From an optimization exercise on the open Yosys and OpenROAD flow, aimed at small area, a short achievable clock period and few clock cycles; shortcuts taken in it are not production practice. At most, simulation tests tie the RTL to the original design; equivalence was not proved. Not every run is shown, and edits may drop behaviour that the tests do not exercise. For runs 2 to 4 and 7, only the layout was checked, not whether the RTL still works.

### design/flow/design.v
`timescale 1ns / 1ps
module ALU(ALUConf, Sign, In1, In2, Zero, Result);
    input [4:0] ALUConf;
    input Sign;
    input [31:0] In1;
    input [31:0] In2;
    output Zero;
    output reg [31:0] Result;
    assign Zero = (Result == 0);
    wire ss;
    wire lt_31;
    wire lt_signed;
    assign ss = {In1[31], In2[31]};
    assign lt_31 = (In1[30:0] < In2[30:0]);
    assign lt_signed = (In1[31] ^ In2[31])? ((ss == 2'b01)? 0: 1): lt_31;
    always @(*) begin
        case (ALUConf)
            5'b00000: Result <= In1 + In2;
            5'b00001: Result <= In1 | In2;
            5'b00010: Result <= In1 & In2;
            5'b00110: Result <= In1 - In2;
            5'b00111: Result <= {31'h00000000, Sign? lt_signed: (In1 < In2)};
            5'b01100: Result <= ~(In1 | In2);
            5'b01101: Result <= In1 ^ In2;
            5'b10000: Result <= (In2 >> In1[4:0]);
            5'b11000: Result <= ({{32{In2[31]}}, In2} >> In1[4:0]);
            5'b11001: Result <= (In2 << In1[4:0]);
            default: Result <= 32'h00000000;
        endcase
    end
endmodule
`timescale 1ns / 1ps
module ALUControl(ALUOp, Funct, ALUConf, Sign);
    input [3:0] ALUOp;
    input [5:0] Funct;
    output reg [4:0] ALUConf;
    output Sign;
    parameter aluADD = 5'b00000;
    parameter aluOR  = 5'b00001;
    parameter aluAND = 5'b00010;
    parameter aluSUB = 5'b00110;
    parameter aluSLT = 5'b00111;
    parameter aluNOR = 5'b01100;
    parameter aluXOR = 5'b01101;
    parameter aluSRL = 5'b10000;
    parameter aluSRA = 5'b11000;
    parameter aluSLL = 5'b11001;
    assign Sign = (ALUOp[2:0] == 3'b010)? ~Funct[0]: ~ALUOp[3];
    reg [4:0] aluFunct;
    always @(*)
        case (Funct)
            6'b00_0000: aluFunct <= aluSLL;
            6'b00_0010: aluFunct <= aluSRL;
            6'b00_0011: aluFunct <= aluSRA;
            6'b10_0000: aluFunct <= aluADD;
            6'b10_0001: aluFunct <= aluADD;
            6'b10_0010: aluFunct <= aluSUB;
            6'b10_0011: aluFunct <= aluSUB;
            6'b10_0100: aluFunct <= aluAND;
            6'b10_0101: aluFunct <= aluOR;
            6'b10_0110: aluFunct <= aluXOR;
            6'b10_0111: aluFunct <= aluNOR;
            6'b10_1010: aluFunct <= aluSLT;
            6'b10_1011: aluFunct <= aluSLT;
            default: aluFunct <= aluADD;
        endcase
    always @(*)
        case (ALUOp[2:0])
            3'b000: ALUConf <= aluADD;
            3'b001: ALUConf <= aluSUB;
            3'b100: ALUConf <= aluAND;
            3'b101: ALUConf <= aluSLT;
            3'b010: ALUConf <= aluFunct;
            default: ALUConf <= aluADD;
        endcase
endmodule
`timescale 1ns / 1ps
module ImmProcess(ExtOp, LuiOp, Immediate, ImmExtOut, ImmExtShift); 
    input ExtOp;  
    input LuiOp;  
    input [15:0] Immediate;
    output [31:0] ImmExtOut;
    output [31:0] ImmExtShift;
    wire [31:0] ImmExt;
    assign ImmExt = {ExtOp? {16{Immediate[15]}}: 16'h0000, Immediate};
    assign ImmExtShift = ImmExt << 2;
    assign ImmExtOut = LuiOp? {Immediate, 16'h0000}: ImmExt;
endmodule
`timescale 1ns / 1ps
module InstReg(reset, clk, IRWrite, Instruction, OpCode, rs, rt, rd, Shamt, Funct);
    input reset;
    input clk;
    input IRWrite;
    input [31:0] Instruction;
    output reg [5:0]  OpCode;
    output reg [4:0]  rs;
    output reg [4:0]  rt;
    output reg [4:0]  rd;
    output reg [4:0]  Shamt;
    output reg [5:0]  Funct;
    reg [31:0] instruction;
    always @(posedge reset or posedge clk) begin
        if (reset) begin
            OpCode <= 6'b000000;
            rs <= 5'b00000;
            rt <= 5'b00000;
            rd <= 5'b00000;
            Shamt <= 5'b00000;
            Funct <= 6'b000000;
            instruction <= 32'b0;
        end
        else if (IRWrite) begin
            OpCode <= Instruction[31:26];
            rs <= Instruction[25:21];
            rt <= Instruction[20:16];
            rd <= Instruction[15:11];
            Shamt <= Instruction[10:6];
            Funct <= Instruction[5:0];
            instruction <= Instruction;
        end
        else begin
            OpCode <= OpCode;
            rs <= rs;
            rt <= rt;
            rd <= rd;
            Shamt <= Shamt;
            Funct <= Funct;
            instruction <= instruction;
        end
    end
endmodule
`timescale 1ns / 1ps
module PC(reset, clk, PCWrite, PC_i, PC_o);
    input reset;             
    input clk;
    input PCWrite;
    input [31:0] PC_i;
    output reg [31:0] PC_o; 
    always@(posedge reset or posedge clk)
    begin
        if(reset) begin
            PC_o <= 0;
        end else if (PCWrite) begin
            PC_o <= PC_i;
        end else begin
            PC_o <= PC_o;
        end
    end
endmodule
`timescale 1ns / 1ps
module RegTemp(reset, clk, Data_i, Data_o);
    input reset;
    input clk;
    input [31:0] Data_i;
    output reg [31:0] Data_o;
    always@(posedge reset or posedge clk) begin
        if (reset) begin
            Data_o <= 32'h00000000;
        end else begin
            Data_o <= Data_i;
        end
    end
endmodule
`timescale 1ns / 1ps
module RegisterFile(reset, clk, RegWrite, Read_register1, Read_register2, Write_register, Write_data, Read_data1, Read_data2);
	input reset;
	input clk;
	input RegWrite;
	input [4:0] Read_register1;
	input [4:0] Read_register2; 
	input [4:0] Write_register;
	input [31:0] Write_data;
	output [31:0] Read_data1;
	output [31:0] Read_data2;
	reg [31:0] RF_data[31:1];
	assign Read_data1 = (Read_register1 == 5'b00000)? 32'h00000000: RF_data[Read_register1];
	assign Read_data2 = (Read_register2 == 5'b00000)? 32'h00000000: RF_data[Read_register2];
	integer i;
	always @(posedge reset or posedge clk) begin
		if (reset) begin
			for (i = 1; i < 32; i = i + 1) begin
				RF_data[i] <= 32'h00000000;
			end
		end else if (RegWrite && (Write_register != 5'b00000)) begin
			RF_data[Write_register] <= Write_data;
		end
	end
endmodule
`timescale 1ns / 1ps
module Controller(reset, clk, OpCode, Funct, 
                PCWrite, PCWriteCond, IorD, MemWrite, MemRead,
                IRWrite, MemtoReg, RegDst, RegWrite, ExtOp, LuiOp,
                ALUSrcA, ALUSrcB, ALUOp, PCSource);
    input reset;
    input clk;
    input  [5:0] OpCode;
    input  [5:0] Funct;
    output reg PCWrite;
    output reg PCWriteCond;
    output reg IorD;
    output reg MemWrite;
    output reg MemRead;
    output reg IRWrite;
    output reg [1:0] MemtoReg;
    output reg [1:0] RegDst;
    output reg RegWrite;
    output reg ExtOp;
    output reg LuiOp;
    output reg [1:0] ALUSrcA;
    output reg [1:0] ALUSrcB;
    output reg [3:0] ALUOp;
    output reg [1:0] PCSource;
     reg [2:0] state;  
     reg [2:0] next_state;  
     parameter sIF = 3'b0 ,sID = 3'b1; 
    always @(posedge reset or posedge clk) 
    begin
        if (reset) 
            begin
                state <= 3'b0;
                next_state <=3'b0;
                PCWrite <= 1'b0;
                PCWriteCond <= 1'b0;
                IorD <= 1'b0;
                MemWrite <= 1'b0;
                MemRead <= 1'b0;
                IRWrite <= 1'b0;
                MemtoReg <= 2'b00;
                RegDst <= 2'b0;
                RegWrite <= 1'b0;
                ExtOp <= 1'b0;
                LuiOp <= 1'b0;
                ALUSrcA <= 2'b0;
                ALUSrcB <= 2'b0;
                PCSource <=2'b0;
            end
        else
        begin
            if (next_state == sIF) 
                begin
                    state <= next_state;
                    next_state <= next_state + 3'b1;
                    MemRead <= 1'b1;
                    IRWrite <= 1'b1;
                    PCWrite <= 1'b1;
                    PCSource <= 2'b00;
                    ALUSrcA <= 2'b00;
                    IorD <= 1'b0;
                    ALUSrcB <= 2'b01;
                    PCWriteCond <= 1'b0;
                    MemWrite <= 1'b0;
                    MemtoReg <= 2'b00;
                    RegDst <= 2'b0;
                    RegWrite <= 1'b0;
                    ExtOp <= 1'b0;
                    LuiOp <= 1'b0;
                end
            else if (next_state == sID) 
                begin
                    state <= next_state;
                    next_state <= next_state + 3'b1;
                    ALUSrcA <= 2'b00;
                    ALUSrcB <= 2'b11;    
                    ExtOp <= 1'b1;
                    PCWrite <= 1'b0;
                    PCWriteCond <= 1'b0;
                    IorD <= 1'b0;
                    MemWrite <= 1'b0;
                    MemRead <= 1'b0;
                    IRWrite <= 1'b0;
                    MemtoReg <= 2'b00;
                    RegDst <= 2'b0;
                    RegWrite <= 1'b0;
                    LuiOp <= 1'b0;
                    PCSource <=2'b0;
                end
            else if (next_state == 3'd2) 
                begin
                    state <= next_state;
                    case(OpCode)
                        6'h00: 
                            begin
                                ALUSrcA <= (Funct==6'h00 || Funct==6'h02 || Funct==6'h03 ) ? 2'b10 : 2'b01; 
                                ALUSrcB <= 2'b00;                       
                                case(Funct)
                                    6'h08:      
                                        begin
                                            PCSource <= 2'b00;
                                            PCWrite  <= 1'b1;
                                            next_state <= sIF;
                                        end
                                    6'h09:        
                                        begin
                                            PCSource <= 2'b00;
                                            PCWrite  <= 1'b1;
                                            next_state <= sIF;
                                            RegDst <= 2'b01;   
                                            MemtoReg <= 2'b10;
                                            RegWrite <= 1'b1;
                                        end
                                    default:
                                        begin
                                            next_state <= next_state + 3'b1;
                                        end
                                endcase
                            end
                        6'h23,6'h2b,6'h0f,6'h08,6'h09,6'h0c,6'h0b,6'h0a:      
                            begin
                                ALUSrcA <= 2'b01;   
                                ALUSrcB <= 2'b10;   
                                ExtOp <=((OpCode==6'h0c)? 0 : 1);      
                                LuiOp <=((OpCode==6'h0f)? 1 : 0);      
                                next_state <= next_state +3'b1;
                            end
                        6'h04: 
                            begin
                                PCWriteCond <= 1'b1;
                                ALUSrcA <= 2'b01;
                                ALUSrcB <= 2'b00;
                                PCSource <= 2'b01;
                                next_state <= sIF;
                            end
                        6'h02: 
                            begin
                                PCWrite <= 1'b1;
                                PCSource <= 2'b10;
                                next_state <= sIF;
                            end
                        6'h03: 
                            begin
                                PCWrite <= 1'b1;
                                PCSource <= 2'b10;
                                RegDst <=  2'b10;   
                                MemtoReg <= 2'b10;
                                RegWrite <= 1'b1;
                                next_state <= sIF;
                            end 
                        default: 
                            begin
                                next_state <= sIF;
                            end
                    endcase
                end
            else if (next_state == 3'd3) 
                begin
                    state<=next_state;
                    case(OpCode)
                        6'h00: 
                            begin
                                RegWrite <= 1'b1;
                                RegDst <= 2'b01;
                                MemtoReg <= 2'b01;
                                next_state <= sIF;
                            end
                        6'h2b:      
                            begin
                                MemWrite<=1'b1;
                                IorD <=1'b1;
                                next_state <= sIF;
                            end
                        6'h08,6'h09,6'h0c,6'h0b,6'h0a,6'h0f:      
                            begin
                                RegWrite <= 1'b1;
                                RegDst <= 2'b00;
                                MemtoReg <= 2'b01;
                                next_state <= sIF;
                            end
                        6'h23:      
                            begin
                                MemRead <= 1'b1;
                                IorD <= 1'b1;
                                IRWrite <=1'b0;
                                next_state <= next_state +3'b001;
                            end
                        default: 
                            begin
                                next_state <= sIF;
                            end
                    endcase
                end
            else if (next_state == 3'd4) 
                begin
                    state<=next_state;
                    case(OpCode)
                        6'h23: 
                            begin
                                RegWrite <= 1'b1;
                                RegDst <= 2'b00;
                                MemtoReg <= 2'b00;
                                next_state <= sIF;
                            end
                        default: 
                            begin
                                next_state <= sIF;
                            end
                    endcase
                 end
         end
    end
    always @(*) begin
        ALUOp[3] = OpCode[0];
        if (state == sIF || state == sID) begin
            ALUOp[2:0] = 3'b000;
        end 
        else begin
            case(OpCode)
                6'h00: ALUOp[2:0] = 3'b010;
                6'h04: ALUOp[2:0] = 3'b001;
                6'h0c: ALUOp[2:0] = 3'b100;
                6'h0a, 6'h0b: ALUOp[2:0] = 3'b101;
                default: ALUOp[2:0] = 3'b000;
            endcase
        end
    end
endmodule
`timescale 1ns / 1ps
module MultiCycleCPU (reset, clk, mem_addr, mem_wdata, mem_we, mem_rdata);
    input reset;
    input clk;
    output [31:0] mem_addr;
    output [31:0] mem_wdata;
    output mem_we;
    input  [31:0] mem_rdata;
    wire PCWrite_;
    wire [31:0] PC_i;
    wire [31:0] PC_o;
    PC PC(reset, clk, PCWrite_, PC_i, PC_o);
    wire [31:0] Address;
    wire [31:0] InstAndDataMemory_Write_data;
    wire MemRead;
    wire MemWrite;
    wire [31:0] Mem_data;
    assign mem_addr = Address;
    assign mem_wdata = InstAndDataMemory_Write_data;
    assign mem_we = MemWrite;
    assign Mem_data = MemRead? mem_rdata: 32'h00000000;
    wire IRWrite;
    wire [5:0] OpCode;
    wire [4:0] rs;
    wire [4:0] rt;
    wire [4:0] rd;
    wire [4:0] Shamt;
    wire [5:0] Funct;
    InstReg InstReg(reset, clk, IRWrite, Mem_data, OpCode, rs, rt, rd, Shamt, Funct);
    wire [31:0] Mem_data_save;
    RegTemp MemDataReg(reset, clk, Mem_data, Mem_data_save);
    wire RegWrite;
    wire [4:0] Write_register;
    wire [31:0] RegisterFile_Write_data;
    wire [31:0] Read_data1;
    wire [31:0] Read_data2;
    RegisterFile RegisterFile(reset, clk, RegWrite, rs, rt, Write_register, 
                              RegisterFile_Write_data, Read_data1, Read_data2);
    wire [31:0] Read_data1_save;
    wire [31:0] Read_data2_save;
    RegTemp Read_data_A_Reg(reset, clk, Read_data1, Read_data1_save);
    RegTemp Read_data_B_Reg(reset, clk, Read_data2, Read_data2_save);
    wire [3:0] ALUop;
    wire [4:0] ALUConf;
    wire Sign;
    ALUControl ALUControl(ALUop, Funct, ALUConf, Sign);
    wire [31:0] In1;
    wire [31:0] In2;
    wire Zero;
    wire [31:0] Result;
    ALU ALU(ALUConf, Sign, In1, In2, Zero, Result);
    wire [31:0] Result_save;
    RegTemp ALUOut(reset, clk, Result, Result_save);
    wire [15:0] Immediate;
    wire ExtOp;
    wire LuiOp;
    wire [31:0] ImmExtOut;
    wire [31:0] ImmExtShift;
    ImmProcess ImmProcess(ExtOp, LuiOp, Immediate, ImmExtOut, ImmExtShift);
    wire PCWrite;
    wire PCWriteCond;
    assign PCWrite_ = PCWrite | (PCWriteCond & Zero);
    wire [1:0] PCSource;
    assign PC_i = (PCSource == 2'b00)? Result:
                  (PCSource == 2'b01)? Result_save:
                  (PCSource == 2'b10)? {PC_o[31:28], rs, rt, rd, Shamt, Funct, 2'b00}:
                  (PCSource == 2'b11)? Read_data1_save:
                  Result_save;
    wire IorD;
    assign Address = (IorD == 1'b0)? PC_o: Result_save;
    assign InstAndDataMemory_Write_data = Read_data2_save;
    wire [1:0] RegDst;
    assign Write_register = (RegDst == 2'b00)? rt:
                            (RegDst == 2'b01)? rd:
                            (RegDst == 2'b10)? 5'd31:
                            rd;
    wire [1:0] MemtoReg;
    assign RegisterFile_Write_data = (MemtoReg == 2'b00)? Mem_data_save:
                                     (MemtoReg == 2'b01)? Result_save:
                                     (MemtoReg == 2'b10)? PC_o:
                                     Result_save;
    wire [1:0] ALUSrcA;
    assign In1 = (ALUSrcA == 2'b00)? PC_o:
                 (ALUSrcA == 2'b01)? Read_data1_save:
                 (ALUSrcA == 2'b10)? Shamt:
                 Read_data1_save;
    wire [1:0] ALUSrcB;
    assign In2 = (ALUSrcB == 2'b00)? Read_data2_save:
                 (ALUSrcB == 2'b01)? 32'd4:
                 (ALUSrcB == 2'b10)? ImmExtOut:
                 (ALUSrcB == 2'b11)? ImmExtShift:
                 Read_data2_save;
    assign Immediate = {rd, Shamt, Funct};
    Controller Controller(reset, clk, OpCode, Funct, PCWrite,
                          PCWriteCond, IorD, MemWrite, MemRead,
                          IRWrite, MemtoReg, RegDst, RegWrite,
                          ExtOp, LuiOp, ALUSrcA, ALUSrcB, ALUop,PCSource);                    
endmodule
### design/flow/run.sh
#!/bin/bash
# synth_recipe.tcl (not shown) runs the flow's synth.tcl, then flattens the netlist and writes it again
# the make line also repeats each setting of config.mk as NAME=value (left out here)
make -C /OpenROAD-flow-scripts/flow DESIGN_CONFIG=/design/flow/config.mk WORK_HOME=/design/flow/orfs CLKGATE_MAP_FILE= SYNTH_SCRIPT=/design/flow/synth_recipe.tcl finish
### design/flow/constraint.sdc
create_clock -name core_clock -period 9.0 [get_ports {clk}]
set_input_delay 1.8000 -clock core_clock [delete_from_list [all_inputs] [get_ports {clk}]]
set_output_delay 1.8000 -clock core_clock [all_outputs]
set_load 0.01 [all_outputs]
### design/flow/config.mk
export PLATFORM = sky130hd
export DESIGN_NAME = MultiCycleCPU
export DESIGN_NICKNAME = MultiCycleCPU
export VERILOG_FILES = /design/flow/design.v
export SDC_FILE = /design/flow/constraint.sdc
export NUM_CORES = 8
export LEC_CHECK = 0
export CAP_MARGIN = 30
export CORE_MARGIN = 2
export CORE_UTILIZATION = 40
export SLEW_MARGIN = 30
run_1/placement_by_type.png
The bar under the picture is 100 um long. Fill, decap, tap and diode cells in gray.
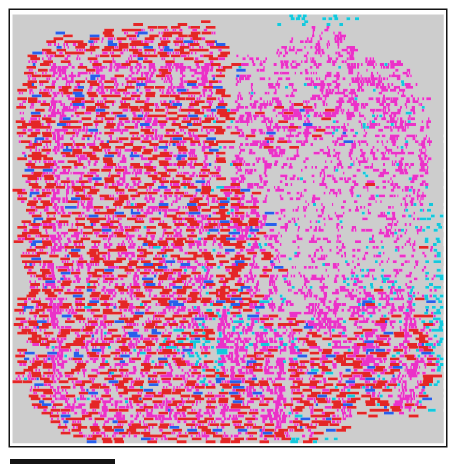
color	class	cells	share of their area
blue	clock drivers and dummy loads	246	6.2%
cyan	remaining buffers and delay cells	372	4.5%
red	sequential cells	1208	41%
magenta	combinational and other logic	5698	48%
Core Area: 167000 um2
design area: 76700 um2
Seq area share: 39.4%
Post-Route Utilization: 45.8%
row cnt: 150

run_1/routing.png
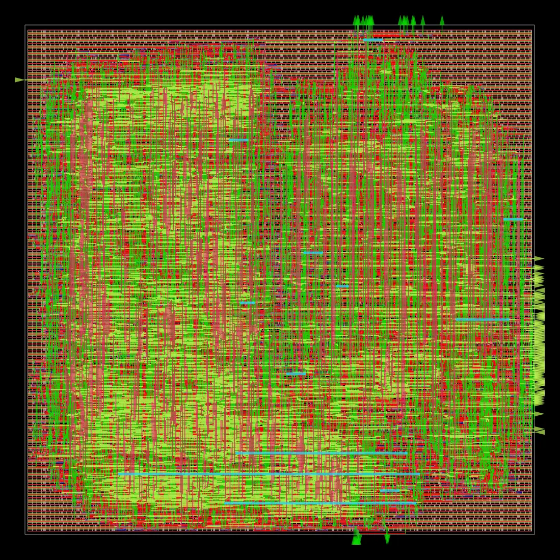
wl on met1: 141 mm
WL final: 392 mm
met3 WL: 55.7 mm
per-cell routed wire length: 40.2 um

==> run_results.csv, run 1 <==
group,metric,value,unit
global_routing,use_met1,54.2,%
setup_path,cp_cell_sequence,"nand2b_1 -> nand2_1 -> nand2_1 -> a22oi_1 -> ha_1 -> nor4_1 -> and3_1 -> o211ai_1 -> nand2_1 -> o21ai_0 -> a22o_1 -> or3_1 -> or4_1 -> nor4_2 -> nand3_2 -> o31ai_4 -> buf_4 -> mux2_2",
logic_synthesis,muxShareOfSynthArea,4.83,%
layout,nFlopsAndLatches,1208,
global_routing,grt_antenna_before_repair,26,
detailed_routing,wl_met2,158,mm
logic_synthesis,synth_largest_area_cell,"dfrtp_1",
timing,rsz0062_at_grt,"no",
floorplan,tapCellCount,2204,
logic_synthesis,ys_warn_count,8,
setup_path,critPathCaptureType,"flip-flop",
clock_tree,clk_pin_slew,0.06,ns
global_routing,grtUsageTotal,44.2,%
logic_synthesis,synth.distinct_cells,98,
detailed_routing,highest_layer,"met5",
setup_path,worst-path-buf-inv,1,
global_routing,gr-usage-met2,62.1,%
logic_synthesis,synth_area_per_cell,8.89,um2
setup_path,reg2reg_from,"Controller.LuiOp",
job,maxCapViolCount,0,
clock_tree,cts_root_buf,"clkbuf_16",
status,status,"complete, no violations",
setup_path,reg2regPathDepth,18,
setup_path,slowest_stage,"dfrtp_1",
timing,fin_crit_sh,86.6,%
clock_tree,cts_made_buffers,138,
clock_tree,htreeDepth,4,
hold_path,hold-path-endpoint,"RegisterFile.RF_data[1][11]",
clock_tree,cts_setup_buffers,0,
detailed_routing,dr_total_vias,70392,
setup_path,r2r_end,"PC.PC_o[19]",
clock_tree,cts.sinks,1208,
layout,multi_input_cells,5578,
logic_synthesis,synthTopCellsByCount,"1298 x nand2_1, 1208 x dfrtp_1, 1120 x o21ai_0, 614 x clkbuf_1, 349 x a21oi_1",
setup_path,cp-startpoint,"Controller.LuiOp",
timing,relSlewSlack,23.8,%
global_routing,grt_start_max_net_pins,159,
layout,final_common_cell,"nand2_1",
timing,whs,0.506,ns
logic_synthesis,ys_ff_latch,1208,
setup_path,reg2reg_setup_slack,1.20,ns
logic_synthesis,synthSimpleGateAreaFrac,15.4,%
layout,top_register,"RegisterFile.RF_data",
floorplan,initial_core_util,40.4,%
hold_path,worstHoldStart,"RegisterFile.RF_data[1][11]",
detailed_routing,drt.antenna.violating_nets,0,
layout,nFillCells,16270,
layout,area_growth,13.5,%
layout,clock_buffers,195,
Testbench counts for the RTL of run 1, summed over its fixed seeds: cycles 343,499.
run_1/power_grid.png
Pins as bars on the die edge.
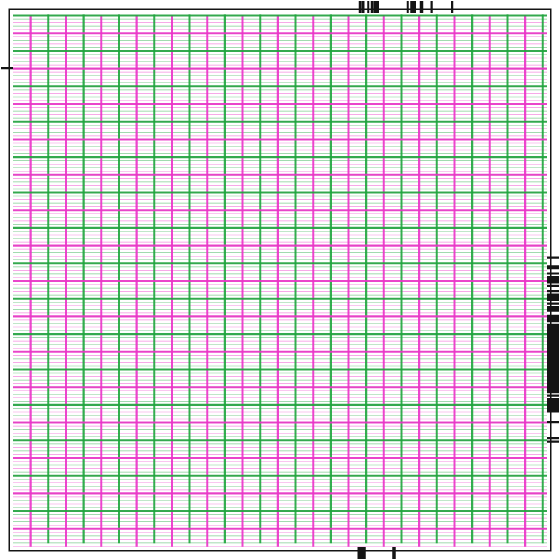
color	net
green	VDD
magenta	VSS
met5 straps	30
rows	150
met4 straps	30
met1 rails	151
signal pins	99
Die H: 415 um
Die Width: 415 um

## Run 2: files that changed since run 1, shown whole
==> design/flow/design.v <==
module ALU(op, a, b, shamt, result, sum);
    input [3:0] op;
    input [31:0] a;
    input [31:0] b;
    input [4:0] shamt;
    output reg [31:0] result;
    output [31:0] sum;
    wire sub = (op == 4'd1) || (op == 4'd6) || (op == 4'd7);
    wire [32:0] s = {1'b0, a} + {1'b0, b ^ {32{sub}}} + {32'd0, sub};
    assign sum = s[31:0];
    wire lt  = (a[31] ^ b[31]) ? a[31] : s[31];
    wire ltu = ~s[32];
    wire signed [31:0] bs = b;
    always @(*) begin
        case (op)
            4'd0, 4'd1: result = s[31:0];
            4'd2:  result = a & b;
            4'd3:  result = a | b;
            4'd4:  result = a ^ b;
            4'd5:  result = ~(a | b);
            4'd6:  result = {31'd0, lt};
            4'd7:  result = {31'd0, ltu};
            4'd8:  result = b << shamt;
            4'd9:  result = b >> shamt;
            4'd10: result = bs >>> shamt;
            default: result = s[31:0];
        endcase
    end
endmodule
module RegisterFile(reset, clk, we, wa, wd, ra1, ra2, rd1, rd2);
    input reset;
    input clk;
    input we;
    input [4:0] wa;
    input [31:0] wd;
    input [4:0] ra1;
    input [4:0] ra2;
    output [31:0] rd1;
    output [31:0] rd2;
    reg [31:0] data [1:31];
    reg [31:1] vld;
    wire wen = we && (wa != 5'd0);
    integer i;
    always @(posedge reset or posedge clk) begin
        if (reset)
            vld <= 31'd0;
        else if (wen)
            vld[wa] <= 1'b1;
    end
    always @(posedge clk) begin
        if (wen)
            data[wa] <= wd;
    end
    assign rd1 = (ra1 != 5'd0 && vld[ra1]) ? data[ra1] : 32'd0;
    assign rd2 = (ra2 != 5'd0 && vld[ra2]) ? data[ra2] : 32'd0;
endmodule
module MultiCycleCPU (reset, clk, mem_addr, mem_wdata, mem_we, mem_rdata);
    input reset;
    input clk;
    output [31:0] mem_addr;
    output [31:0] mem_wdata;
    output mem_we;
    input  [31:0] mem_rdata;
    reg [31:0] maddr;       
    reg        mem_cyc;     
    reg        mem_ld;      
    reg [4:0]  mem_rd;      
    reg        st_we;
    reg [31:0] st_data;
    reg        ex_valid;
    reg [31:0] ir;
    reg [31:0] ex_pc4;      
    reg [31:0] ra, rb;
    assign mem_addr  = maddr;
    assign mem_we    = st_we;
    assign mem_wdata = st_data;
    wire [5:0]  op    = ir[31:26];
    wire [5:0]  fn    = ir[5:0];
    wire [4:0]  ir_rs = ir[25:21];
    wire [4:0]  ir_rt = ir[20:16];
    wire [4:0]  ir_rd = ir[15:11];
    wire [15:0] imm   = ir[15:0];
    wire is_r    = (op == 6'h00);
    wire is_jr   = is_r && (fn == 6'h08);
    wire is_jalr = is_r && (fn == 6'h09);
    wire is_j    = (op == 6'h02);
    wire is_jal  = (op == 6'h03);
    wire is_beq  = (op == 6'h04);
    wire is_lw   = (op == 6'h23);
    wire is_sw   = (op == 6'h2b);
    wire is_andi = (op == 6'h0c);
    wire is_lui  = (op == 6'h0f);
    wire is_alui = (op == 6'h08) || (op == 6'h09) || (op == 6'h0a) ||
                   (op == 6'h0b) || is_andi || is_lui;
    reg [3:0] alu_op;
    always @(*) begin
        if (is_r) begin
            case (fn)
                6'h00: alu_op = 4'd8;
                6'h02: alu_op = 4'd9;
                6'h03: alu_op = 4'd10;
                6'h22, 6'h23: alu_op = 4'd1;
                6'h24: alu_op = 4'd2;
                6'h25: alu_op = 4'd3;
                6'h26: alu_op = 4'd4;
                6'h27: alu_op = 4'd5;
                6'h2a: alu_op = 4'd6;
                6'h2b: alu_op = 4'd7;
                default: alu_op = 4'd0;
            endcase
        end else begin
            case (op)
                6'h0a: alu_op = 4'd6;
                6'h0b: alu_op = 4'd7;
                6'h0c: alu_op = 4'd2;
                default: alu_op = 4'd0;
            endcase
        end
    end
    wire use_imm = is_alui || is_lw || is_sw;
    wire [31:0] immv = is_lui  ? {imm, 16'h0000} :
                       is_andi ? {16'h0000, imm} :
                                 {{16{imm[15]}}, imm};
    wire [31:0] opb = use_imm ? immv : rb;
    wire [31:0] alu_res, alu_sum;
    ALU ALU(.op(alu_op), .a(ra), .b(opb), .shamt(ir[10:6]), .result(alu_res), .sum(alu_sum));
    wire link = is_jal || is_jalr;
    wire [31:0] ex_wdata = link ? ex_pc4 : alu_res;
    wire ex_writes = ex_valid && ((is_r && !is_jr) || is_alui || is_jal);
    wire [4:0] ex_wreg = is_jal ? 5'd31 : is_r ? ir_rd : ir_rt;
    wire ex_run = ex_valid && !mem_cyc;
    wire taken = is_beq && (ra == rb);
    wire redirect = ex_run && (is_jr || is_jalr || taken);
    wire [31:0] btarget = ex_pc4 + {{14{imm[15]}}, imm, 2'b00};
    wire [31:0] rtarget = is_beq ? btarget : alu_sum;
    wire to_mem = ex_run && (is_lw || is_sw);
    wire [31:0] inst = mem_rdata;
    wire [4:0]  f_rs = inst[25:21];
    wire [4:0]  f_rt = inst[20:16];
    wire [31:0] pc4f = maddr + 32'd4;
    wire f_isj = (inst[31:27] == 5'b00001);   
    wire [31:0] jtarget_f = {pc4f[31:28], inst[25:0], 2'b00};
    wire rf_we = mem_cyc ? mem_ld : (ex_run && ex_writes);
    wire [4:0] rf_wa = mem_cyc ? mem_rd : ex_wreg;
    wire [31:0] rf_wd = mem_cyc ? mem_rdata : ex_wdata;
    wire [31:0] rf_a, rf_b;
    RegisterFile RegisterFile(.reset(reset), .clk(clk), .we(rf_we), .wa(rf_wa), .wd(rf_wd),
                              .ra1(f_rs), .ra2(f_rt), .rd1(rf_a), .rd2(rf_b));
    wire ex_fwd = ex_writes && (ex_wreg != 5'd0);
    wire fwd_a = ex_fwd && (ex_wreg == f_rs);
    wire fwd_b = ex_fwd && (ex_wreg == f_rt);
    wire ld_fwd = mem_ld && (mem_rd != 5'd0);
    always @(posedge reset or posedge clk) begin
        if (reset) begin
            maddr    <= 32'd0;
            mem_cyc  <= 1'b0;
            st_we    <= 1'b0;
            ex_valid <= 1'b0;
        end else if (mem_cyc) begin
            mem_cyc <= 1'b0;
            st_we   <= 1'b0;
            maddr   <= (is_j || is_jal) ? {ex_pc4[31:28], ir[25:0], 2'b00} : ex_pc4;
        end else begin
            ex_valid <= !redirect;
            if (redirect) begin
                maddr <= rtarget;
            end else if (to_mem) begin
                maddr   <= alu_sum;
                mem_cyc <= 1'b1;
                st_we   <= is_sw;
            end else if (f_isj) begin
                maddr <= jtarget_f;
            end else begin
                maddr <= pc4f;
            end
        end
    end
    always @(posedge clk) begin
        if (mem_cyc) begin
            if (ld_fwd && mem_rd == ir_rs) ra <= mem_rdata;
            if (ld_fwd && mem_rd == ir_rt) rb <= mem_rdata;
        end else begin
            ir     <= inst;
            ex_pc4 <= pc4f;
            ra     <= fwd_a ? ex_wdata : rf_a;
            rb     <= fwd_b ? ex_wdata : rf_b;
            if (to_mem) begin
                mem_ld  <= is_lw;
                mem_rd  <= ir_rt;
                st_data <= rb;
            end
        end
    end
endmodule
run_2/clk_routes.png
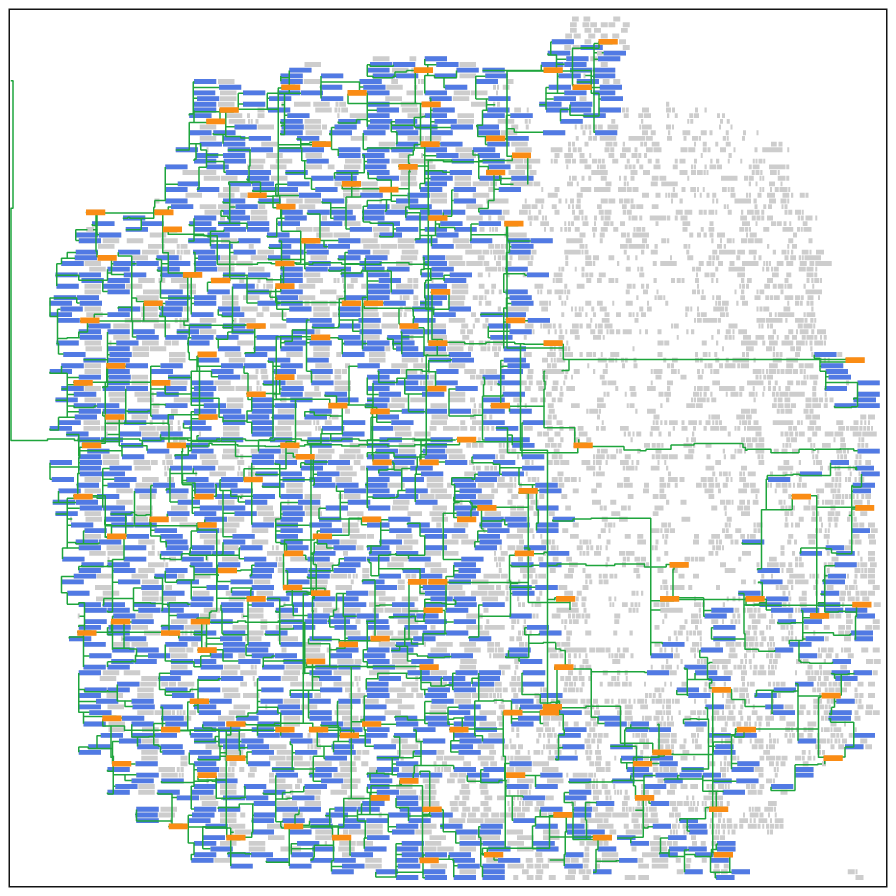
[blue] flip-flops | count: 1224
[orange] clock drivers | count: 136
[green] clock wires | length: 16000 um
routed clock nets	137

run_2/wires.png
The bar under the picture is 100 um long. Only two layers are drawn.
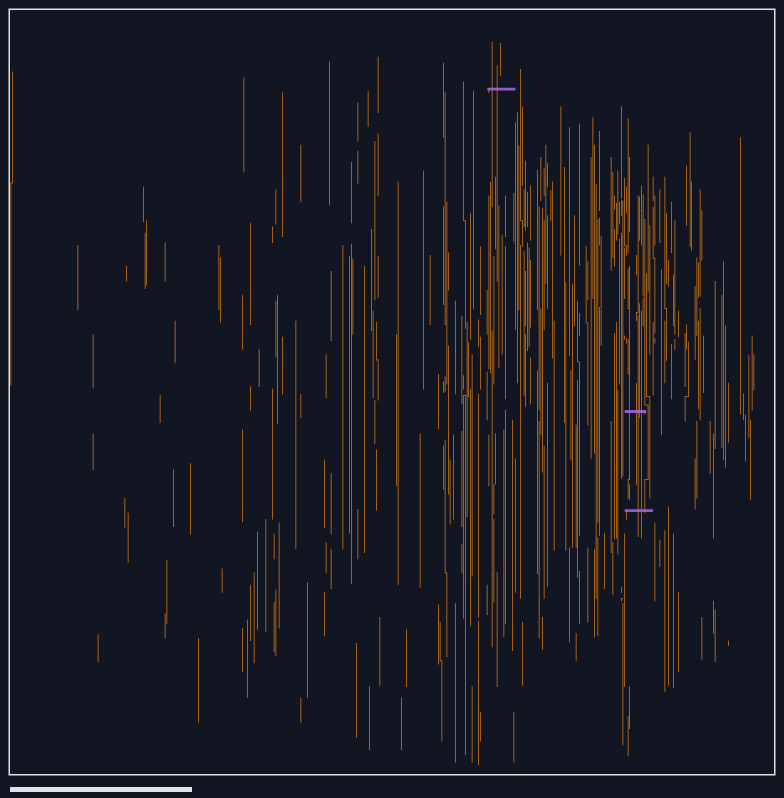
color	layer	wire length
purple	metal 5	37.7 um
orange	metal 4	18500 um
routed vias: 48875
per-cell routed wire length: 37.0 um
WL final: 271 mm
gr usage total: 30.8%

==> run 2 against run 1 <==
Clock-buffer cell count is 29 lower. Critical path type unchanged. Cell area rose by 2.1%. Sequential share of layout area rose by 7.1 points. Fmax grew 8.2%. Worst hold slack worse by 0.025 ns. Clock skew fell by 0.019 ns. Highest routed layer unchanged. Critical path depth is 1 lower. Cell count fell by 25%. Synthesized cell count decreased by 37%. Register-to-register slack improved by 0.59 ns.
==> run_results.csv, run 2 <==
group,metric,value,unit
layout,nFlopsAndLatches,1224,
global_routing,use_met1,39.5,%
clock_tree,cts_root_buf,"clkbuf_16",
timing,whs,0.481,ns
clock_tree,htreeDepth,4,
floorplan,tapCellCount,2310,
layout,finalInstanceArea,78300,um2
setup_path,reg2regPathDepth,17,
clock_tree,cts_made_buffers,136,
floorplan,die_w,419,um
logic_synthesis,synth_largest_area_cell,"edfxtp_1",
status,status,"complete, no violations",
layout,seq_share,46.5,%
setup_path,reg2reg_setup_slack,1.80,ns
hold_path,worstHoldStart,"maddr[0]",
layout,final_common_cell,"edfxtp_1",
logic_synthesis,ys_ff_latch,1224,
logic_synthesis,synthSimpleGateAreaFrac,6.07,%
setup_path,reg2reg_from,"ir[27]",
setup_path,slowest_stage,"o32ai_1",
detailed_routing,route.met3.wl,25.8,mm
layout,multi_input_cells,3135,
timing,rsz0062_at_grt,"no",
clock_tree,clk_pin_slew,0.06,ns
floorplan,die_y,419,um
logic_synthesis,synth.distinct_cells,108,
logic_synthesis,synthTopCellsByCount,"1158 x edfxtp_1, 616 x mux4_2, 339 x nor2_1, 285 x nand2_1, 257 x a21oi_1",
setup_path,critPathCaptureType,"flip-flop",
layout,top_register,"RegisterFile.data",
floorplan,coreArea,171000,um2
clock_tree,cts.sinks,1224,
detailed_routing,highest_layer,"met5",
setup_path,worst-path-buf-inv,2,
run_2/routing.png
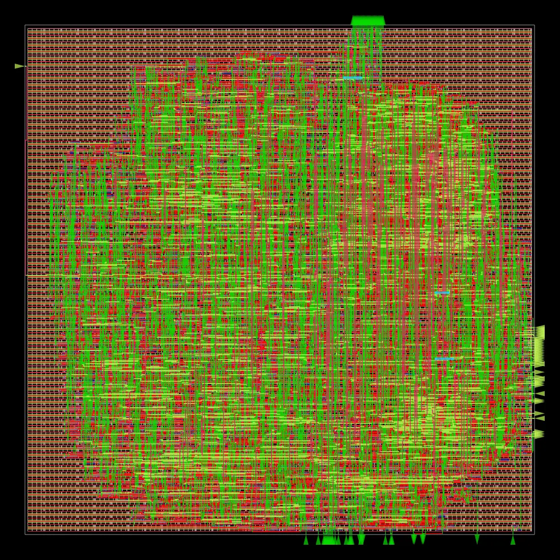
met2 routed wirelength: 126 mm
wl on met1: 101 mm

run_2/placement_by_type.png
The bar under the picture is 100 um long. Fill, decap, tap and diode cells in gray.
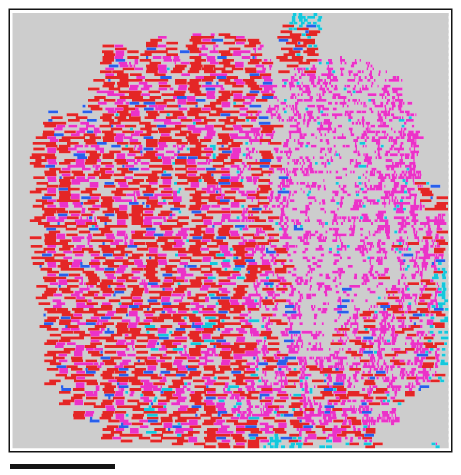

==> run 3: a larger rewrite; changed files in full <==
==> design/flow/design.v <==
module ALU(sub, rsel, shl, sha, a, b, shamt, link, sd, result, sum);
    input sub;
    input [9:0] rsel;
    input shl;
    input sha;
    input [31:0] a;
    input [31:0] b;
    input [4:0] shamt;
    input [31:0] link;
    input [31:0] sd;       
    output [31:0] result;
    output [31:0] sum;
    wire [32:0] s = {1'b0, a} + {1'b0, b ^ {32{sub}}} + {32'd0, sub};
    assign sum = s[31:0];
    wire lt  = (a[31] ^ b[31]) ? a[31] : s[31];
    wire ltu = ~s[32];
    function [31:0] rev(input [31:0] x);
        integer k;
        for (k = 0; k < 32; k = k + 1) rev[k] = x[31 - k];
    endfunction
    wire [31:0] sin = shl ? rev(b) : b;
    wire signed [32:0] sx = {sha & b[31], sin};
    wire [32:0] sr = sx >>> shamt;
    wire [31:0] shv = shl ? rev(sr[31:0]) : sr[31:0];
    assign result = ({32{rsel[0]}} & s[31:0])
                  | ({32{rsel[1]}} & (a & b))
                  | ({32{rsel[2]}} & (a | b))
                  | ({32{rsel[3]}} & (a ^ b))
                  | ({32{rsel[4]}} & ~(a | b))
                  | {31'd0, rsel[5] & lt}
                  | {31'd0, rsel[6] & ltu}
                  | ({32{rsel[7]}} & shv)
                  | ({32{rsel[8]}} & link)
                  | ({32{rsel[9]}} & sd);
endmodule
module RegisterFile(reset, clk, we, wa, wd, ra1, ra2, bpw, bpw1, bpw2, rd1, rd2);
    input reset;
    input clk;
    input we;
    input [4:0] wa;
    input [31:0] wd;
    input [4:0] ra1;
    input [4:0] ra2;
    input [31:0] bpw;
    input bpw1, bpw2;
    output [31:0] rd1;
    output [31:0] rd2;
    reg [31:0] data [1:31];
    reg [31:1] vld;
    integer i;
    always @(posedge reset or posedge clk) begin
        if (reset)
            vld <= 31'd0;
        else if (we && wa != 5'd0)
            vld[wa] <= 1'b1;
    end
    wire [31:0] s1, s2;
    assign s1[0] = bpw1;
    assign s2[0] = bpw2;
    wire [31:1] wsel;
    genvar r, b, g;
    generate
        for (r = 1; r < 32; r = r + 1) begin : row
            assign s1[r] = (ra1 == r) && vld[r] && !bpw1;
            assign s2[r] = (ra2 == r) && vld[r] && !bpw2;
            assign wsel[r] = we && (wa == r);
            wire nsel = !wsel[r];
            for (b = 0; b < 32; b = b + 1) begin : bt
                wire dn;
                RfHold hold(.we(wsel[r]), .nwe(nsel), .d(wd[b]), .q(data[r][b]), .y(dn));
                always @(posedge clk) data[r][b] <= dn;
            end
        end
        for (b = 0; b < 32; b = b + 1) begin : col
            wire [31:0] d;
            assign d[0] = bpw[b];
            for (r = 1; r < 32; r = r + 1) begin : din
                assign d[r] = data[r][b];
            end
            wire [10:0] n1, n2;
            RfAoi2 a1(.s0(s1[30]), .d0(d[30]), .s1(s1[31]), .d1(d[31]), .y(n1[10]));
            RfAoi2 a2(.s0(s2[30]), .d0(d[30]), .s1(s2[31]), .d1(d[31]), .y(n2[10]));
            for (g = 0; g < 10; g = g + 1) begin : grp
                RfAoi3 a1(.s0(s1[3*g]), .d0(d[3*g]), .s1(s1[3*g+1]), .d1(d[3*g+1]),
                          .s2(s1[3*g+2]), .d2(d[3*g+2]), .y(n1[g]));
                RfAoi3 a2(.s0(s2[3*g]), .d0(d[3*g]), .s1(s2[3*g+1]), .d1(d[3*g+1]),
                          .s2(s2[3*g+2]), .d2(d[3*g+2]), .y(n2[g]));
            end
            assign rd1[b] = ~&n1;
            assign rd2[b] = ~&n2;
        end
    endgenerate
endmodule
module RfAoi3(s0, d0, s1, d1, s2, d2, y);
    input s0, d0, s1, d1, s2, d2;
    output y;
    assign y = ~((s0 & d0) | (s1 & d1) | (s2 & d2));
endmodule
module RfAoi2(s0, d0, s1, d1, y);
    input s0, d0, s1, d1;
    output y;
    assign y = ~((s0 & d0) | (s1 & d1));
endmodule
module RfHold(we, nwe, d, q, y);
    input we, nwe, d, q;
    output y;
    assign y = (we & d) | (nwe & q);
endmodule
module MultiCycleCPU (reset, clk, mem_addr, mem_wdata, mem_we, mem_rdata);
    input reset;
    input clk;
    output [31:0] mem_addr;
    output [31:0] mem_wdata;
    output mem_we;
    input  [31:0] mem_rdata;
    reg [31:0] maddr;       
    reg        mem_cyc;     
    reg        mem_ld;      
    reg [4:0]  mem_rd;      
    reg        st_we;
    reg        ex_valid;
    reg [31:0] ir;
    reg [31:0] ex_pc4;      
    reg [31:0] ra, rb;      
    reg [31:0] opb;         
    reg        d_sub, d_useimm, d_shl;
    reg        d_wen;       
    reg [4:0]  d_wreg;
    reg        wb_we;
    reg [4:0]  wb_reg;
    reg [31:0] wb_data;
    assign mem_addr  = maddr;
    assign mem_we    = st_we;
    assign mem_wdata = wb_data;    
    wire [5:0]  op    = ir[31:26];
    wire [5:0]  fn    = ir[5:0];
    wire [4:0]  ir_rt = ir[20:16];
    wire [15:0] imm   = ir[15:0];
    wire is_r    = (op == 6'h00);
    wire is_jr   = is_r && (fn == 6'h08 || fn == 6'h09);    
    wire is_jj   = (op[5:1] == 5'b00001);                   
    wire is_beq  = (op == 6'h04);
    wire is_lw   = (op == 6'h23);
    wire is_sw   = (op == 6'h2b);
    wire [9:0] rsel;
    assign rsel[1] = (is_r && fn == 6'h24) || op == 6'h0c;
    assign rsel[2] = is_r && fn == 6'h25;
    assign rsel[3] = is_r && fn == 6'h26;
    assign rsel[4] = is_r && fn == 6'h27;
    assign rsel[5] = (is_r && fn == 6'h2a) || op == 6'h0a;
    assign rsel[6] = (is_r && fn == 6'h2b) || op == 6'h0b;
    assign rsel[7] = is_r && (fn == 6'h00 || fn == 6'h02 || fn == 6'h03);
    assign rsel[8] = (op == 6'h03) || (is_r && fn == 6'h09);
    assign rsel[9] = is_sw;
    assign rsel[0] = ~|rsel[9:1];
    wire [31:0] alu_res, alu_sum;
    ALU ALU(.sub(d_sub), .rsel(rsel), .shl(d_shl), .sha(fn[0]), .a(ra), .b(opb),
            .shamt(ir[10:6]), .link(ex_pc4), .sd(rb), .result(alu_res), .sum(alu_sum));
    wire ex_run   = ex_valid && !mem_cyc;
    wire taken    = is_beq && (ra == rb);
    wire redirect = ex_run && (is_jr || taken);
    wire [31:0] btarget = ex_pc4 + {{14{imm[15]}}, imm, 2'b00};
    wire [31:0] rtarget = is_beq ? btarget : alu_sum;
    wire to_mem   = ex_run && (is_lw || is_sw);
    wire [31:0] inst = mem_rdata;
    wire [5:0]  f_op = inst[31:26];
    wire [5:0]  f_fn = inst[5:0];
    wire [4:0]  f_rs = inst[25:21];
    wire [4:0]  f_rt = inst[20:16];
    wire [4:0]  f_rd = inst[15:11];
    wire [31:0] pc4f = maddr + 32'd4;
    wire f_isj = (f_op[5:1] == 5'b00001);   
    wire [31:0] jtarget_f = {pc4f[31:28], inst[25:0], 2'b00};
    wire f_r    = (f_op == 6'h00);
    wire f_lui  = (f_op == 6'h0f);
    wire f_andi = (f_op == 6'h0c);
    wire f_sub  = (f_r && (f_fn == 6'h22 || f_fn == 6'h23 || f_fn == 6'h2a || f_fn == 6'h2b)) ||
                  f_op == 6'h0a || f_op == 6'h0b;
    wire f_useimm = (f_op[5:3] == 3'b001) || f_op == 6'h23 || f_op == 6'h2b;
    wire [31:0] f_imm = f_lui  ? {inst[15:0], 16'h0000} :
                        f_andi ? {16'h0000, inst[15:0]} :
                                 {{16{inst[15]}}, inst[15:0]};
    wire f_jal  = (f_op == 6'h03);
    wire f_writes = (f_r && f_fn != 6'h08) || (f_op[5:3] == 3'b001) || f_jal;
    wire [4:0] f_wreg = f_jal ? 5'd31 : f_r ? f_rd : f_rt;
    wire bpe_a = ex_valid && d_wen && (d_wreg == f_rs);
    wire bpe_b = ex_valid && d_wen && (d_wreg == f_rt);
    wire bpw_a = wb_we && (wb_reg == f_rs);
    wire bpw_b = wb_we && (wb_reg == f_rt);
    wire [31:0] rf_a, rf_b;
    RegisterFile RegisterFile(.reset(reset), .clk(clk), .we(wb_we), .wa(wb_reg), .wd(wb_data),
                              .ra1(f_rs), .ra2(f_rt),
                              .bpw(wb_data), .bpw1(bpw_a), .bpw2(bpw_b),
                              .rd1(rf_a), .rd2(rf_b));
    wire ld_fwd = mem_ld && (mem_rd != 5'd0);
    always @(posedge reset or posedge clk) begin
        if (reset) begin
            maddr    <= 32'd0;
            mem_cyc  <= 1'b0;
            st_we    <= 1'b0;
            ex_valid <= 1'b0;
            wb_we    <= 1'b0;
        end else if (mem_cyc) begin
            mem_cyc <= 1'b0;
            st_we   <= 1'b0;
            wb_we   <= ld_fwd;
            maddr   <= is_jj ? {ex_pc4[31:28], ir[25:0], 2'b00} : ex_pc4;
        end else begin
            ex_valid <= !redirect;
            wb_we    <= ex_valid && d_wen;
            if (redirect) begin
                maddr <= rtarget;
            end else if (to_mem) begin
                maddr   <= alu_sum;
                mem_cyc <= 1'b1;
                st_we   <= is_sw;
            end else if (f_isj) begin
                maddr <= jtarget_f;
            end else begin
                maddr <= pc4f;
            end
        end
    end
    always @(posedge clk) begin
        if (mem_cyc) begin
            wb_reg  <= mem_rd;
            wb_data <= mem_rdata;
            if (ld_fwd && mem_rd == ir[25:21]) ra <= mem_rdata;
            if (ld_fwd && mem_rd == ir[20:16]) rb <= mem_rdata;
            if (ld_fwd && mem_rd == ir[20:16] && !d_useimm) opb <= mem_rdata;
        end else begin
            wb_reg   <= d_wreg;
            wb_data  <= alu_res;
            ir       <= inst;
            ex_pc4   <= pc4f;
            ra       <= bpe_a ? alu_res : rf_a;
            rb       <= bpe_b ? alu_res : rf_b;
            opb      <= f_useimm ? f_imm : bpe_b ? alu_res : rf_b;
            d_sub    <= f_sub;
            d_useimm <= f_useimm;
            d_shl    <= f_r && (f_fn == 6'h00);
            d_wen    <= f_writes && (f_wreg != 5'd0);
            d_wreg   <= f_wreg;
            if (to_mem) begin
                mem_ld  <= is_lw;
                mem_rd  <= ir_rt;
            end
        end
    end
endmodule
==> design/flow/config.mk <==
export PLATFORM = sky130hd
export DESIGN_NAME = MultiCycleCPU
export DESIGN_NICKNAME = MultiCycleCPU
export VERILOG_FILES = /design/flow/design.v
export SDC_FILE = /design/flow/constraint.sdc
export NUM_CORES = 8
export LEC_CHECK = 0
export CAP_MARGIN = 30
export CORE_MARGIN = 2
export CORE_UTILIZATION = 40
export SETUP_SLACK_MARGIN = 5
export SLEW_MARGIN = 30
export SYNTH_HIERARCHICAL = 1
run_3/placement_by_type.png
The bar under the picture is 100 um long. Fill, decap, tap and diode cells in gray.
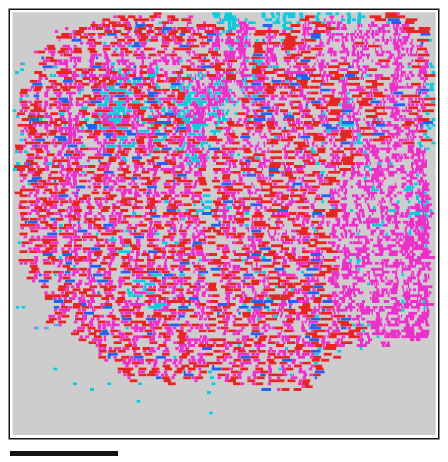
Core Area: 154000 um2
Post-Route Utilization: 49.2%
design area: 75600 um2
Seq area share: 36.5%

run_3/clk_routes.png
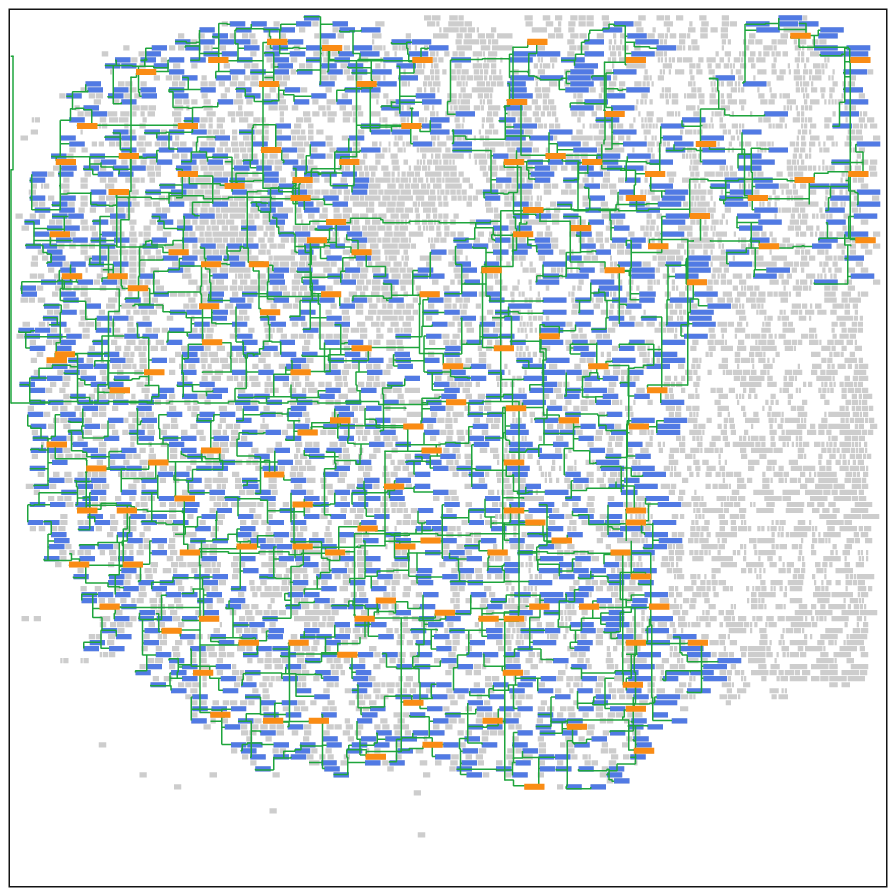
[green] clock wires | length: 16000 um
[orange] clock drivers | count: 136
[blue] flip-flops | count: 1271
flops lie	all over the die
final clock skew: 0.0657 ns

==> run 3 against run 2 <==
Still clean on timing, DRC and antenna. Cell count grew 14%. Worst setup slack gained 1.8 ns. Sequential share of layout area shrank 10 points. Die area shrank 10%. Synthesized cell count grew 18%. First-iteration DRC count grew 88%. Highest routed layer unchanged.
==> run_results.csv, run 3 <==
group,metric,value,unit
setup_path,cp_cell_sequence,"buf_6 -> buf_8 -> xor2_4 -> nor4_4 -> and3_4 -> nand2b_4 -> buf_12 -> buf_6 -> nor2_4 -> and3_4 -> buf_4 -> buf_6 -> a222oi_1 -> nand4_1 -> nor2_2 -> nand4_1 -> mux2i_1 -> a21oi_1",
clock_tree,cts_root_buf,"clkbuf_16",
setup_path,reg2reg_setup_slack,4.21,ns
detailed_routing,dr_total_vias,63045,
floorplan,initial_core_util,40.2,%
status,status,"complete, no violations",
setup_path,reg2reg_from,"wb_reg[3]",
layout,area_growth,22.6,%
global_routing,gr-usage-met2,56.1,%
logic_synthesis,ys_ff_latch,1271,
detailed_routing,route.met3.wl,49.6,mm
setup_path,r2r_end,"rb[8]",
layout,clock_buffers,186,
detailed_routing,wl_met1,111,mm
layout,top_register,"RegisterFile.data",
global_routing,grt_start_max_net_pins,84,
timing,fin_crit_sh,59.5,%
clock_tree,cts_made_buffers,136,
layout,final_common_cell,"dfxtp_1",
floorplan,rows,144,
clock_tree,clk_pin_slew,0.06,ns
logic_synthesis,synthTopCellsByCount,"1029 x dfxtp_1, 997 x a22o_1, 648 x a222oi_1, 257 x nand2_1, 239 x nor2_1",
clock_tree,cts_setup_buffers,104,
run_3/routing.png
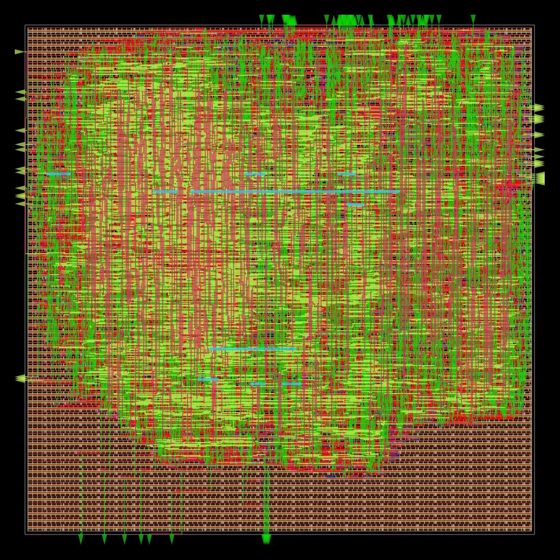
gr usage total: 39.3%
max layer used: met5

run_3/power_grid.png
Pins as bars on the die edge.
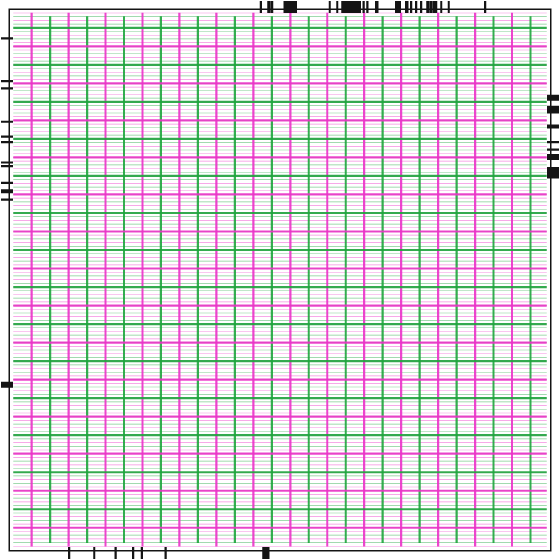

## Run 4: what changed since run 3
--- a/design/flow/design.v
+++ b/design/flow/design.v
@@ -35,3 +35,3 @@
 endmodule
-module RegisterFile(reset, clk, we, wa, wd, ra1, ra2, bpw, bpw1, bpw2, rd1, rd2);
+module RegisterFile(reset, clk, we, wa, wd, ra1, ra2, rd1, rd2);
     input reset;
@@ -43,4 +43,2 @@
     input [4:0] ra2;
-    input [31:0] bpw;
-    input bpw1, bpw2;
     output [31:0] rd1;
@@ -56,5 +54,7 @@
     end
-    wire [31:0] s1, s2;
-    assign s1[0] = bpw1;
-    assign s2[0] = bpw2;
+    wire [3:0] lo1 = 4'b0001 << ra1[1:0];
+    wire [7:0] hi1 = 8'b00000001 << ra1[4:2];
+    wire [3:0] lo2 = 4'b0001 << ra2[1:0];
+    wire [7:0] hi2 = 8'b00000001 << ra2[4:2];
+    wire [31:1] s1, s2;
     wire [31:1] wsel;
@@ -63,4 +63,4 @@
         for (r = 1; r < 32; r = r + 1) begin : row
-            assign s1[r] = (ra1 == r) && vld[r] && !bpw1;
-            assign s2[r] = (ra2 == r) && vld[r] && !bpw2;
+            assign s1[r] = hi1[r / 4] && lo1[r % 4] && vld[r];
+            assign s2[r] = hi2[r / 4] && lo2[r % 4] && vld[r];
             assign wsel[r] = we && (wa == r);
@@ -74,4 +74,3 @@
         for (b = 0; b < 32; b = b + 1) begin : col
-            wire [31:0] d;
-            assign d[0] = bpw[b];
+            wire [31:1] d;
             for (r = 1; r < 32; r = r + 1) begin : din
@@ -80,9 +79,9 @@
             wire [10:0] n1, n2;
-            RfAoi2 a1(.s0(s1[30]), .d0(d[30]), .s1(s1[31]), .d1(d[31]), .y(n1[10]));
-            RfAoi2 a2(.s0(s2[30]), .d0(d[30]), .s1(s2[31]), .d1(d[31]), .y(n2[10]));
+            assign n1[10] = ~(s1[31] & d[31]);
+            assign n2[10] = ~(s2[31] & d[31]);
             for (g = 0; g < 10; g = g + 1) begin : grp
-                RfAoi3 a1(.s0(s1[3*g]), .d0(d[3*g]), .s1(s1[3*g+1]), .d1(d[3*g+1]),
-                          .s2(s1[3*g+2]), .d2(d[3*g+2]), .y(n1[g]));
-                RfAoi3 a2(.s0(s2[3*g]), .d0(d[3*g]), .s1(s2[3*g+1]), .d1(d[3*g+1]),
-                          .s2(s2[3*g+2]), .d2(d[3*g+2]), .y(n2[g]));
+                RfAoi3 a1(.s0(s1[3*g+1]), .d0(d[3*g+1]), .s1(s1[3*g+2]), .d1(d[3*g+2]),
+                          .s2(s1[3*g+3]), .d2(d[3*g+3]), .y(n1[g]));
+                RfAoi3 a2(.s0(s2[3*g+1]), .d0(d[3*g+1]), .s1(s2[3*g+2]), .d1(d[3*g+2]),
+                          .s2(s2[3*g+3]), .d2(d[3*g+3]), .y(n2[g]));
             end
@@ -97,7 +96,2 @@
     assign y = ~((s0 & d0) | (s1 & d1) | (s2 & d2));
-endmodule
-module RfAoi2(s0, d0, s1, d1, y);
-    input s0, d0, s1, d1;
-    output y;
-    assign y = ~((s0 & d0) | (s1 & d1));
 endmodule
@@ -192,3 +186,2 @@
                               .ra1(f_rs), .ra2(f_rt),
-                              .bpw(wb_data), .bpw1(bpw_a), .bpw2(bpw_b),
                               .rd1(rf_a), .rd2(rf_b));
@@ -235,5 +228,5 @@
             ex_pc4   <= pc4f;
-            ra       <= bpe_a ? alu_res : rf_a;
-            rb       <= bpe_b ? alu_res : rf_b;
-            opb      <= f_useimm ? f_imm : bpe_b ? alu_res : rf_b;
+            ra       <= bpe_a ? alu_res : bpw_a ? wb_data : rf_a;
+            rb       <= bpe_b ? alu_res : bpw_b ? wb_data : rf_b;
+            opb      <= f_useimm ? f_imm : bpe_b ? alu_res : bpw_b ? wb_data : rf_b;
             d_sub    <= f_sub;
run_4/power_grid.png
Pins as bars on the die edge.
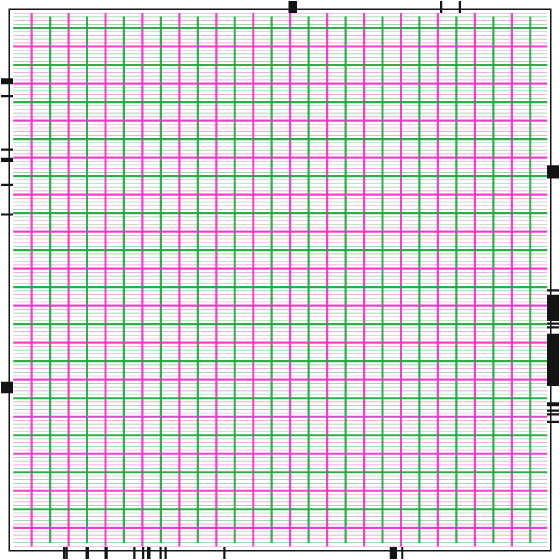
color	net
green	VDD
magenta	VSS
met1 rails	145
rows	144
Die H: 397 um
Core Area: 154000 um2
Die Width: 397 um

run_4/placement_by_type.png
The bar under the picture is 100 um long. Fill, decap, tap and diode cells in gray.
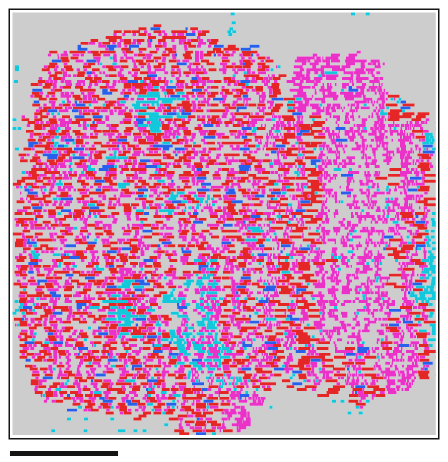
Post-Route Utilization: 49.7%
design area: 76400 um2
Seq area share: 36.1%
row cnt: 144

==> run 4 against run 3 <==
Critical endpoint is now opb[16]. Die area is essentially flat. Still clean.
==> run_results.csv, run 4 <==
group,metric,value,unit
status,status,"complete, no violations",
global_routing,gr-usage-met2,57.0,%
detailed_routing,wl_met1,118,mm
setup_path,reg2reg_from,"d_shl",
floorplan,tapCellCount,2044,
logic_synthesis,synth.distinct_cells,95,
global_routing,grt_start_max_net_pins,101,
layout,nFillCells,13596,
timing,skew,0.0722,ns
setup_path,worst-path-buf-inv,5,
global_routing,use_met1,48.4,%
logic_synthesis,ys_ff_latch,1271,
detailed_routing,drt-total-wl,337,mm
setup_path,critPathCaptureType,"flip-flop",
detailed_routing,wl_met2,135,mm
clock_tree,cts.sinks,1271,
logic_synthesis,muxShareOfSynthArea,5.26,%
setup_path,cp_cell_sequence,"buf_6 -> buf_12 -> buf_4 -> nor2_2 -> and3_4 -> buf_12 -> bufbuf_16 -> a222oi_1 -> nand4_1 -> a2111o_1 -> mux2i_1 -> nand2_1 -> o21ai_0 -> nor2b_1 -> o31ai_1",
logic_synthesis,synth_area_per_cell,10.8,um2
layout,clock_buffers,214,
clock_tree,htreeDepth,4,
timing,rsz0062_at_grt,"yes",
setup_path,reg2regPathDepth,12,
layout,area_growth,23.8,%
floorplan,initial_core_util,40.1,%
logic_synthesis,synthSimpleGateAreaFrac,8.28,%
setup_path,r2r_end,"opb[26]",
clock_tree,cts_setup_buffers,168,
detailed_routing,highest_layer,"met5",
global_routing,grt_antenna_before_repair,28,
job,maxCapViolCount,0,
global_routing,grtUsageTotal,40.3,%
layout,top_register,"RegisterFile.data",
hold_path,hold-path-endpoint,"ex_pc4[0]",
detailed_routing,drt.antenna.violating_nets,0,
clock_tree,cts_made_buffers,143,
run_4/wires.png
The bar under the picture is 100 um long. Only two layers are drawn.
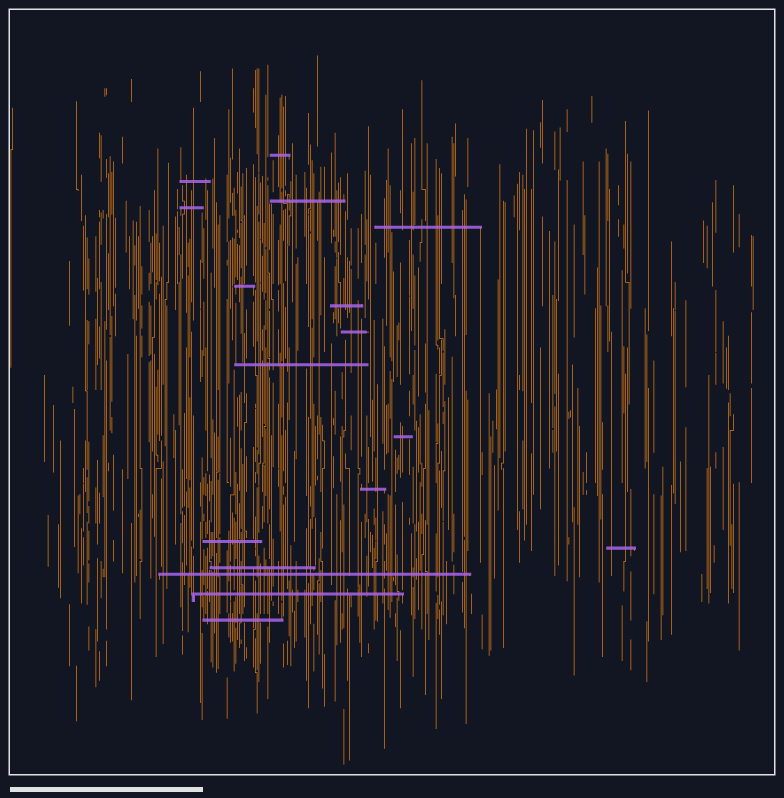
color	layer	wire length
purple	metal 5	662 um
orange	metal 4	32.2 mm

## Run 5: what changed since run 4
--- a/design/flow/design.v
+++ b/design/flow/design.v
@@ -35,3 +35,3 @@
 endmodule
-module RegisterFile(reset, clk, we, wa, wd, ra1, ra2, rd1, rd2);
+module RegisterFile(reset, clk, we, wa, wd, ra1, ra2, rn1, rn2);
     input reset;
@@ -43,4 +43,4 @@
     input [4:0] ra2;
-    output [31:0] rd1;
-    output [31:0] rd2;
+    output [351:0] rn1;
+    output [351:0] rn2;
     reg [31:0] data [1:31];
@@ -87,4 +87,4 @@
             end
-            assign rd1[b] = ~&n1;
-            assign rd2[b] = ~&n2;
+            assign rn1[11*b +: 11] = n1;
+            assign rn2[11*b +: 11] = n2;
         end
@@ -183,7 +183,29 @@
     wire bpw_b = wb_we && (wb_reg == f_rt);
-    wire [31:0] rf_a, rf_b;
+    wire [351:0] rn_a, rn_b;
     RegisterFile RegisterFile(.reset(reset), .clk(clk), .we(wb_we), .wa(wb_reg), .wd(wb_data),
-                              .ra1(f_rs), .ra2(f_rt),
-                              .rd1(rf_a), .rd2(rf_b));
+                              .ra1(f_rs), .ra2(f_rt), .rn1(rn_a), .rn2(rn_b));
     wire ld_fwd = mem_ld && (mem_rd != 5'd0);
+    wire ld_a = ld_fwd && (mem_rd == ir[25:21]);
+    wire ld_b = ld_fwd && (mem_rd == ir[20:16]);
+    function [31:0] opsel(input s_ld, input s_hold, input s_alu, input s_wb, input s_imm,
+                          input s_rf, input [31:0] hold, input [31:0] alu, input [351:0] rn);
+        integer k;
+        for (k = 0; k < 32; k = k + 1)
+            opsel[k] = (s_ld & mem_rdata[k]) | (s_hold & hold[k]) | (s_alu & alu[k]) |
+                       (s_wb & wb_data[k]) | (s_imm & f_imm[k]) | (s_rf & ~&rn[11*k +: 11]);
+    endfunction
+    wire fa_alu = !mem_cyc && bpe_a;
+    wire fa_wb  = !mem_cyc && !bpe_a && bpw_a;
+    wire fa_rf  = !mem_cyc && !bpe_a && !bpw_a;
+    wire fb_alu = !mem_cyc && bpe_b;
+    wire fb_wb  = !mem_cyc && !bpe_b && bpw_b;
+    wire fb_rf  = !mem_cyc && !bpe_b && !bpw_b;
+    wire fo_imm = !mem_cyc && f_useimm;
+    wire fo_ld  = mem_cyc && ld_b && !d_useimm;
+    wire [31:0] ra_n  = opsel(mem_cyc && ld_a, mem_cyc && !ld_a, fa_alu, fa_wb, 1'b0, fa_rf,
+                              ra, alu_res, rn_a);
+    wire [31:0] rb_n  = opsel(mem_cyc && ld_b, mem_cyc && !ld_b, fb_alu, fb_wb, 1'b0, fb_rf,
+                              rb, alu_res, rn_b);
+    wire [31:0] opb_n = opsel(fo_ld, mem_cyc && !fo_ld, fb_alu && !f_useimm, fb_wb && !f_useimm,
+                              fo_imm, fb_rf && !f_useimm, opb, alu_res, rn_b);
     always @(posedge reset or posedge clk) begin
@@ -217,2 +239,5 @@
     always @(posedge clk) begin
+        ra  <= ra_n;
+        rb  <= rb_n;
+        opb <= opb_n;
         if (mem_cyc) begin
@@ -220,5 +245,2 @@
             wb_data <= mem_rdata;
-            if (ld_fwd && mem_rd == ir[25:21]) ra <= mem_rdata;
-            if (ld_fwd && mem_rd == ir[20:16]) rb <= mem_rdata;
-            if (ld_fwd && mem_rd == ir[20:16] && !d_useimm) opb <= mem_rdata;
         end else begin
@@ -228,5 +250,2 @@
             ex_pc4   <= pc4f;
-            ra       <= bpe_a ? alu_res : bpw_a ? wb_data : rf_a;
-            rb       <= bpe_b ? alu_res : bpw_b ? wb_data : rf_b;
-            opb      <= f_useimm ? f_imm : bpe_b ? alu_res : bpw_b ? wb_data : rf_b;
             d_sub    <= f_sub;
--- a/design/flow/config.mk
+++ b/design/flow/config.mk
@@ -10,3 +10,3 @@
 export CORE_UTILIZATION = 40
-export SETUP_SLACK_MARGIN = 5
+export SETUP_SLACK_MARGIN = 4
 export SLEW_MARGIN = 30
run_5/wires.png
The bar under the picture is 100 um long. Only two layers are drawn.
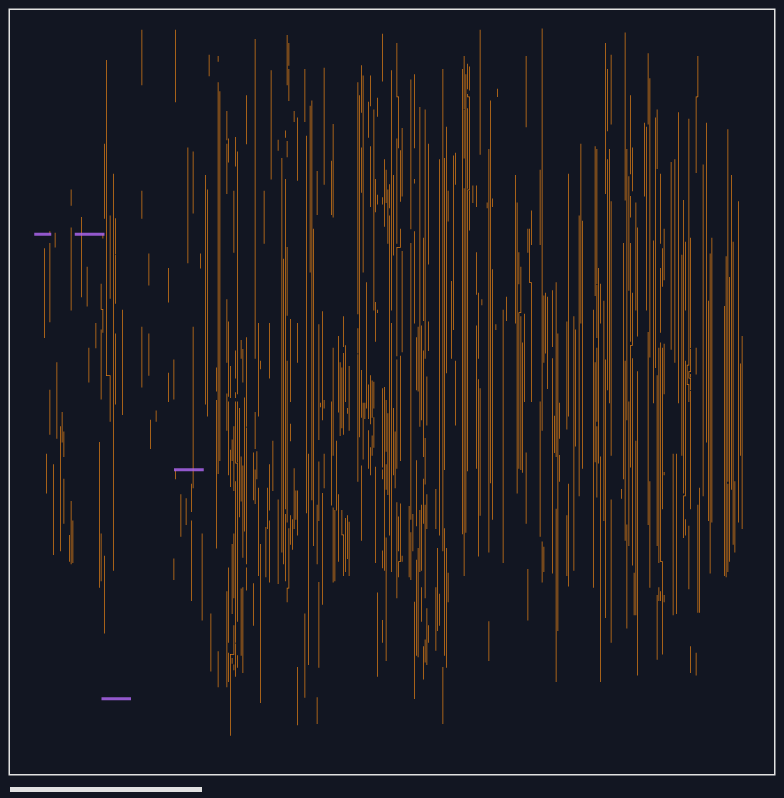
color	layer	wire length
purple	metal 5	48.8 um
orange	metal 4	25.5 mm
gr usage total: 37.9%
WL final: 312 mm
per-cell routed wire length: 37.7 um

run_5/routing.png
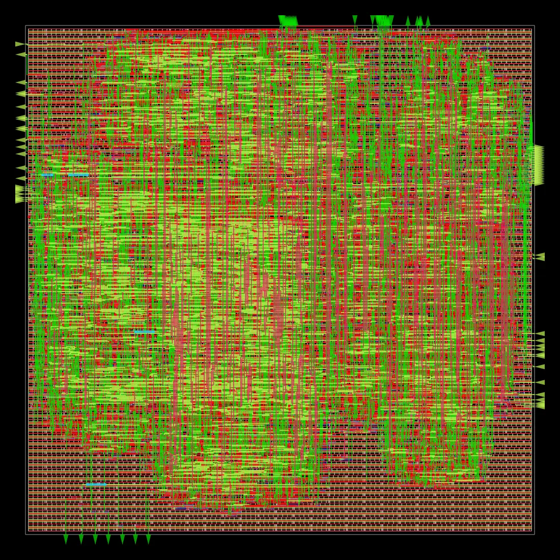
routed vias: 61241
met3 WL: 41.2 mm

==> run 5 against run 4 <==
Clock skew is 0.018 ns lower. First-iteration DRC count is 12% lower. Synthesized cell count is 3.5% higher. Worst hold slack better by 0.015 ns. Global-route usage is 2.4 points lower. Cell count is 2.0% lower. Still clean on timing, DRC and antenna. Clock-buffer cell count is 13 lower. Critical path depth is 3 lower. Non-clock buffer count is 289 lower. Sequential share of layout area is 1.4 points higher. Area after synthesis is 0.13% higher.
==> run_results.csv, run 5 <==
group,metric,value,unit
status,status,"complete, no violations",
detailed_routing,wl_met1,116,mm
timing,rsz0062_at_grt,"yes",
layout,top_register,"RegisterFile.data",
floorplan,tapCellCount,2044,
hold_path,hold-path-endpoint,"RegisterFile.vld[29]",
global_routing,grt_start_max_net_pins,56,
timing,fin_crit_sh,57.6,%
logic_synthesis,synthSimpleGateAreaFrac,10.3,%
layout,clock_buffers,201,
setup_path,r2r_end,"opb[25]",
logic_synthesis,ys_ff_latch,1271,
layout,nFlopsAndLatches,1271,
logic_synthesis,synth.distinct_cells,106,
clock_tree,cts_setup_buffers,0,
clock_tree,htreeDepth,4,
detailed_routing,drt.antenna.violating_nets,0,
clock_tree,cts.sinks,1271,
layout,area_growth,15.0,%
setup_path,worst-path-buf-inv,3,
setup_path,cp-startpoint,"mem_rdata[25]",
floorplan,rows,144,
layout,multi_input_cells,4267,
detailed_routing,wl_met2,129,mm
Testbench counts for the RTL of run 5, summed over its fixed seeds: cycles 111,946.
run_5/clk_routes.png
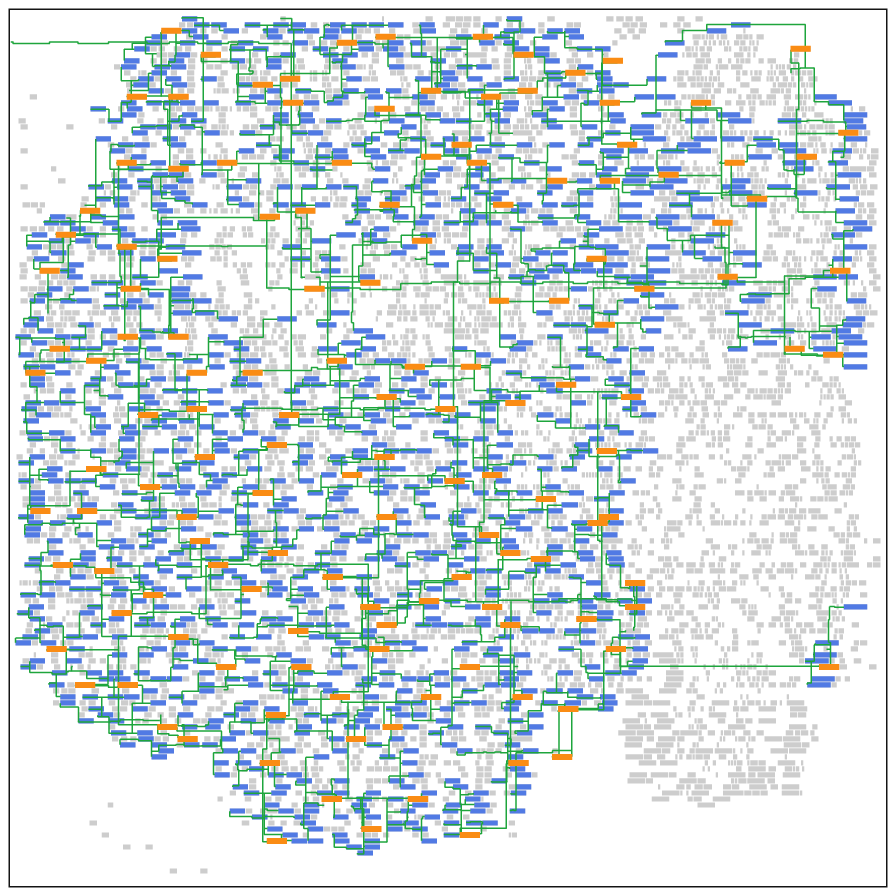
final clock skew: 0.0544 ns

## Run 6: what changed since run 5
--- a/design/flow/config.mk
+++ b/design/flow/config.mk
@@ -10,3 +10,3 @@
 export CORE_UTILIZATION = 40
-export SETUP_SLACK_MARGIN = 4
+export SETUP_SLACK_MARGIN = 5
 export SLEW_MARGIN = 30
run_6/power_grid.png
Pins as bars on the die edge.
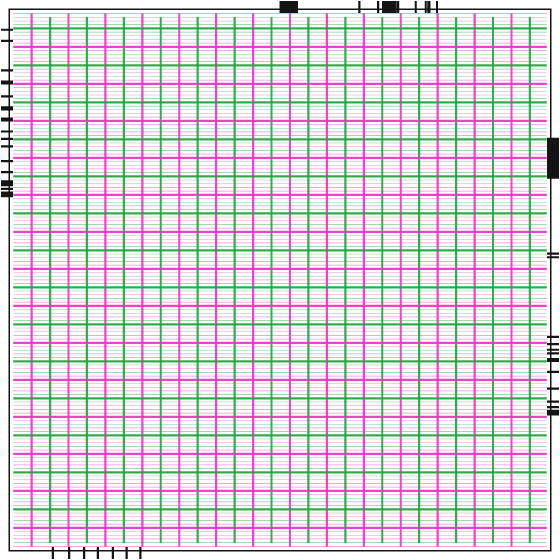
color	net
green	VDD
magenta	VSS
rows	144
signal pins	99
met4 straps	28
Die Width: 397 um

run_6/wires.png
The bar under the picture is 100 um long. Only two layers are drawn.
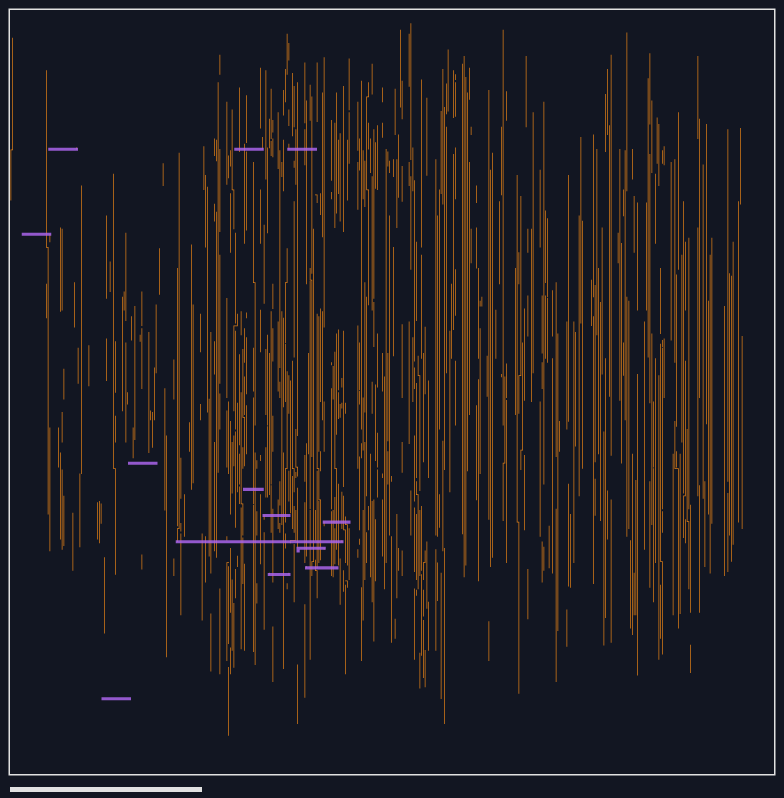
color	layer	wire length
orange	metal 4	29.8 mm
purple	metal 5	244 um
routed vias: 63026
WL final: 327 mm
per-cell routed wire length: 38.8 um
gr usage total: 39.2%

run_6/placement_by_type.png
The bar under the picture is 100 um long. Fill, decap, tap and diode cells in gray.
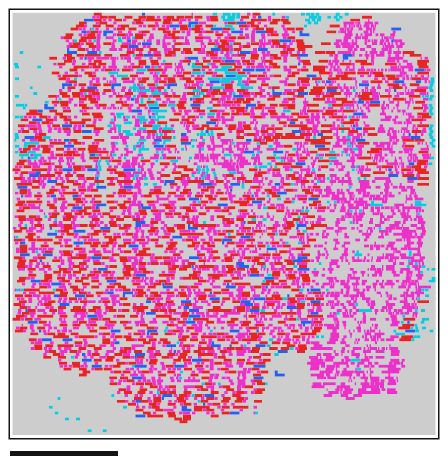
design area: 74400 um2
Post-Route Utilization: 48.4%
Seq area share: 35.8%

==> run 6 against run 5 <==
Still clean. Utilization grew 2.1 points. Fmax grew 22%. Sequential cell count stayed put. Clock skew up 0.0022 ns. Highest routed layer unchanged.
==> run_results.csv, run 6 <==
group,metric,value,unit
logic_synthesis,yosysMostFrequentCell,"dfxtp_1",
setup_path,slowest_stage,"nand4_1",
global_routing,grt_antenna_before_repair,19,
logic_synthesis,synth_area,61800,um2
setup_path,reg2reg_from,"d_sub",
timing,skew,0.0566,ns
timing,rsz0062_at_grt,"yes",
job,maxCapViolCount,0,
hold_path,worstHoldStart,"RegisterFile.vld[26]",
logic_synthesis,synth-compound-area-share,33.1,%
global_routing,gr-usage-met2,56.3,%
timing,relSlewSlack,28.3,%
clock_tree,clk_pin_slew,0.06,ns
setup_path,worst-path-buf-inv,3,
setup_path,reg2regPathDepth,15,
layout,multi_input_cells,4278,
timing,fin_crit_sh,47.3,%
setup_path,cp.depth,11,
clock_tree,cts_setup_buffers,39,
floorplan,io-pin-count,99,
status,status,"complete, no violations",
logic_synthesis,synth.distinct_cells,106,
setup_path,cp_cell_sequence,"buf_6 -> buf_12 -> and2_4 -> and3_1 -> buf_6 -> a222oi_1 -> nand4_1 -> nor3_4 -> a21oi_2 -> mux2i_1 -> mux2i_1",
floorplan,initial_core_util,40.2,%
clock_tree,cts_root_buf,"clkbuf_16",
clock_tree,cts.sinks,1271,
setup_path,cp-startpoint,"mem_rdata[19]",
layout,top_register,"RegisterFile.data",
timing,whs,0.495,ns
global_routing,grt_start_max_net_pins,56,
floorplan,coreArea,154000,um2
detailed_routing,route.met3.wl,45.5,mm
layout,area_growth,20.3,%
logic_synthesis,muxShareOfSynthArea,5.85,%
setup_path,critPathCaptureType,"flip-flop",
detailed_routing,highest_layer,"met5",
logic_synthesis,ys_warn_count,11,
floorplan,rows,144,
logic_synthesis,ys_ff_latch,1271,
setup_path,r2r_end,"opb[25]",
setup_path,reg2reg_setup_slack,4.94,ns
layout,final_common_cell,"dfxtp_1",
logic_synthesis,synth_area_per_cell,10.5,um2
detailed_routing,wl_met1,118,mm
layout,antennaDiodeCount,6,
layout,nFlopsAndLatches,1271,
logic_synthesis,synth_largest_area_cell,"dfxtp_1",
logic_synthesis,synthTopCellsByCount,"1125 x dfxtp_1, 996 x a22o_1, 642 x a222oi_1, 339 x nand2_1, 209 x nor2_1",
layout,clock_buffers,201,
hold_path,hold-path-endpoint,"RegisterFile.vld[26]",
setup_path,crit_required,9.65,ns
global_routing,use_met1,49.6,%
setup_path,critPathCapture,"rb[11]",
## Run 7: what changed since run 6
--- a/design/flow/design.v
+++ b/design/flow/design.v
@@ -1,36 +1 @@
-module ALU(sub, rsel, shl, sha, a, b, shamt, link, sd, result, sum);
-    input sub;
-    input [9:0] rsel;
-    input shl;
-    input sha;
-    input [31:0] a;
-    input [31:0] b;
-    input [4:0] shamt;
-    input [31:0] link;
-    input [31:0] sd;       
-    output [31:0] result;
-    output [31:0] sum;
-    wire [32:0] s = {1'b0, a} + {1'b0, b ^ {32{sub}}} + {32'd0, sub};
-    assign sum = s[31:0];
-    wire lt  = (a[31] ^ b[31]) ? a[31] : s[31];
-    wire ltu = ~s[32];
-    function [31:0] rev(input [31:0] x);
-        integer k;
-        for (k = 0; k < 32; k = k + 1) rev[k] = x[31 - k];
-    endfunction
-    wire [31:0] sin = shl ? rev(b) : b;
-    wire signed [32:0] sx = {sha & b[31], sin};
-    wire [32:0] sr = sx >>> shamt;
-    wire [31:0] shv = shl ? rev(sr[31:0]) : sr[31:0];
-    assign result = ({32{rsel[0]}} & s[31:0])
-                  | ({32{rsel[1]}} & (a & b))
-                  | ({32{rsel[2]}} & (a | b))
-                  | ({32{rsel[3]}} & (a ^ b))
-                  | ({32{rsel[4]}} & ~(a | b))
-                  | {31'd0, rsel[5] & lt}
-                  | {31'd0, rsel[6] & ltu}
-                  | ({32{rsel[7]}} & shv)
-                  | ({32{rsel[8]}} & link)
-                  | ({32{rsel[9]}} & sd);
-endmodule
 module RegisterFile(reset, clk, we, wa, wd, ra1, ra2, rn1, rn2);
@@ -149,5 +114,24 @@
     assign rsel[0] = ~|rsel[9:1];
-    wire [31:0] alu_res, alu_sum;
-    ALU ALU(.sub(d_sub), .rsel(rsel), .shl(d_shl), .sha(fn[0]), .a(ra), .b(opb),
-            .shamt(ir[10:6]), .link(ex_pc4), .sd(rb), .result(alu_res), .sum(alu_sum));
+    wire [32:0] alu_s = {1'b0, ra} + {1'b0, opb ^ {32{d_sub}}} + {32'd0, d_sub};
+    wire [31:0] alu_sum = alu_s[31:0];
+    wire alu_lt  = (ra[31] ^ opb[31]) ? ra[31] : alu_s[31];
+    wire alu_ltu = ~alu_s[32];
+    function [31:0] rev(input [31:0] x);
+        integer k;
+        for (k = 0; k < 32; k = k + 1) rev[k] = x[31 - k];
+    endfunction
+    wire [31:0] sh_in = d_shl ? rev(opb) : opb;
+    wire signed [32:0] sh_x = {fn[0] & opb[31], sh_in};
+    wire [32:0] sh_r = sh_x >>> ir[10:6];
+    wire [31:0] shv = d_shl ? rev(sh_r[31:0]) : sh_r[31:0];
+    wire [31:0] alu_res = ({32{rsel[0]}} & alu_s[31:0])
+                        | ({32{rsel[1]}} & (ra & opb))
+                        | ({32{rsel[2]}} & (ra | opb))
+                        | ({32{rsel[3]}} & (ra ^ opb))
+                        | ({32{rsel[4]}} & ~(ra | opb))
+                        | {31'd0, rsel[5] & alu_lt}
+                        | {31'd0, rsel[6] & alu_ltu}
+                        | ({32{rsel[7]}} & shv)
+                        | ({32{rsel[8]}} & ex_pc4)
+                        | ({32{rsel[9]}} & rb);
     wire ex_run   = ex_valid && !mem_cyc;
==> run 7 against run 6 <==
Cell count rose by 0.69%. Critical path type unchanged. Fmax fell by 4.6%. Sequential cell count did not move. First-iteration DRC count rose by 18%. Global-route usage rose by 3.8 points. Cell area rose by 0.80%. Clock-buffer cell count fell by 3.
==> run_results.csv, run 7 <==
group,metric,value,unit
status,status,"complete, no violations",
timing,relSlewSlack,23.8,%
timing,fin_crit_sh,49.5,%
floorplan,initial_core_util,40.2,%
timing,whs,0.496,ns
setup_path,reg2regPathDepth,10,
clock_tree,cts_root_buf,"clkbuf_16",
logic_synthesis,yosysMostFrequentCell,"dfxtp_1",
floorplan,coreArea,152000,um2
clock_tree,cts.sinks,1271,
setup_path,critPathCapture,"rb[26]",
layout,seq_share,35.5,%
floorplan,die_y,394,um
setup_path,cp-startpoint,"mem_rdata[17]",
layout,final_common_cell,"dfxtp_1",
layout,postLayoutCoreUtil,49.4,%
logic_synthesis,ys_warn_count,10,
logic_synthesis,muxShareOfSynthArea,4.35,%
clock_tree,cts_made_buffers,143,
clock_tree,clk_pin_slew,0.06,ns
logic_synthesis,synth_area_per_cell,10.4,um2
logic_synthesis,synth.distinct_cells,99,
setup_path,slowest_stage,"nand4_1",
job,maxCapViolCount,0,
layout,multi_input_cells,4233,
detailed_routing,drt.antenna.violating_nets,0,
layout,area_growth,22.9,%
layout,top_register,"RegisterFile.data",
setup_path,reg2reg_setup_slack,4.93,ns
setup_path,worst-path-buf-inv,3,
run_7/clk_routes.png
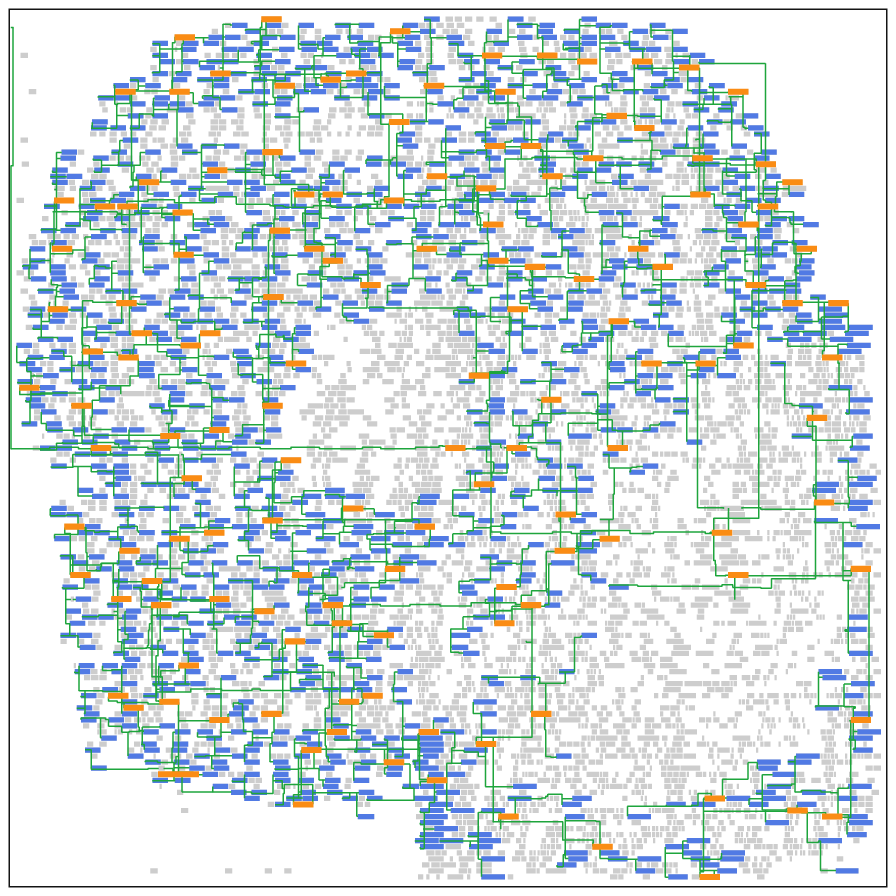
clock latency on the worst-skew pair: 0.83 ns
final clock skew: 0.0492 ns

run_7/wires.png
The bar under the picture is 100 um long. Only two layers are drawn.
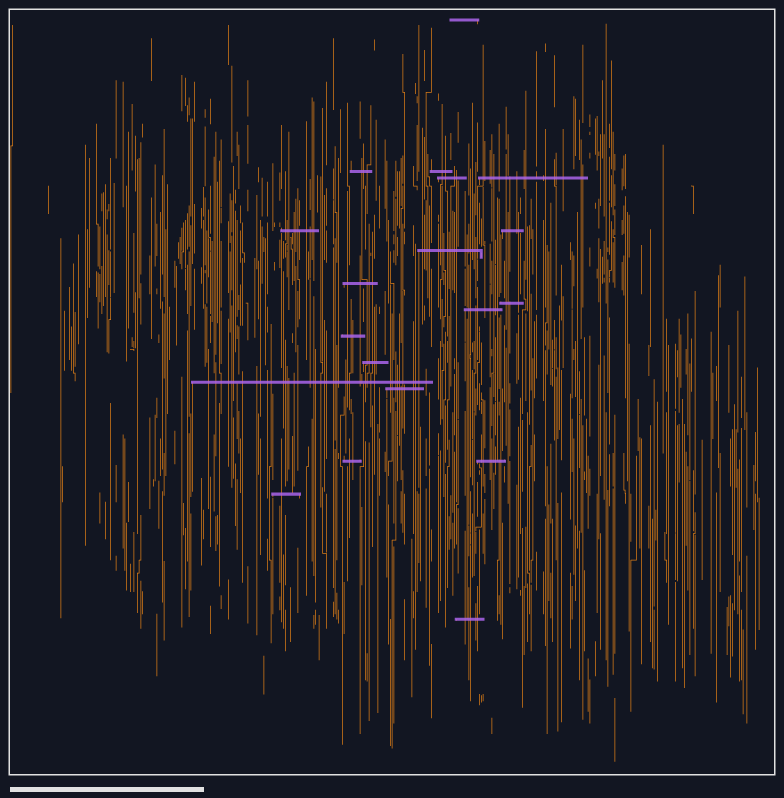
color	layer	wire length
orange	metal 4	35.3 mm
purple	metal 5	428 um
per-cell routed wire length: 41.7 um
routed vias: 65351
WL final: 353 mm
gr usage total: 43.0%

run_7/routing.png
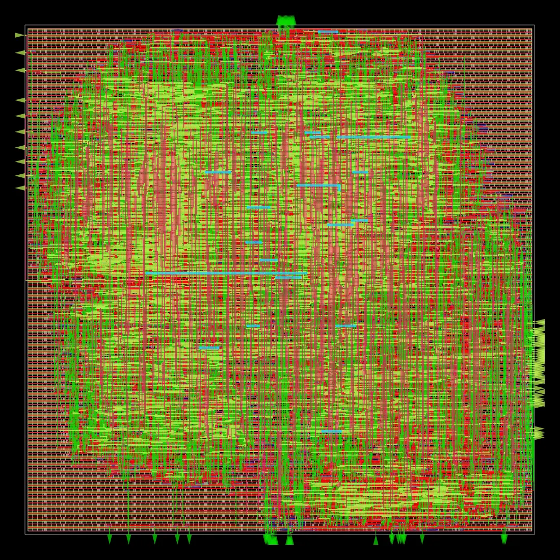
met3 WL: 55.9 mm
wl on met1: 121 mm
met2 routed wirelength: 140 mm

## Run 8: what changed since run 7
--- a/design/flow/design.v
+++ b/design/flow/design.v
@@ -173,9 +173,2 @@
     wire ld_b = ld_fwd && (mem_rd == ir[20:16]);
-    function [31:0] opsel(input s_ld, input s_hold, input s_alu, input s_wb, input s_imm,
-                          input s_rf, input [31:0] hold, input [31:0] alu, input [351:0] rn);
-        integer k;
-        for (k = 0; k < 32; k = k + 1)
-            opsel[k] = (s_ld & mem_rdata[k]) | (s_hold & hold[k]) | (s_alu & alu[k]) |
-                       (s_wb & wb_data[k]) | (s_imm & f_imm[k]) | (s_rf & ~&rn[11*k +: 11]);
-    endfunction
     wire fa_alu = !mem_cyc && bpe_a;
@@ -188,8 +181,21 @@
     wire fo_ld  = mem_cyc && ld_b && !d_useimm;
-    wire [31:0] ra_n  = opsel(mem_cyc && ld_a, mem_cyc && !ld_a, fa_alu, fa_wb, 1'b0, fa_rf,
-                              ra, alu_res, rn_a);
-    wire [31:0] rb_n  = opsel(mem_cyc && ld_b, mem_cyc && !ld_b, fb_alu, fb_wb, 1'b0, fb_rf,
-                              rb, alu_res, rn_b);
-    wire [31:0] opb_n = opsel(fo_ld, mem_cyc && !fo_ld, fb_alu && !f_useimm, fb_wb && !f_useimm,
-                              fo_imm, fb_rf && !f_useimm, opb, alu_res, rn_b);
+    wire [31:0] ra_x  = ({32{mem_cyc && ld_a}} & mem_rdata) | ({32{mem_cyc && !ld_a}} & ra) |
+                        ({32{fa_wb}} & wb_data);
+    wire [31:0] rb_x  = ({32{mem_cyc && ld_b}} & mem_rdata) | ({32{mem_cyc && !ld_b}} & rb) |
+                        ({32{fb_wb}} & wb_data);
+    wire [31:0] opb_x = ({32{fo_ld}} & mem_rdata) | ({32{mem_cyc && !fo_ld}} & opb) |
+                        ({32{fb_wb && !f_useimm}} & wb_data) | ({32{fo_imm}} & f_imm);
+    wire [31:0] ra_n, rb_n, opb_n;
+    genvar k;
+    generate
+        for (k = 0; k < 32; k = k + 1) begin : opf
+            OpFinal fa(.m0(~&rn_a[11*k +: 4]), .m1(~&rn_a[11*k+4 +: 4]), .m2(~&rn_a[11*k+8 +: 3]),
+                       .s(fa_rf), .a(alu_res[k]), .t(fa_alu), .x(ra_x[k]), .y(ra_n[k]));
+            OpFinal fb(.m0(~&rn_b[11*k +: 4]), .m1(~&rn_b[11*k+4 +: 4]), .m2(~&rn_b[11*k+8 +: 3]),
+                       .s(fb_rf), .a(alu_res[k]), .t(fb_alu), .x(rb_x[k]), .y(rb_n[k]));
+            OpFinal fo(.m0(~&rn_b[11*k +: 4]), .m1(~&rn_b[11*k+4 +: 4]), .m2(~&rn_b[11*k+8 +: 3]),
+                       .s(fb_rf && !f_useimm), .a(alu_res[k]), .t(fb_alu && !f_useimm),
+                       .x(opb_x[k]), .y(opb_n[k]));
+        end
+    endgenerate
     always @(posedge reset or posedge clk) begin
@@ -246 +252,6 @@
 endmodule
+module OpFinal(m0, m1, m2, s, a, t, x, y);
+    input m0, m1, m2, s, a, t, x;
+    output y;
+    assign y = (s & (m0 | m1 | m2)) | (t & a) | x;
+endmodule
run_8/clk_routes.png
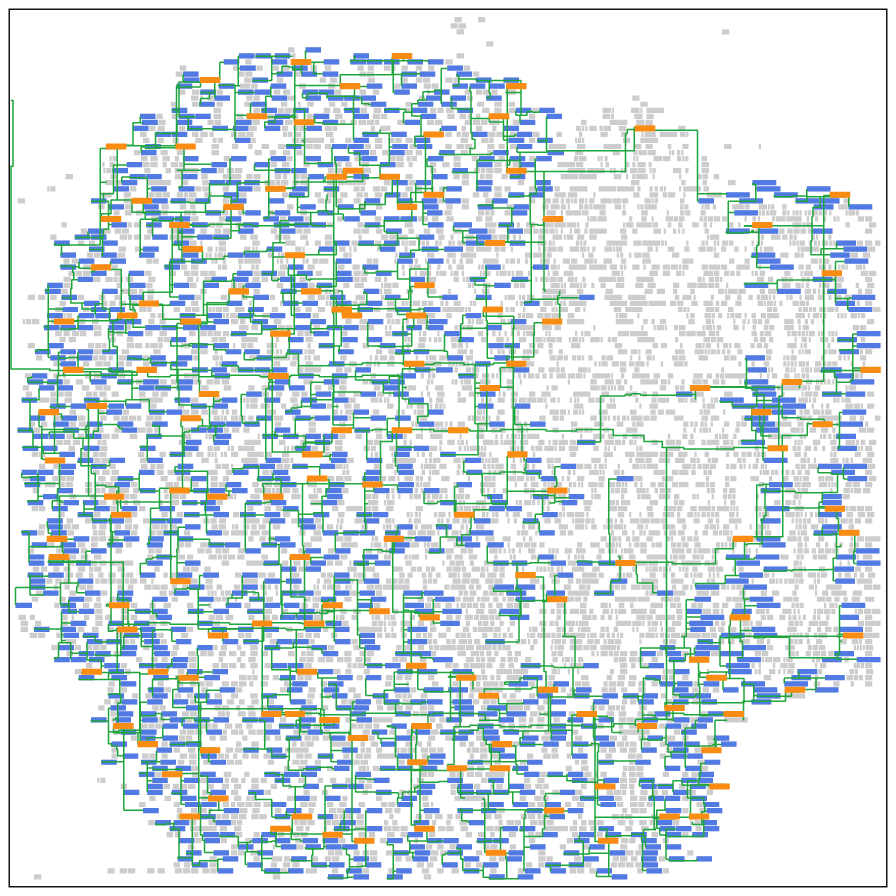
final clock skew: 0.0519 ns
clock latency on the worst-skew pair: 0.84 ns

run_8/power_grid.png
Pins as bars on the die edge.
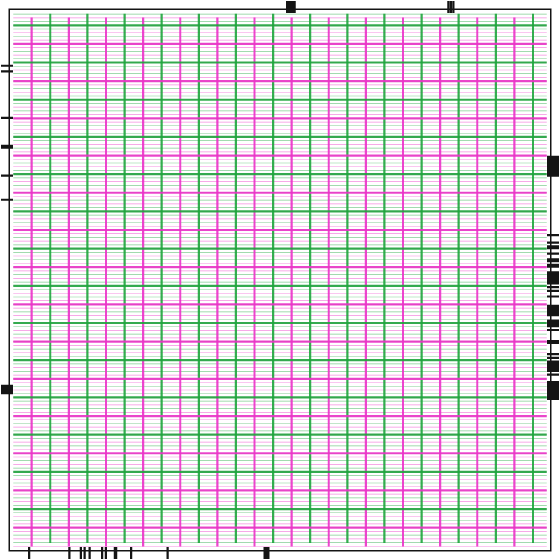
color	net
green	VDD
magenta	VSS
met1 rails	144
signal pins	99
met4 straps	28
met5 straps	28

run_8/wires.png
The bar under the picture is 100 um long. Only two layers are drawn.
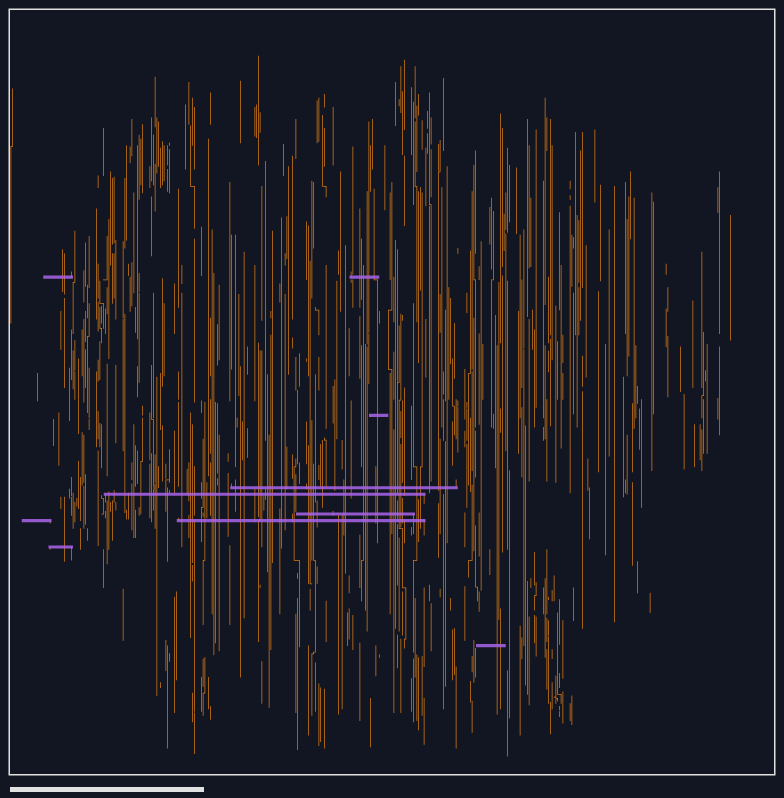
color	layer	wire length
orange	metal 4	26.3 mm
purple	metal 5	542 um

==> run 8 against run 7 <==
Fmax grew 4.0%. Highest routed layer unchanged. Wire length shrank 8.7%. First-iteration DRC count is 0.33% higher. Critical path depth shrank 3. Clock skew grew 0.0027 ns. Non-clock buffer count decreased by 113. Worst setup slack gained 0.17 ns.
==> run_results.csv, run 8 <==
group,metric,value,unit
status,status,"complete, no violations",
clock_tree,clk_pin_slew,0.06,ns
global_routing,grt_antenna_before_repair,10,
layout,postLayoutCoreUtil,47.9,%
setup_path,slowest_stage,"nand4_1",
layout,final_common_cell,"dfxtp_1",
setup_path,crit_required,9.71,ns
detailed_routing,highest_layer,"met5",
detailed_routing,wire_per_inst,38.6,um
detailed_routing,drt.antenna.violating_nets,0,
logic_synthesis,synth.distinct_cells,105,
logic_synthesis,synthTopCellsByCount,"1125 x dfxtp_1, 998 x a22o_1, 658 x a222oi_1, 444 x nand2_1, 205 x a21oi_1",
timing,relSlewSlack,27.3,%
global_routing,gr-usage-met2,53.0,%
floorplan,coreArea,152000,um2
timing,rsz0062_at_grt,"yes",
logic_synthesis,synth_area,61100,um2
logic_synthesis,ys_warn_count,10,
job,maxCapViolCount,0,
detailed_routing,wl_met2,125,mm
floorplan,rows,143,
setup_path,reg2regPathDepth,14,
hold_path,hold-path-endpoint,"RegisterFile.vld[27]",
logic_synthesis,synth-compound-area-share,34.3,%
layout,finalInstanceArea,72600,um2
logic_synthesis,synthSimpleGateAreaFrac,9.84,%
global_routing,use_met1,50.4,%
global_routing,grt_start_max_net_pins,74,
floorplan,io-pin-count,99,
detailed_routing,wl_met1,116,mm
clock_tree,cts_made_buffers,139,
setup_path,cp_cell_sequence,"clkdlybuf4s50_1 -> buf_12 -> nor3_1 -> and3_1 -> buf_12 -> a222oi_1 -> nand4_1 -> o31ai_2 -> nand2_1",
layout,antennaDiodeCount,9,
setup_path,cp-startpoint,"mem_rdata[24]",
setup_path,reg2reg_setup_slack,4.99,ns
setup_path,critPathCaptureType,"flip-flop",
timing,whs,0.479,ns
layout,area_growth,19.0,%
clock_tree,cts.sinks,1271,
layout,nFlopsAndLatches,1271,
floorplan,die_w,395,um
layout,nFillCells,14016,
setup_path,worst-path-buf-inv,3,
floorplan,initial_core_util,40.2,%
timing,fin_crit_sh,47.6,%
clock_tree,cts_root_buf,"clkbuf_16",
layout,seq_share,36.7,%
logic_synthesis,synth_area_per_cell,10.4,um2
floorplan,tapCellCount,2030,
setup_path,critPathCapture,"ra[26]",
setup_path,reg2reg_from,"d_sub",
Testbench counts for the RTL of run 8, summed over its fixed seeds: cycles 111,946.
## Run 9: what changed since run 8
--- a/design/flow/config.mk
+++ b/design/flow/config.mk
@@ -10,2 +10,4 @@
 export CORE_UTILIZATION = 40
+export CTS_BUF_LIST = sky130_fd_sc_hd__clkbuf_8
+export CTS_CLUSTER_SIZE = 20
 export SETUP_SLACK_MARGIN = 5
run_9/routing.png
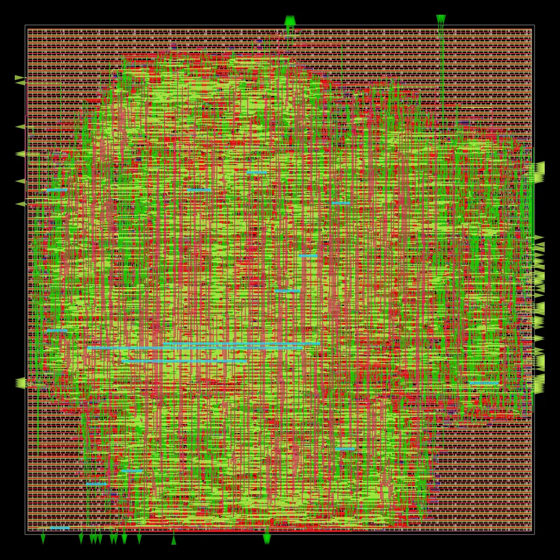
WL final: 326 mm
met3 WL: 55.6 mm
routed vias: 64172
per-cell routed wire length: 38.3 um
wl on met1: 117 mm

run_9/clk_routes.png
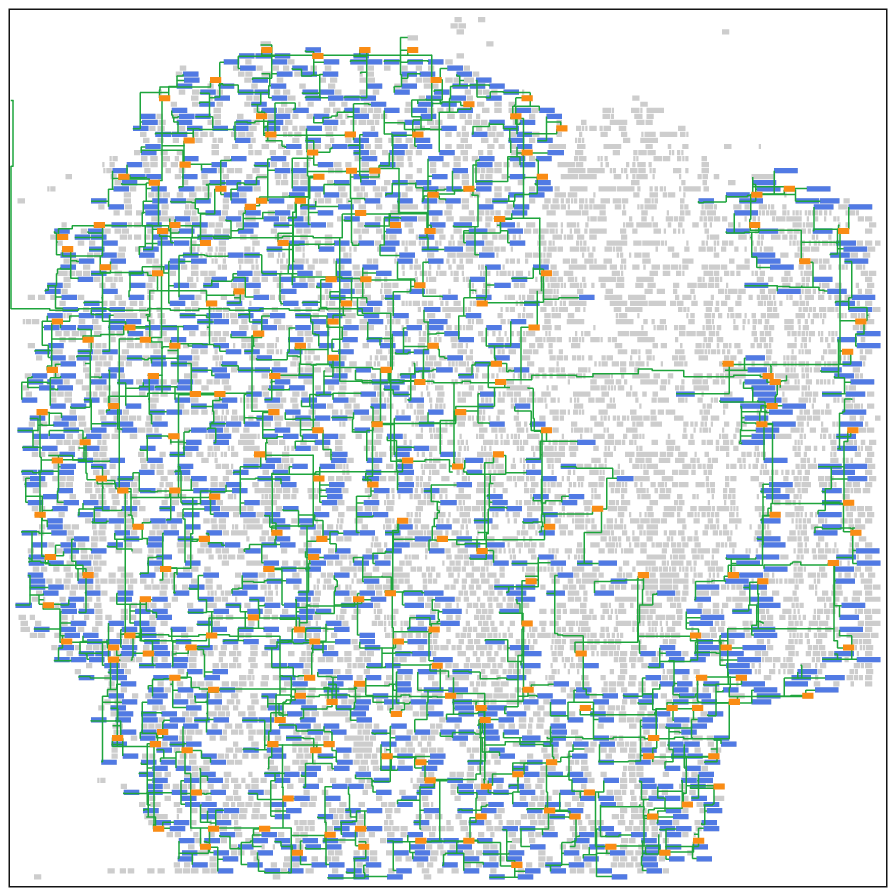
[green] clock wires | length: 17600 um
[blue] flip-flops | count: 1271
[orange] clock drivers | count: 208
routed clock nets	209
final clock skew: 0.122 ns

==> run 9 against run 8 <==
Largest cell class unchanged. Critical path type unchanged. Cell area barely moved. Area after synthesis did not move.
==> run_results.csv, run 9 <==
group,metric,value,unit
clock_tree,htreeDepth,4,
setup_path,r2r_end,"rb[15]",
layout,clock_buffers,273,
layout,top_register,"RegisterFile.data",
clock_tree,cts_root_buf,"clkbuf_8",
clock_tree,clk_pin_slew,0.07,ns
global_routing,gr-usage-met2,53.1,%
clock_tree,cts_setup_buffers,35,
setup_path,cp.depth,10,
logic_synthesis,synth-compound-area-share,34.3,%
setup_path,reg2reg_from,"d_sub",
setup_path,cp-startpoint,"mem_rdata[21]",
global_routing,use_met1,50.3,%
global_routing,grt_antenna_before_repair,22,
hold_path,hold-path-endpoint,"RegisterFile.vld[27]",
logic_synthesis,synth_area,61100,um2
setup_path,slowest_stage,"nand4_1",
logic_synthesis,ys_warn_count,10,
setup_path,crit_required,9.91,ns
logic_synthesis,ys_ff_latch,1271,
layout,nFillCells,14078,
floorplan,die_w,395,um
status,status,"complete, no violations",
clock_tree,cts.sinks,1271,
timing,fin_crit_sh,46.4,%
logic_synthesis,synth_area_per_cell,10.4,um2
setup_path,reg2regPathDepth,13,
floorplan,tapCellCount,2030,
logic_synthesis,synth.distinct_cells,105,
setup_path,cp_cell_sequence,"clkdlybuf4s50_1 -> buf_12 -> nor2b_4 -> nor2b_2 -> and3_4 -> buf_12 -> a222oi_1 -> nand4_1 -> o31ai_2 -> nand2_1",
run_9/placement_by_type.png
The bar under the picture is 100 um long. Fill, decap, tap and diode cells in gray.
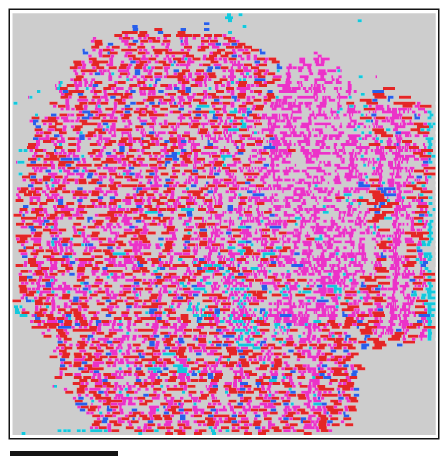
row cnt: 143
Seq area share: 36.7%
Post-Route Utilization: 47.9%
design area: 72600 um2
Core Area: 152000 um2

run_9/wires.png
The bar under the picture is 100 um long. Only two layers are drawn.
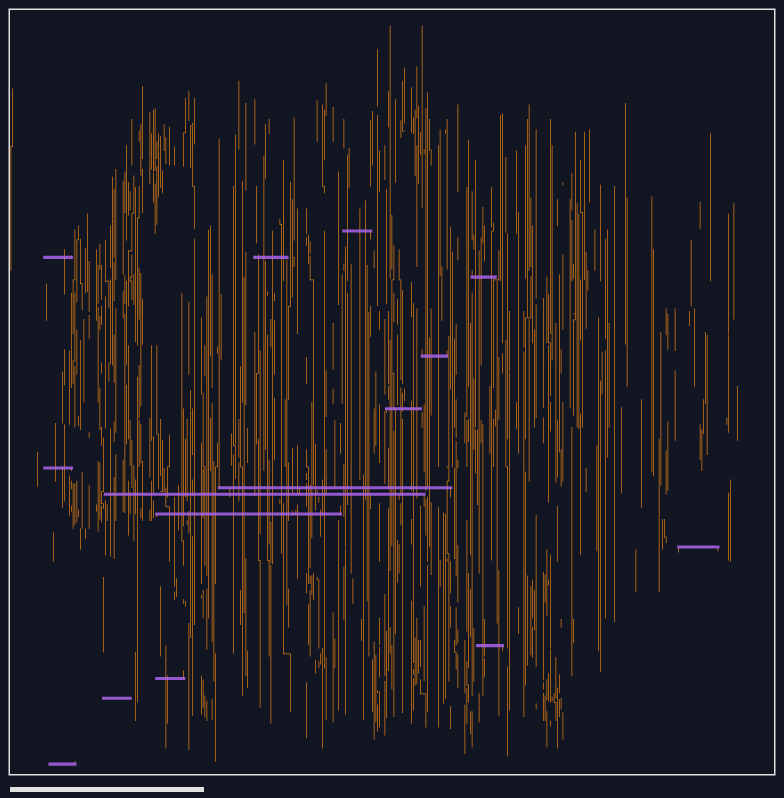

## Run 10: what changed since run 9
==> design/flow/flow/run.sh (new file) <==
#!/bin/bash
# The standard layout (standard.sh), unchanged except that the port
# buffers that global placement inserts on every input and output are
# sky130_fd_sc_hd__buf_4 cells instead of the delay cells buffer_ports picks by
# default. All of make's output goes to standard.log in this folder; ORFS's
# per-step logs are under orfs/logs/.
set -euo pipefail
bash standard.sh "BUFFER_PORTS_ARGS=-buffer_cell sky130_fd_sc_hd__buf_4" finish > standard.log 2>&1
==> design/flow/standard.sh (new file) <==
#!/bin/bash
# synth_recipe.tcl (not shown) runs the flow's synth.tcl, then flattens the netlist and writes it again
# the make line also repeats each setting of config.mk as NAME=value (left out here)
make -C /OpenROAD-flow-scripts/flow DESIGN_CONFIG=/design/flow/config.mk WORK_HOME=/design/flow/orfs CLKGATE_MAP_FILE= SYNTH_SCRIPT=/design/flow/synth_recipe.tcl "${@:-finish}"
--- a/design/flow/config.mk
+++ b/design/flow/config.mk
@@ -10,4 +10,2 @@
 export CORE_UTILIZATION = 40
-export CTS_BUF_LIST = sky130_fd_sc_hd__clkbuf_8
-export CTS_CLUSTER_SIZE = 20
 export SETUP_SLACK_MARGIN = 5
removed: design/flow/run.sh
run_10/wires.png
The bar under the picture is 100 um long. Only two layers are drawn.
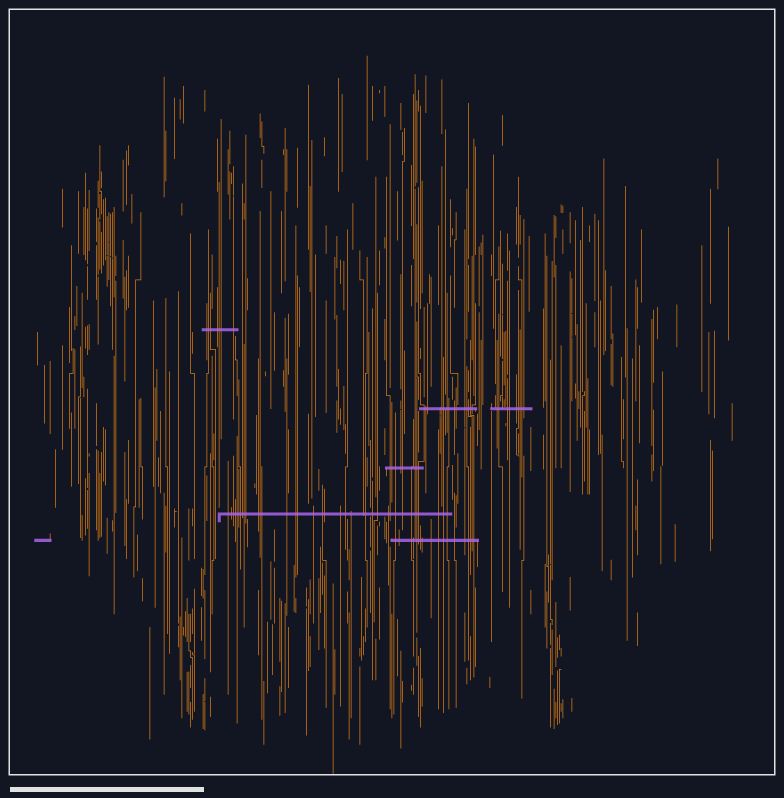
color	layer	wire length
purple	metal 5	259 um
orange	metal 4	23.5 mm

run_10/clk_routes.png
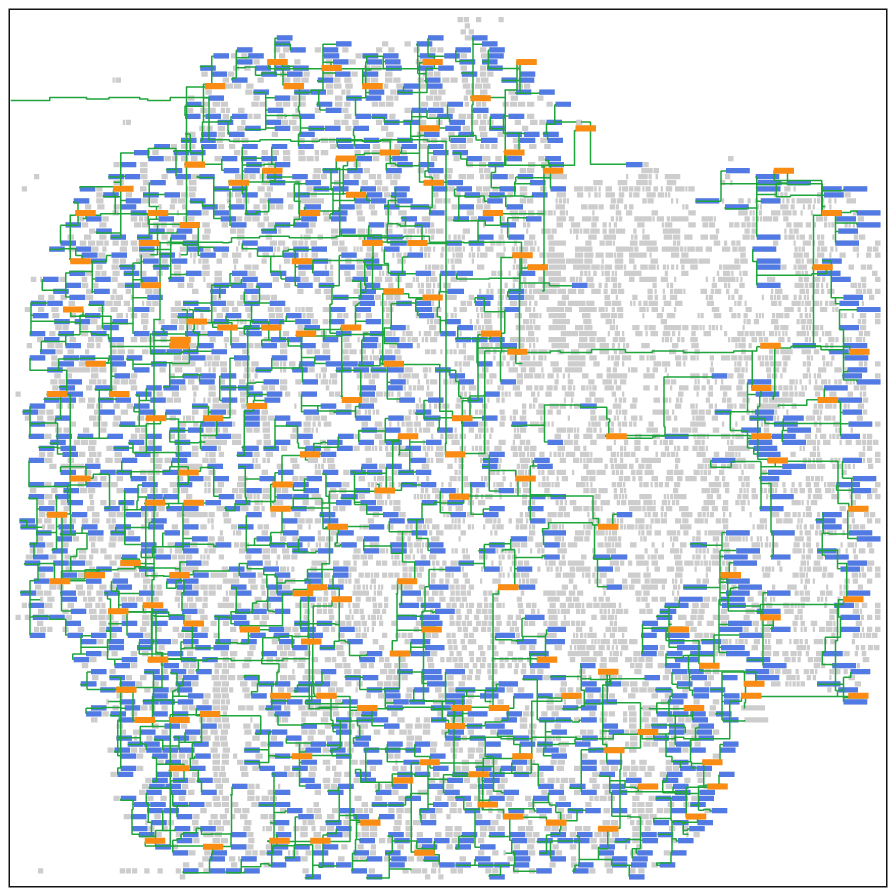

==> run 10 against run 9 <==
Still clean on timing, DRC and antenna. Area after synthesis unchanged. Die area unchanged. Clock-buffer cell count down 77. Worst hold slack worse by 0.0016 ns. Sequential share of layout area up 0.94 points. Critical path depth down 2. Non-clock buffer count down 94. Wire length down 5.0%. Utilization down 1.2 points. Sequential cell count unchanged. Critical endpoint is now opb[19]. Highest routed layer unchanged.
==> run_results.csv, run 10 <==
group,metric,value,unit
global_routing,grtUsageTotal,37.6,%
global_routing,use_met1,49.2,%
detailed_routing,wl_met1,114,mm
detailed_routing,wl_met2,122,mm
layout,multi_input_cells,4257,
setup_path,reg2reg_setup_slack,4.90,ns
floorplan,initial_core_util,40.2,%
layout,nFlopsAndLatches,1271,
floorplan,coreArea,152000,um2
timing,fin_crit_sh,46.9,%
floorplan,tapCellCount,2030,
clock_tree,clk_pin_slew,0.06,ns
setup_path,cp-startpoint,"mem_rdata[18]",
setup_path,cp_cell_sequence,"buf_4 -> nor2b_1 -> and2_1 -> and3_2 -> a222oi_1 -> nand4_1 -> o31ai_1 -> nand2_1",
global_routing,grt_antenna_before_repair,10,
layout,clock_buffers,196,
logic_synthesis,ys_ff_latch,1271,
timing,skew,0.0658,ns
detailed_routing,wire_per_inst,37.4,um
logic_synthesis,synthTopCellsByCount,"1125 x dfxtp_1, 998 x a22o_1, 658 x a222oi_1, 444 x nand2_1, 205 x a21oi_1",
logic_synthesis,synth.distinct_cells,105,
setup_path,reg2regPathDepth,11,
layout,nFillCells,14138,
setup_path,slowest_stage,"o31ai_1",
timing,rsz0062_at_grt,"yes",
setup_path,crit_required,9.65,ns
detailed_routing,route.met3.wl,50.8,mm
clock_tree,cts_setup_buffers,3,
hold_path,hold-path-endpoint,"RegisterFile.vld[31]",
layout,final_common_cell,"dfxtp_1",
floorplan,rows,143,
detailed_routing,drt-total-wl,310,mm
logic_synthesis,synth-compound-area-share,34.3,%
logic_synthesis,muxShareOfSynthArea,4.73,%
clock_tree,cts_made_buffers,141,
floorplan,io-pin-count,99,
setup_path,critPathCaptureType,"flip-flop",
logic_synthesis,yosysMostFrequentCell,"dfxtp_1",
clock_tree,cts.sinks,1271,
setup_path,worst-path-buf-inv,1,
detailed_routing,drt.antenna.violating_nets,0,
status,status,"complete, no violations",
logic_synthesis,synth_area,61100,um2
layout,antennaDiodeCount,7,
clock_tree,htreeDepth,4,
job,maxCapViolCount,0,
global_routing,grt_start_max_net_pins,97,
logic_synthesis,synth_largest_area_cell,"dfxtp_1",
global_routing,gr-usage-met2,51.6,%
layout,finalInstanceArea,70700,um2
detailed_routing,dr_total_vias,62222,
layout,area_growth,15.8,%
logic_synthesis,ys_warn_count,10,
setup_path,cp.depth,8,
clock_tree,cts_root_buf,"clkbuf_16",
run_10/placement_by_type.png
The bar under the picture is 100 um long. Fill, decap, tap and diode cells in gray.
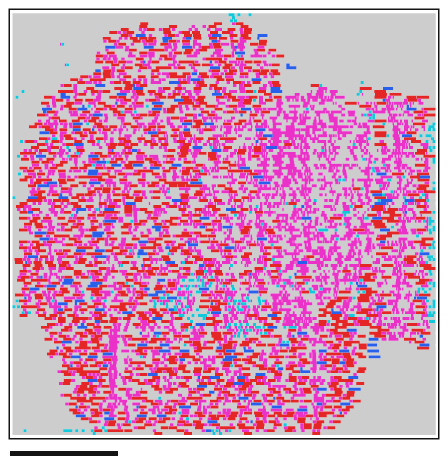
color	class	cells	share of their area
magenta	combinational and other logic	4404	50%
blue	clock drivers and dummy loads	248	7.1%
red	sequential cells	1271	39%
cyan	remaining buffers and delay cells	312	3.5%
Seq area share: 37.6%
Post-Route Utilization: 46.6%


==> layout pictures side by side <==
Clock wires, drivers and flops.
shot_01.png
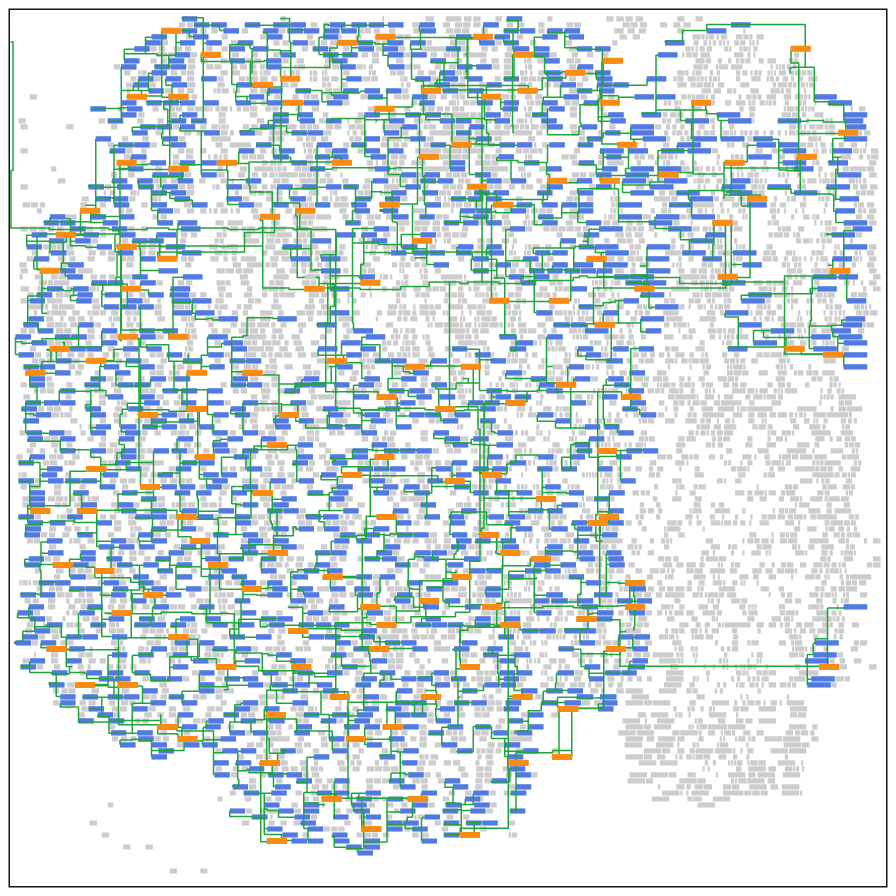
shot_02.png
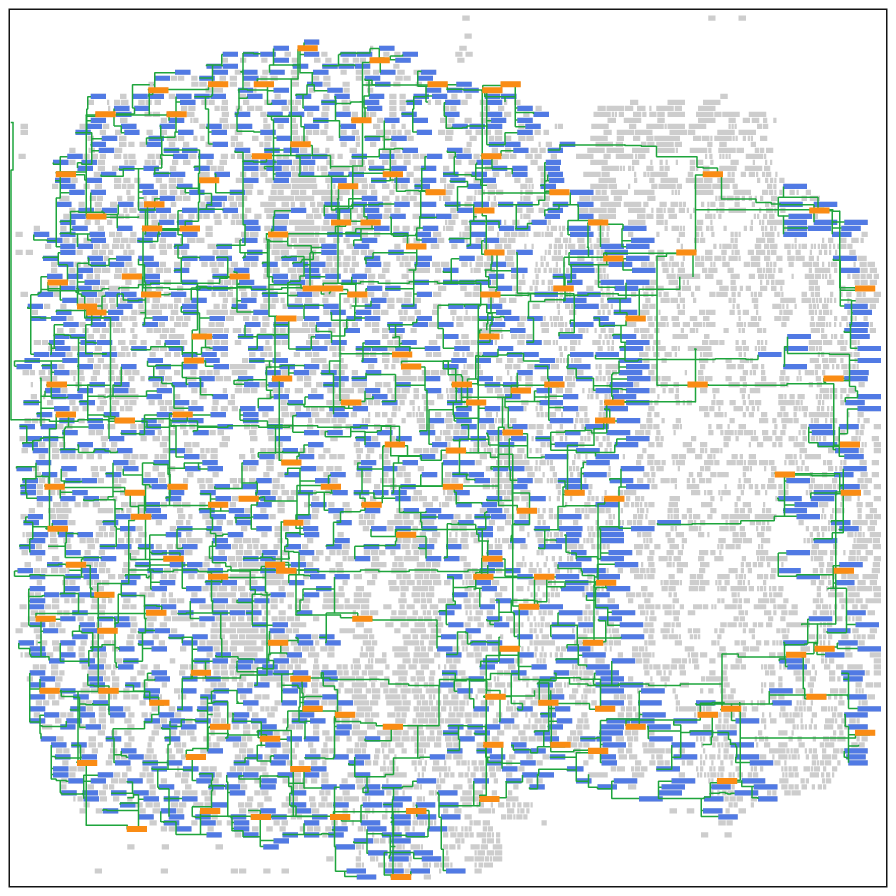
shot_03.png
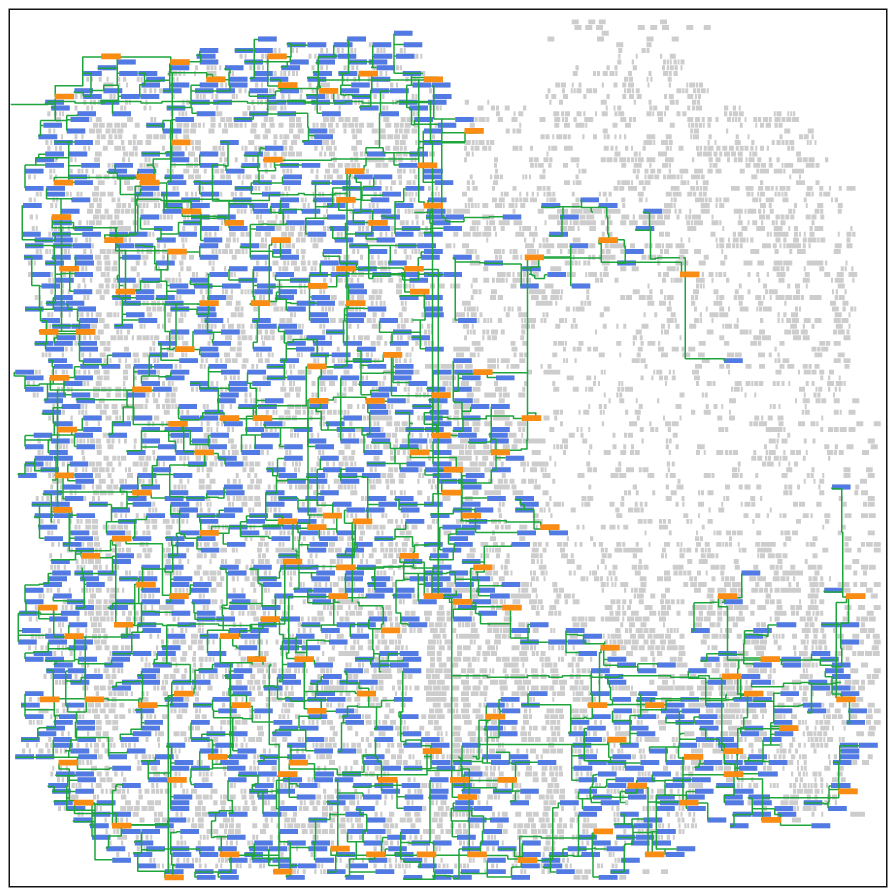
For run 4, see shot_02.png.
For run 1, see shot_03.png.
For run 6, see shot_01.png.

Key to shot_02.png:
[green] clock wires | length: 16900 um
[blue] flip-flops | count: 1271
[orange] clock drivers | count: 143
flops lie	all over the die
routed clock nets	144

[re-timing with driven ports]
No port has a modelled driver above. Below, the same layouts with a new extraction and two added sets of constraints.
Step 1 sets driving cells, clkbuf_16 on the clock port and buf_2 on the other inputs (assumed; they add their load-dependent delay and slew).
Step 2 moves the port delays by t, midway between the first and last clock arrival at a register: inputs arrive t later, outputs are due t later. That takes back most of the time a late clock gives input paths.
a / b / c = ideal ports / drivers / drivers and shift; a / b = the first two.
| run | t, ns | setup WS [ns] | worst data-port slew with drivers (ns) |
|---|---|---|---|
| run 1 | 0.857 | 1.204 / 1.204 / 1.204 | 0.08 |
| run 2 | 0.873 | 1.795 / 1.795 / 1.795 | 0.05 |
| run 3 | 0.877 | 3.641 / 3.688 / 2.810 | 0.04 |
| run 4 | 0.897 | 4.353 / 4.395 / 3.498 | 0.07 |
| run 5 | 0.875 | 3.819 / 3.878 / 3.003 | 0.04 |
| run 6 | 0.873 | 4.745 / 4.771 / 3.899 | 0.07 |
| run 7 | 0.890 | 4.541 / 4.590 / 3.700 | 0.08 |
| run 8 | 0.891 | 4.714 / 4.766 / 3.875 | 0.07 |
| run 9 | 1.050 | 4.821 / 4.876 / 3.825 | 0.07 |
| run 10 | 0.876 | 4.780 / 4.842 / 3.966 | 0.14 |
After both steps setup and hold are still met in every run listed. The setup slack of run 9, which loses most, moves by +0.055 ns with the drivers and by -0.996 ns with both steps.
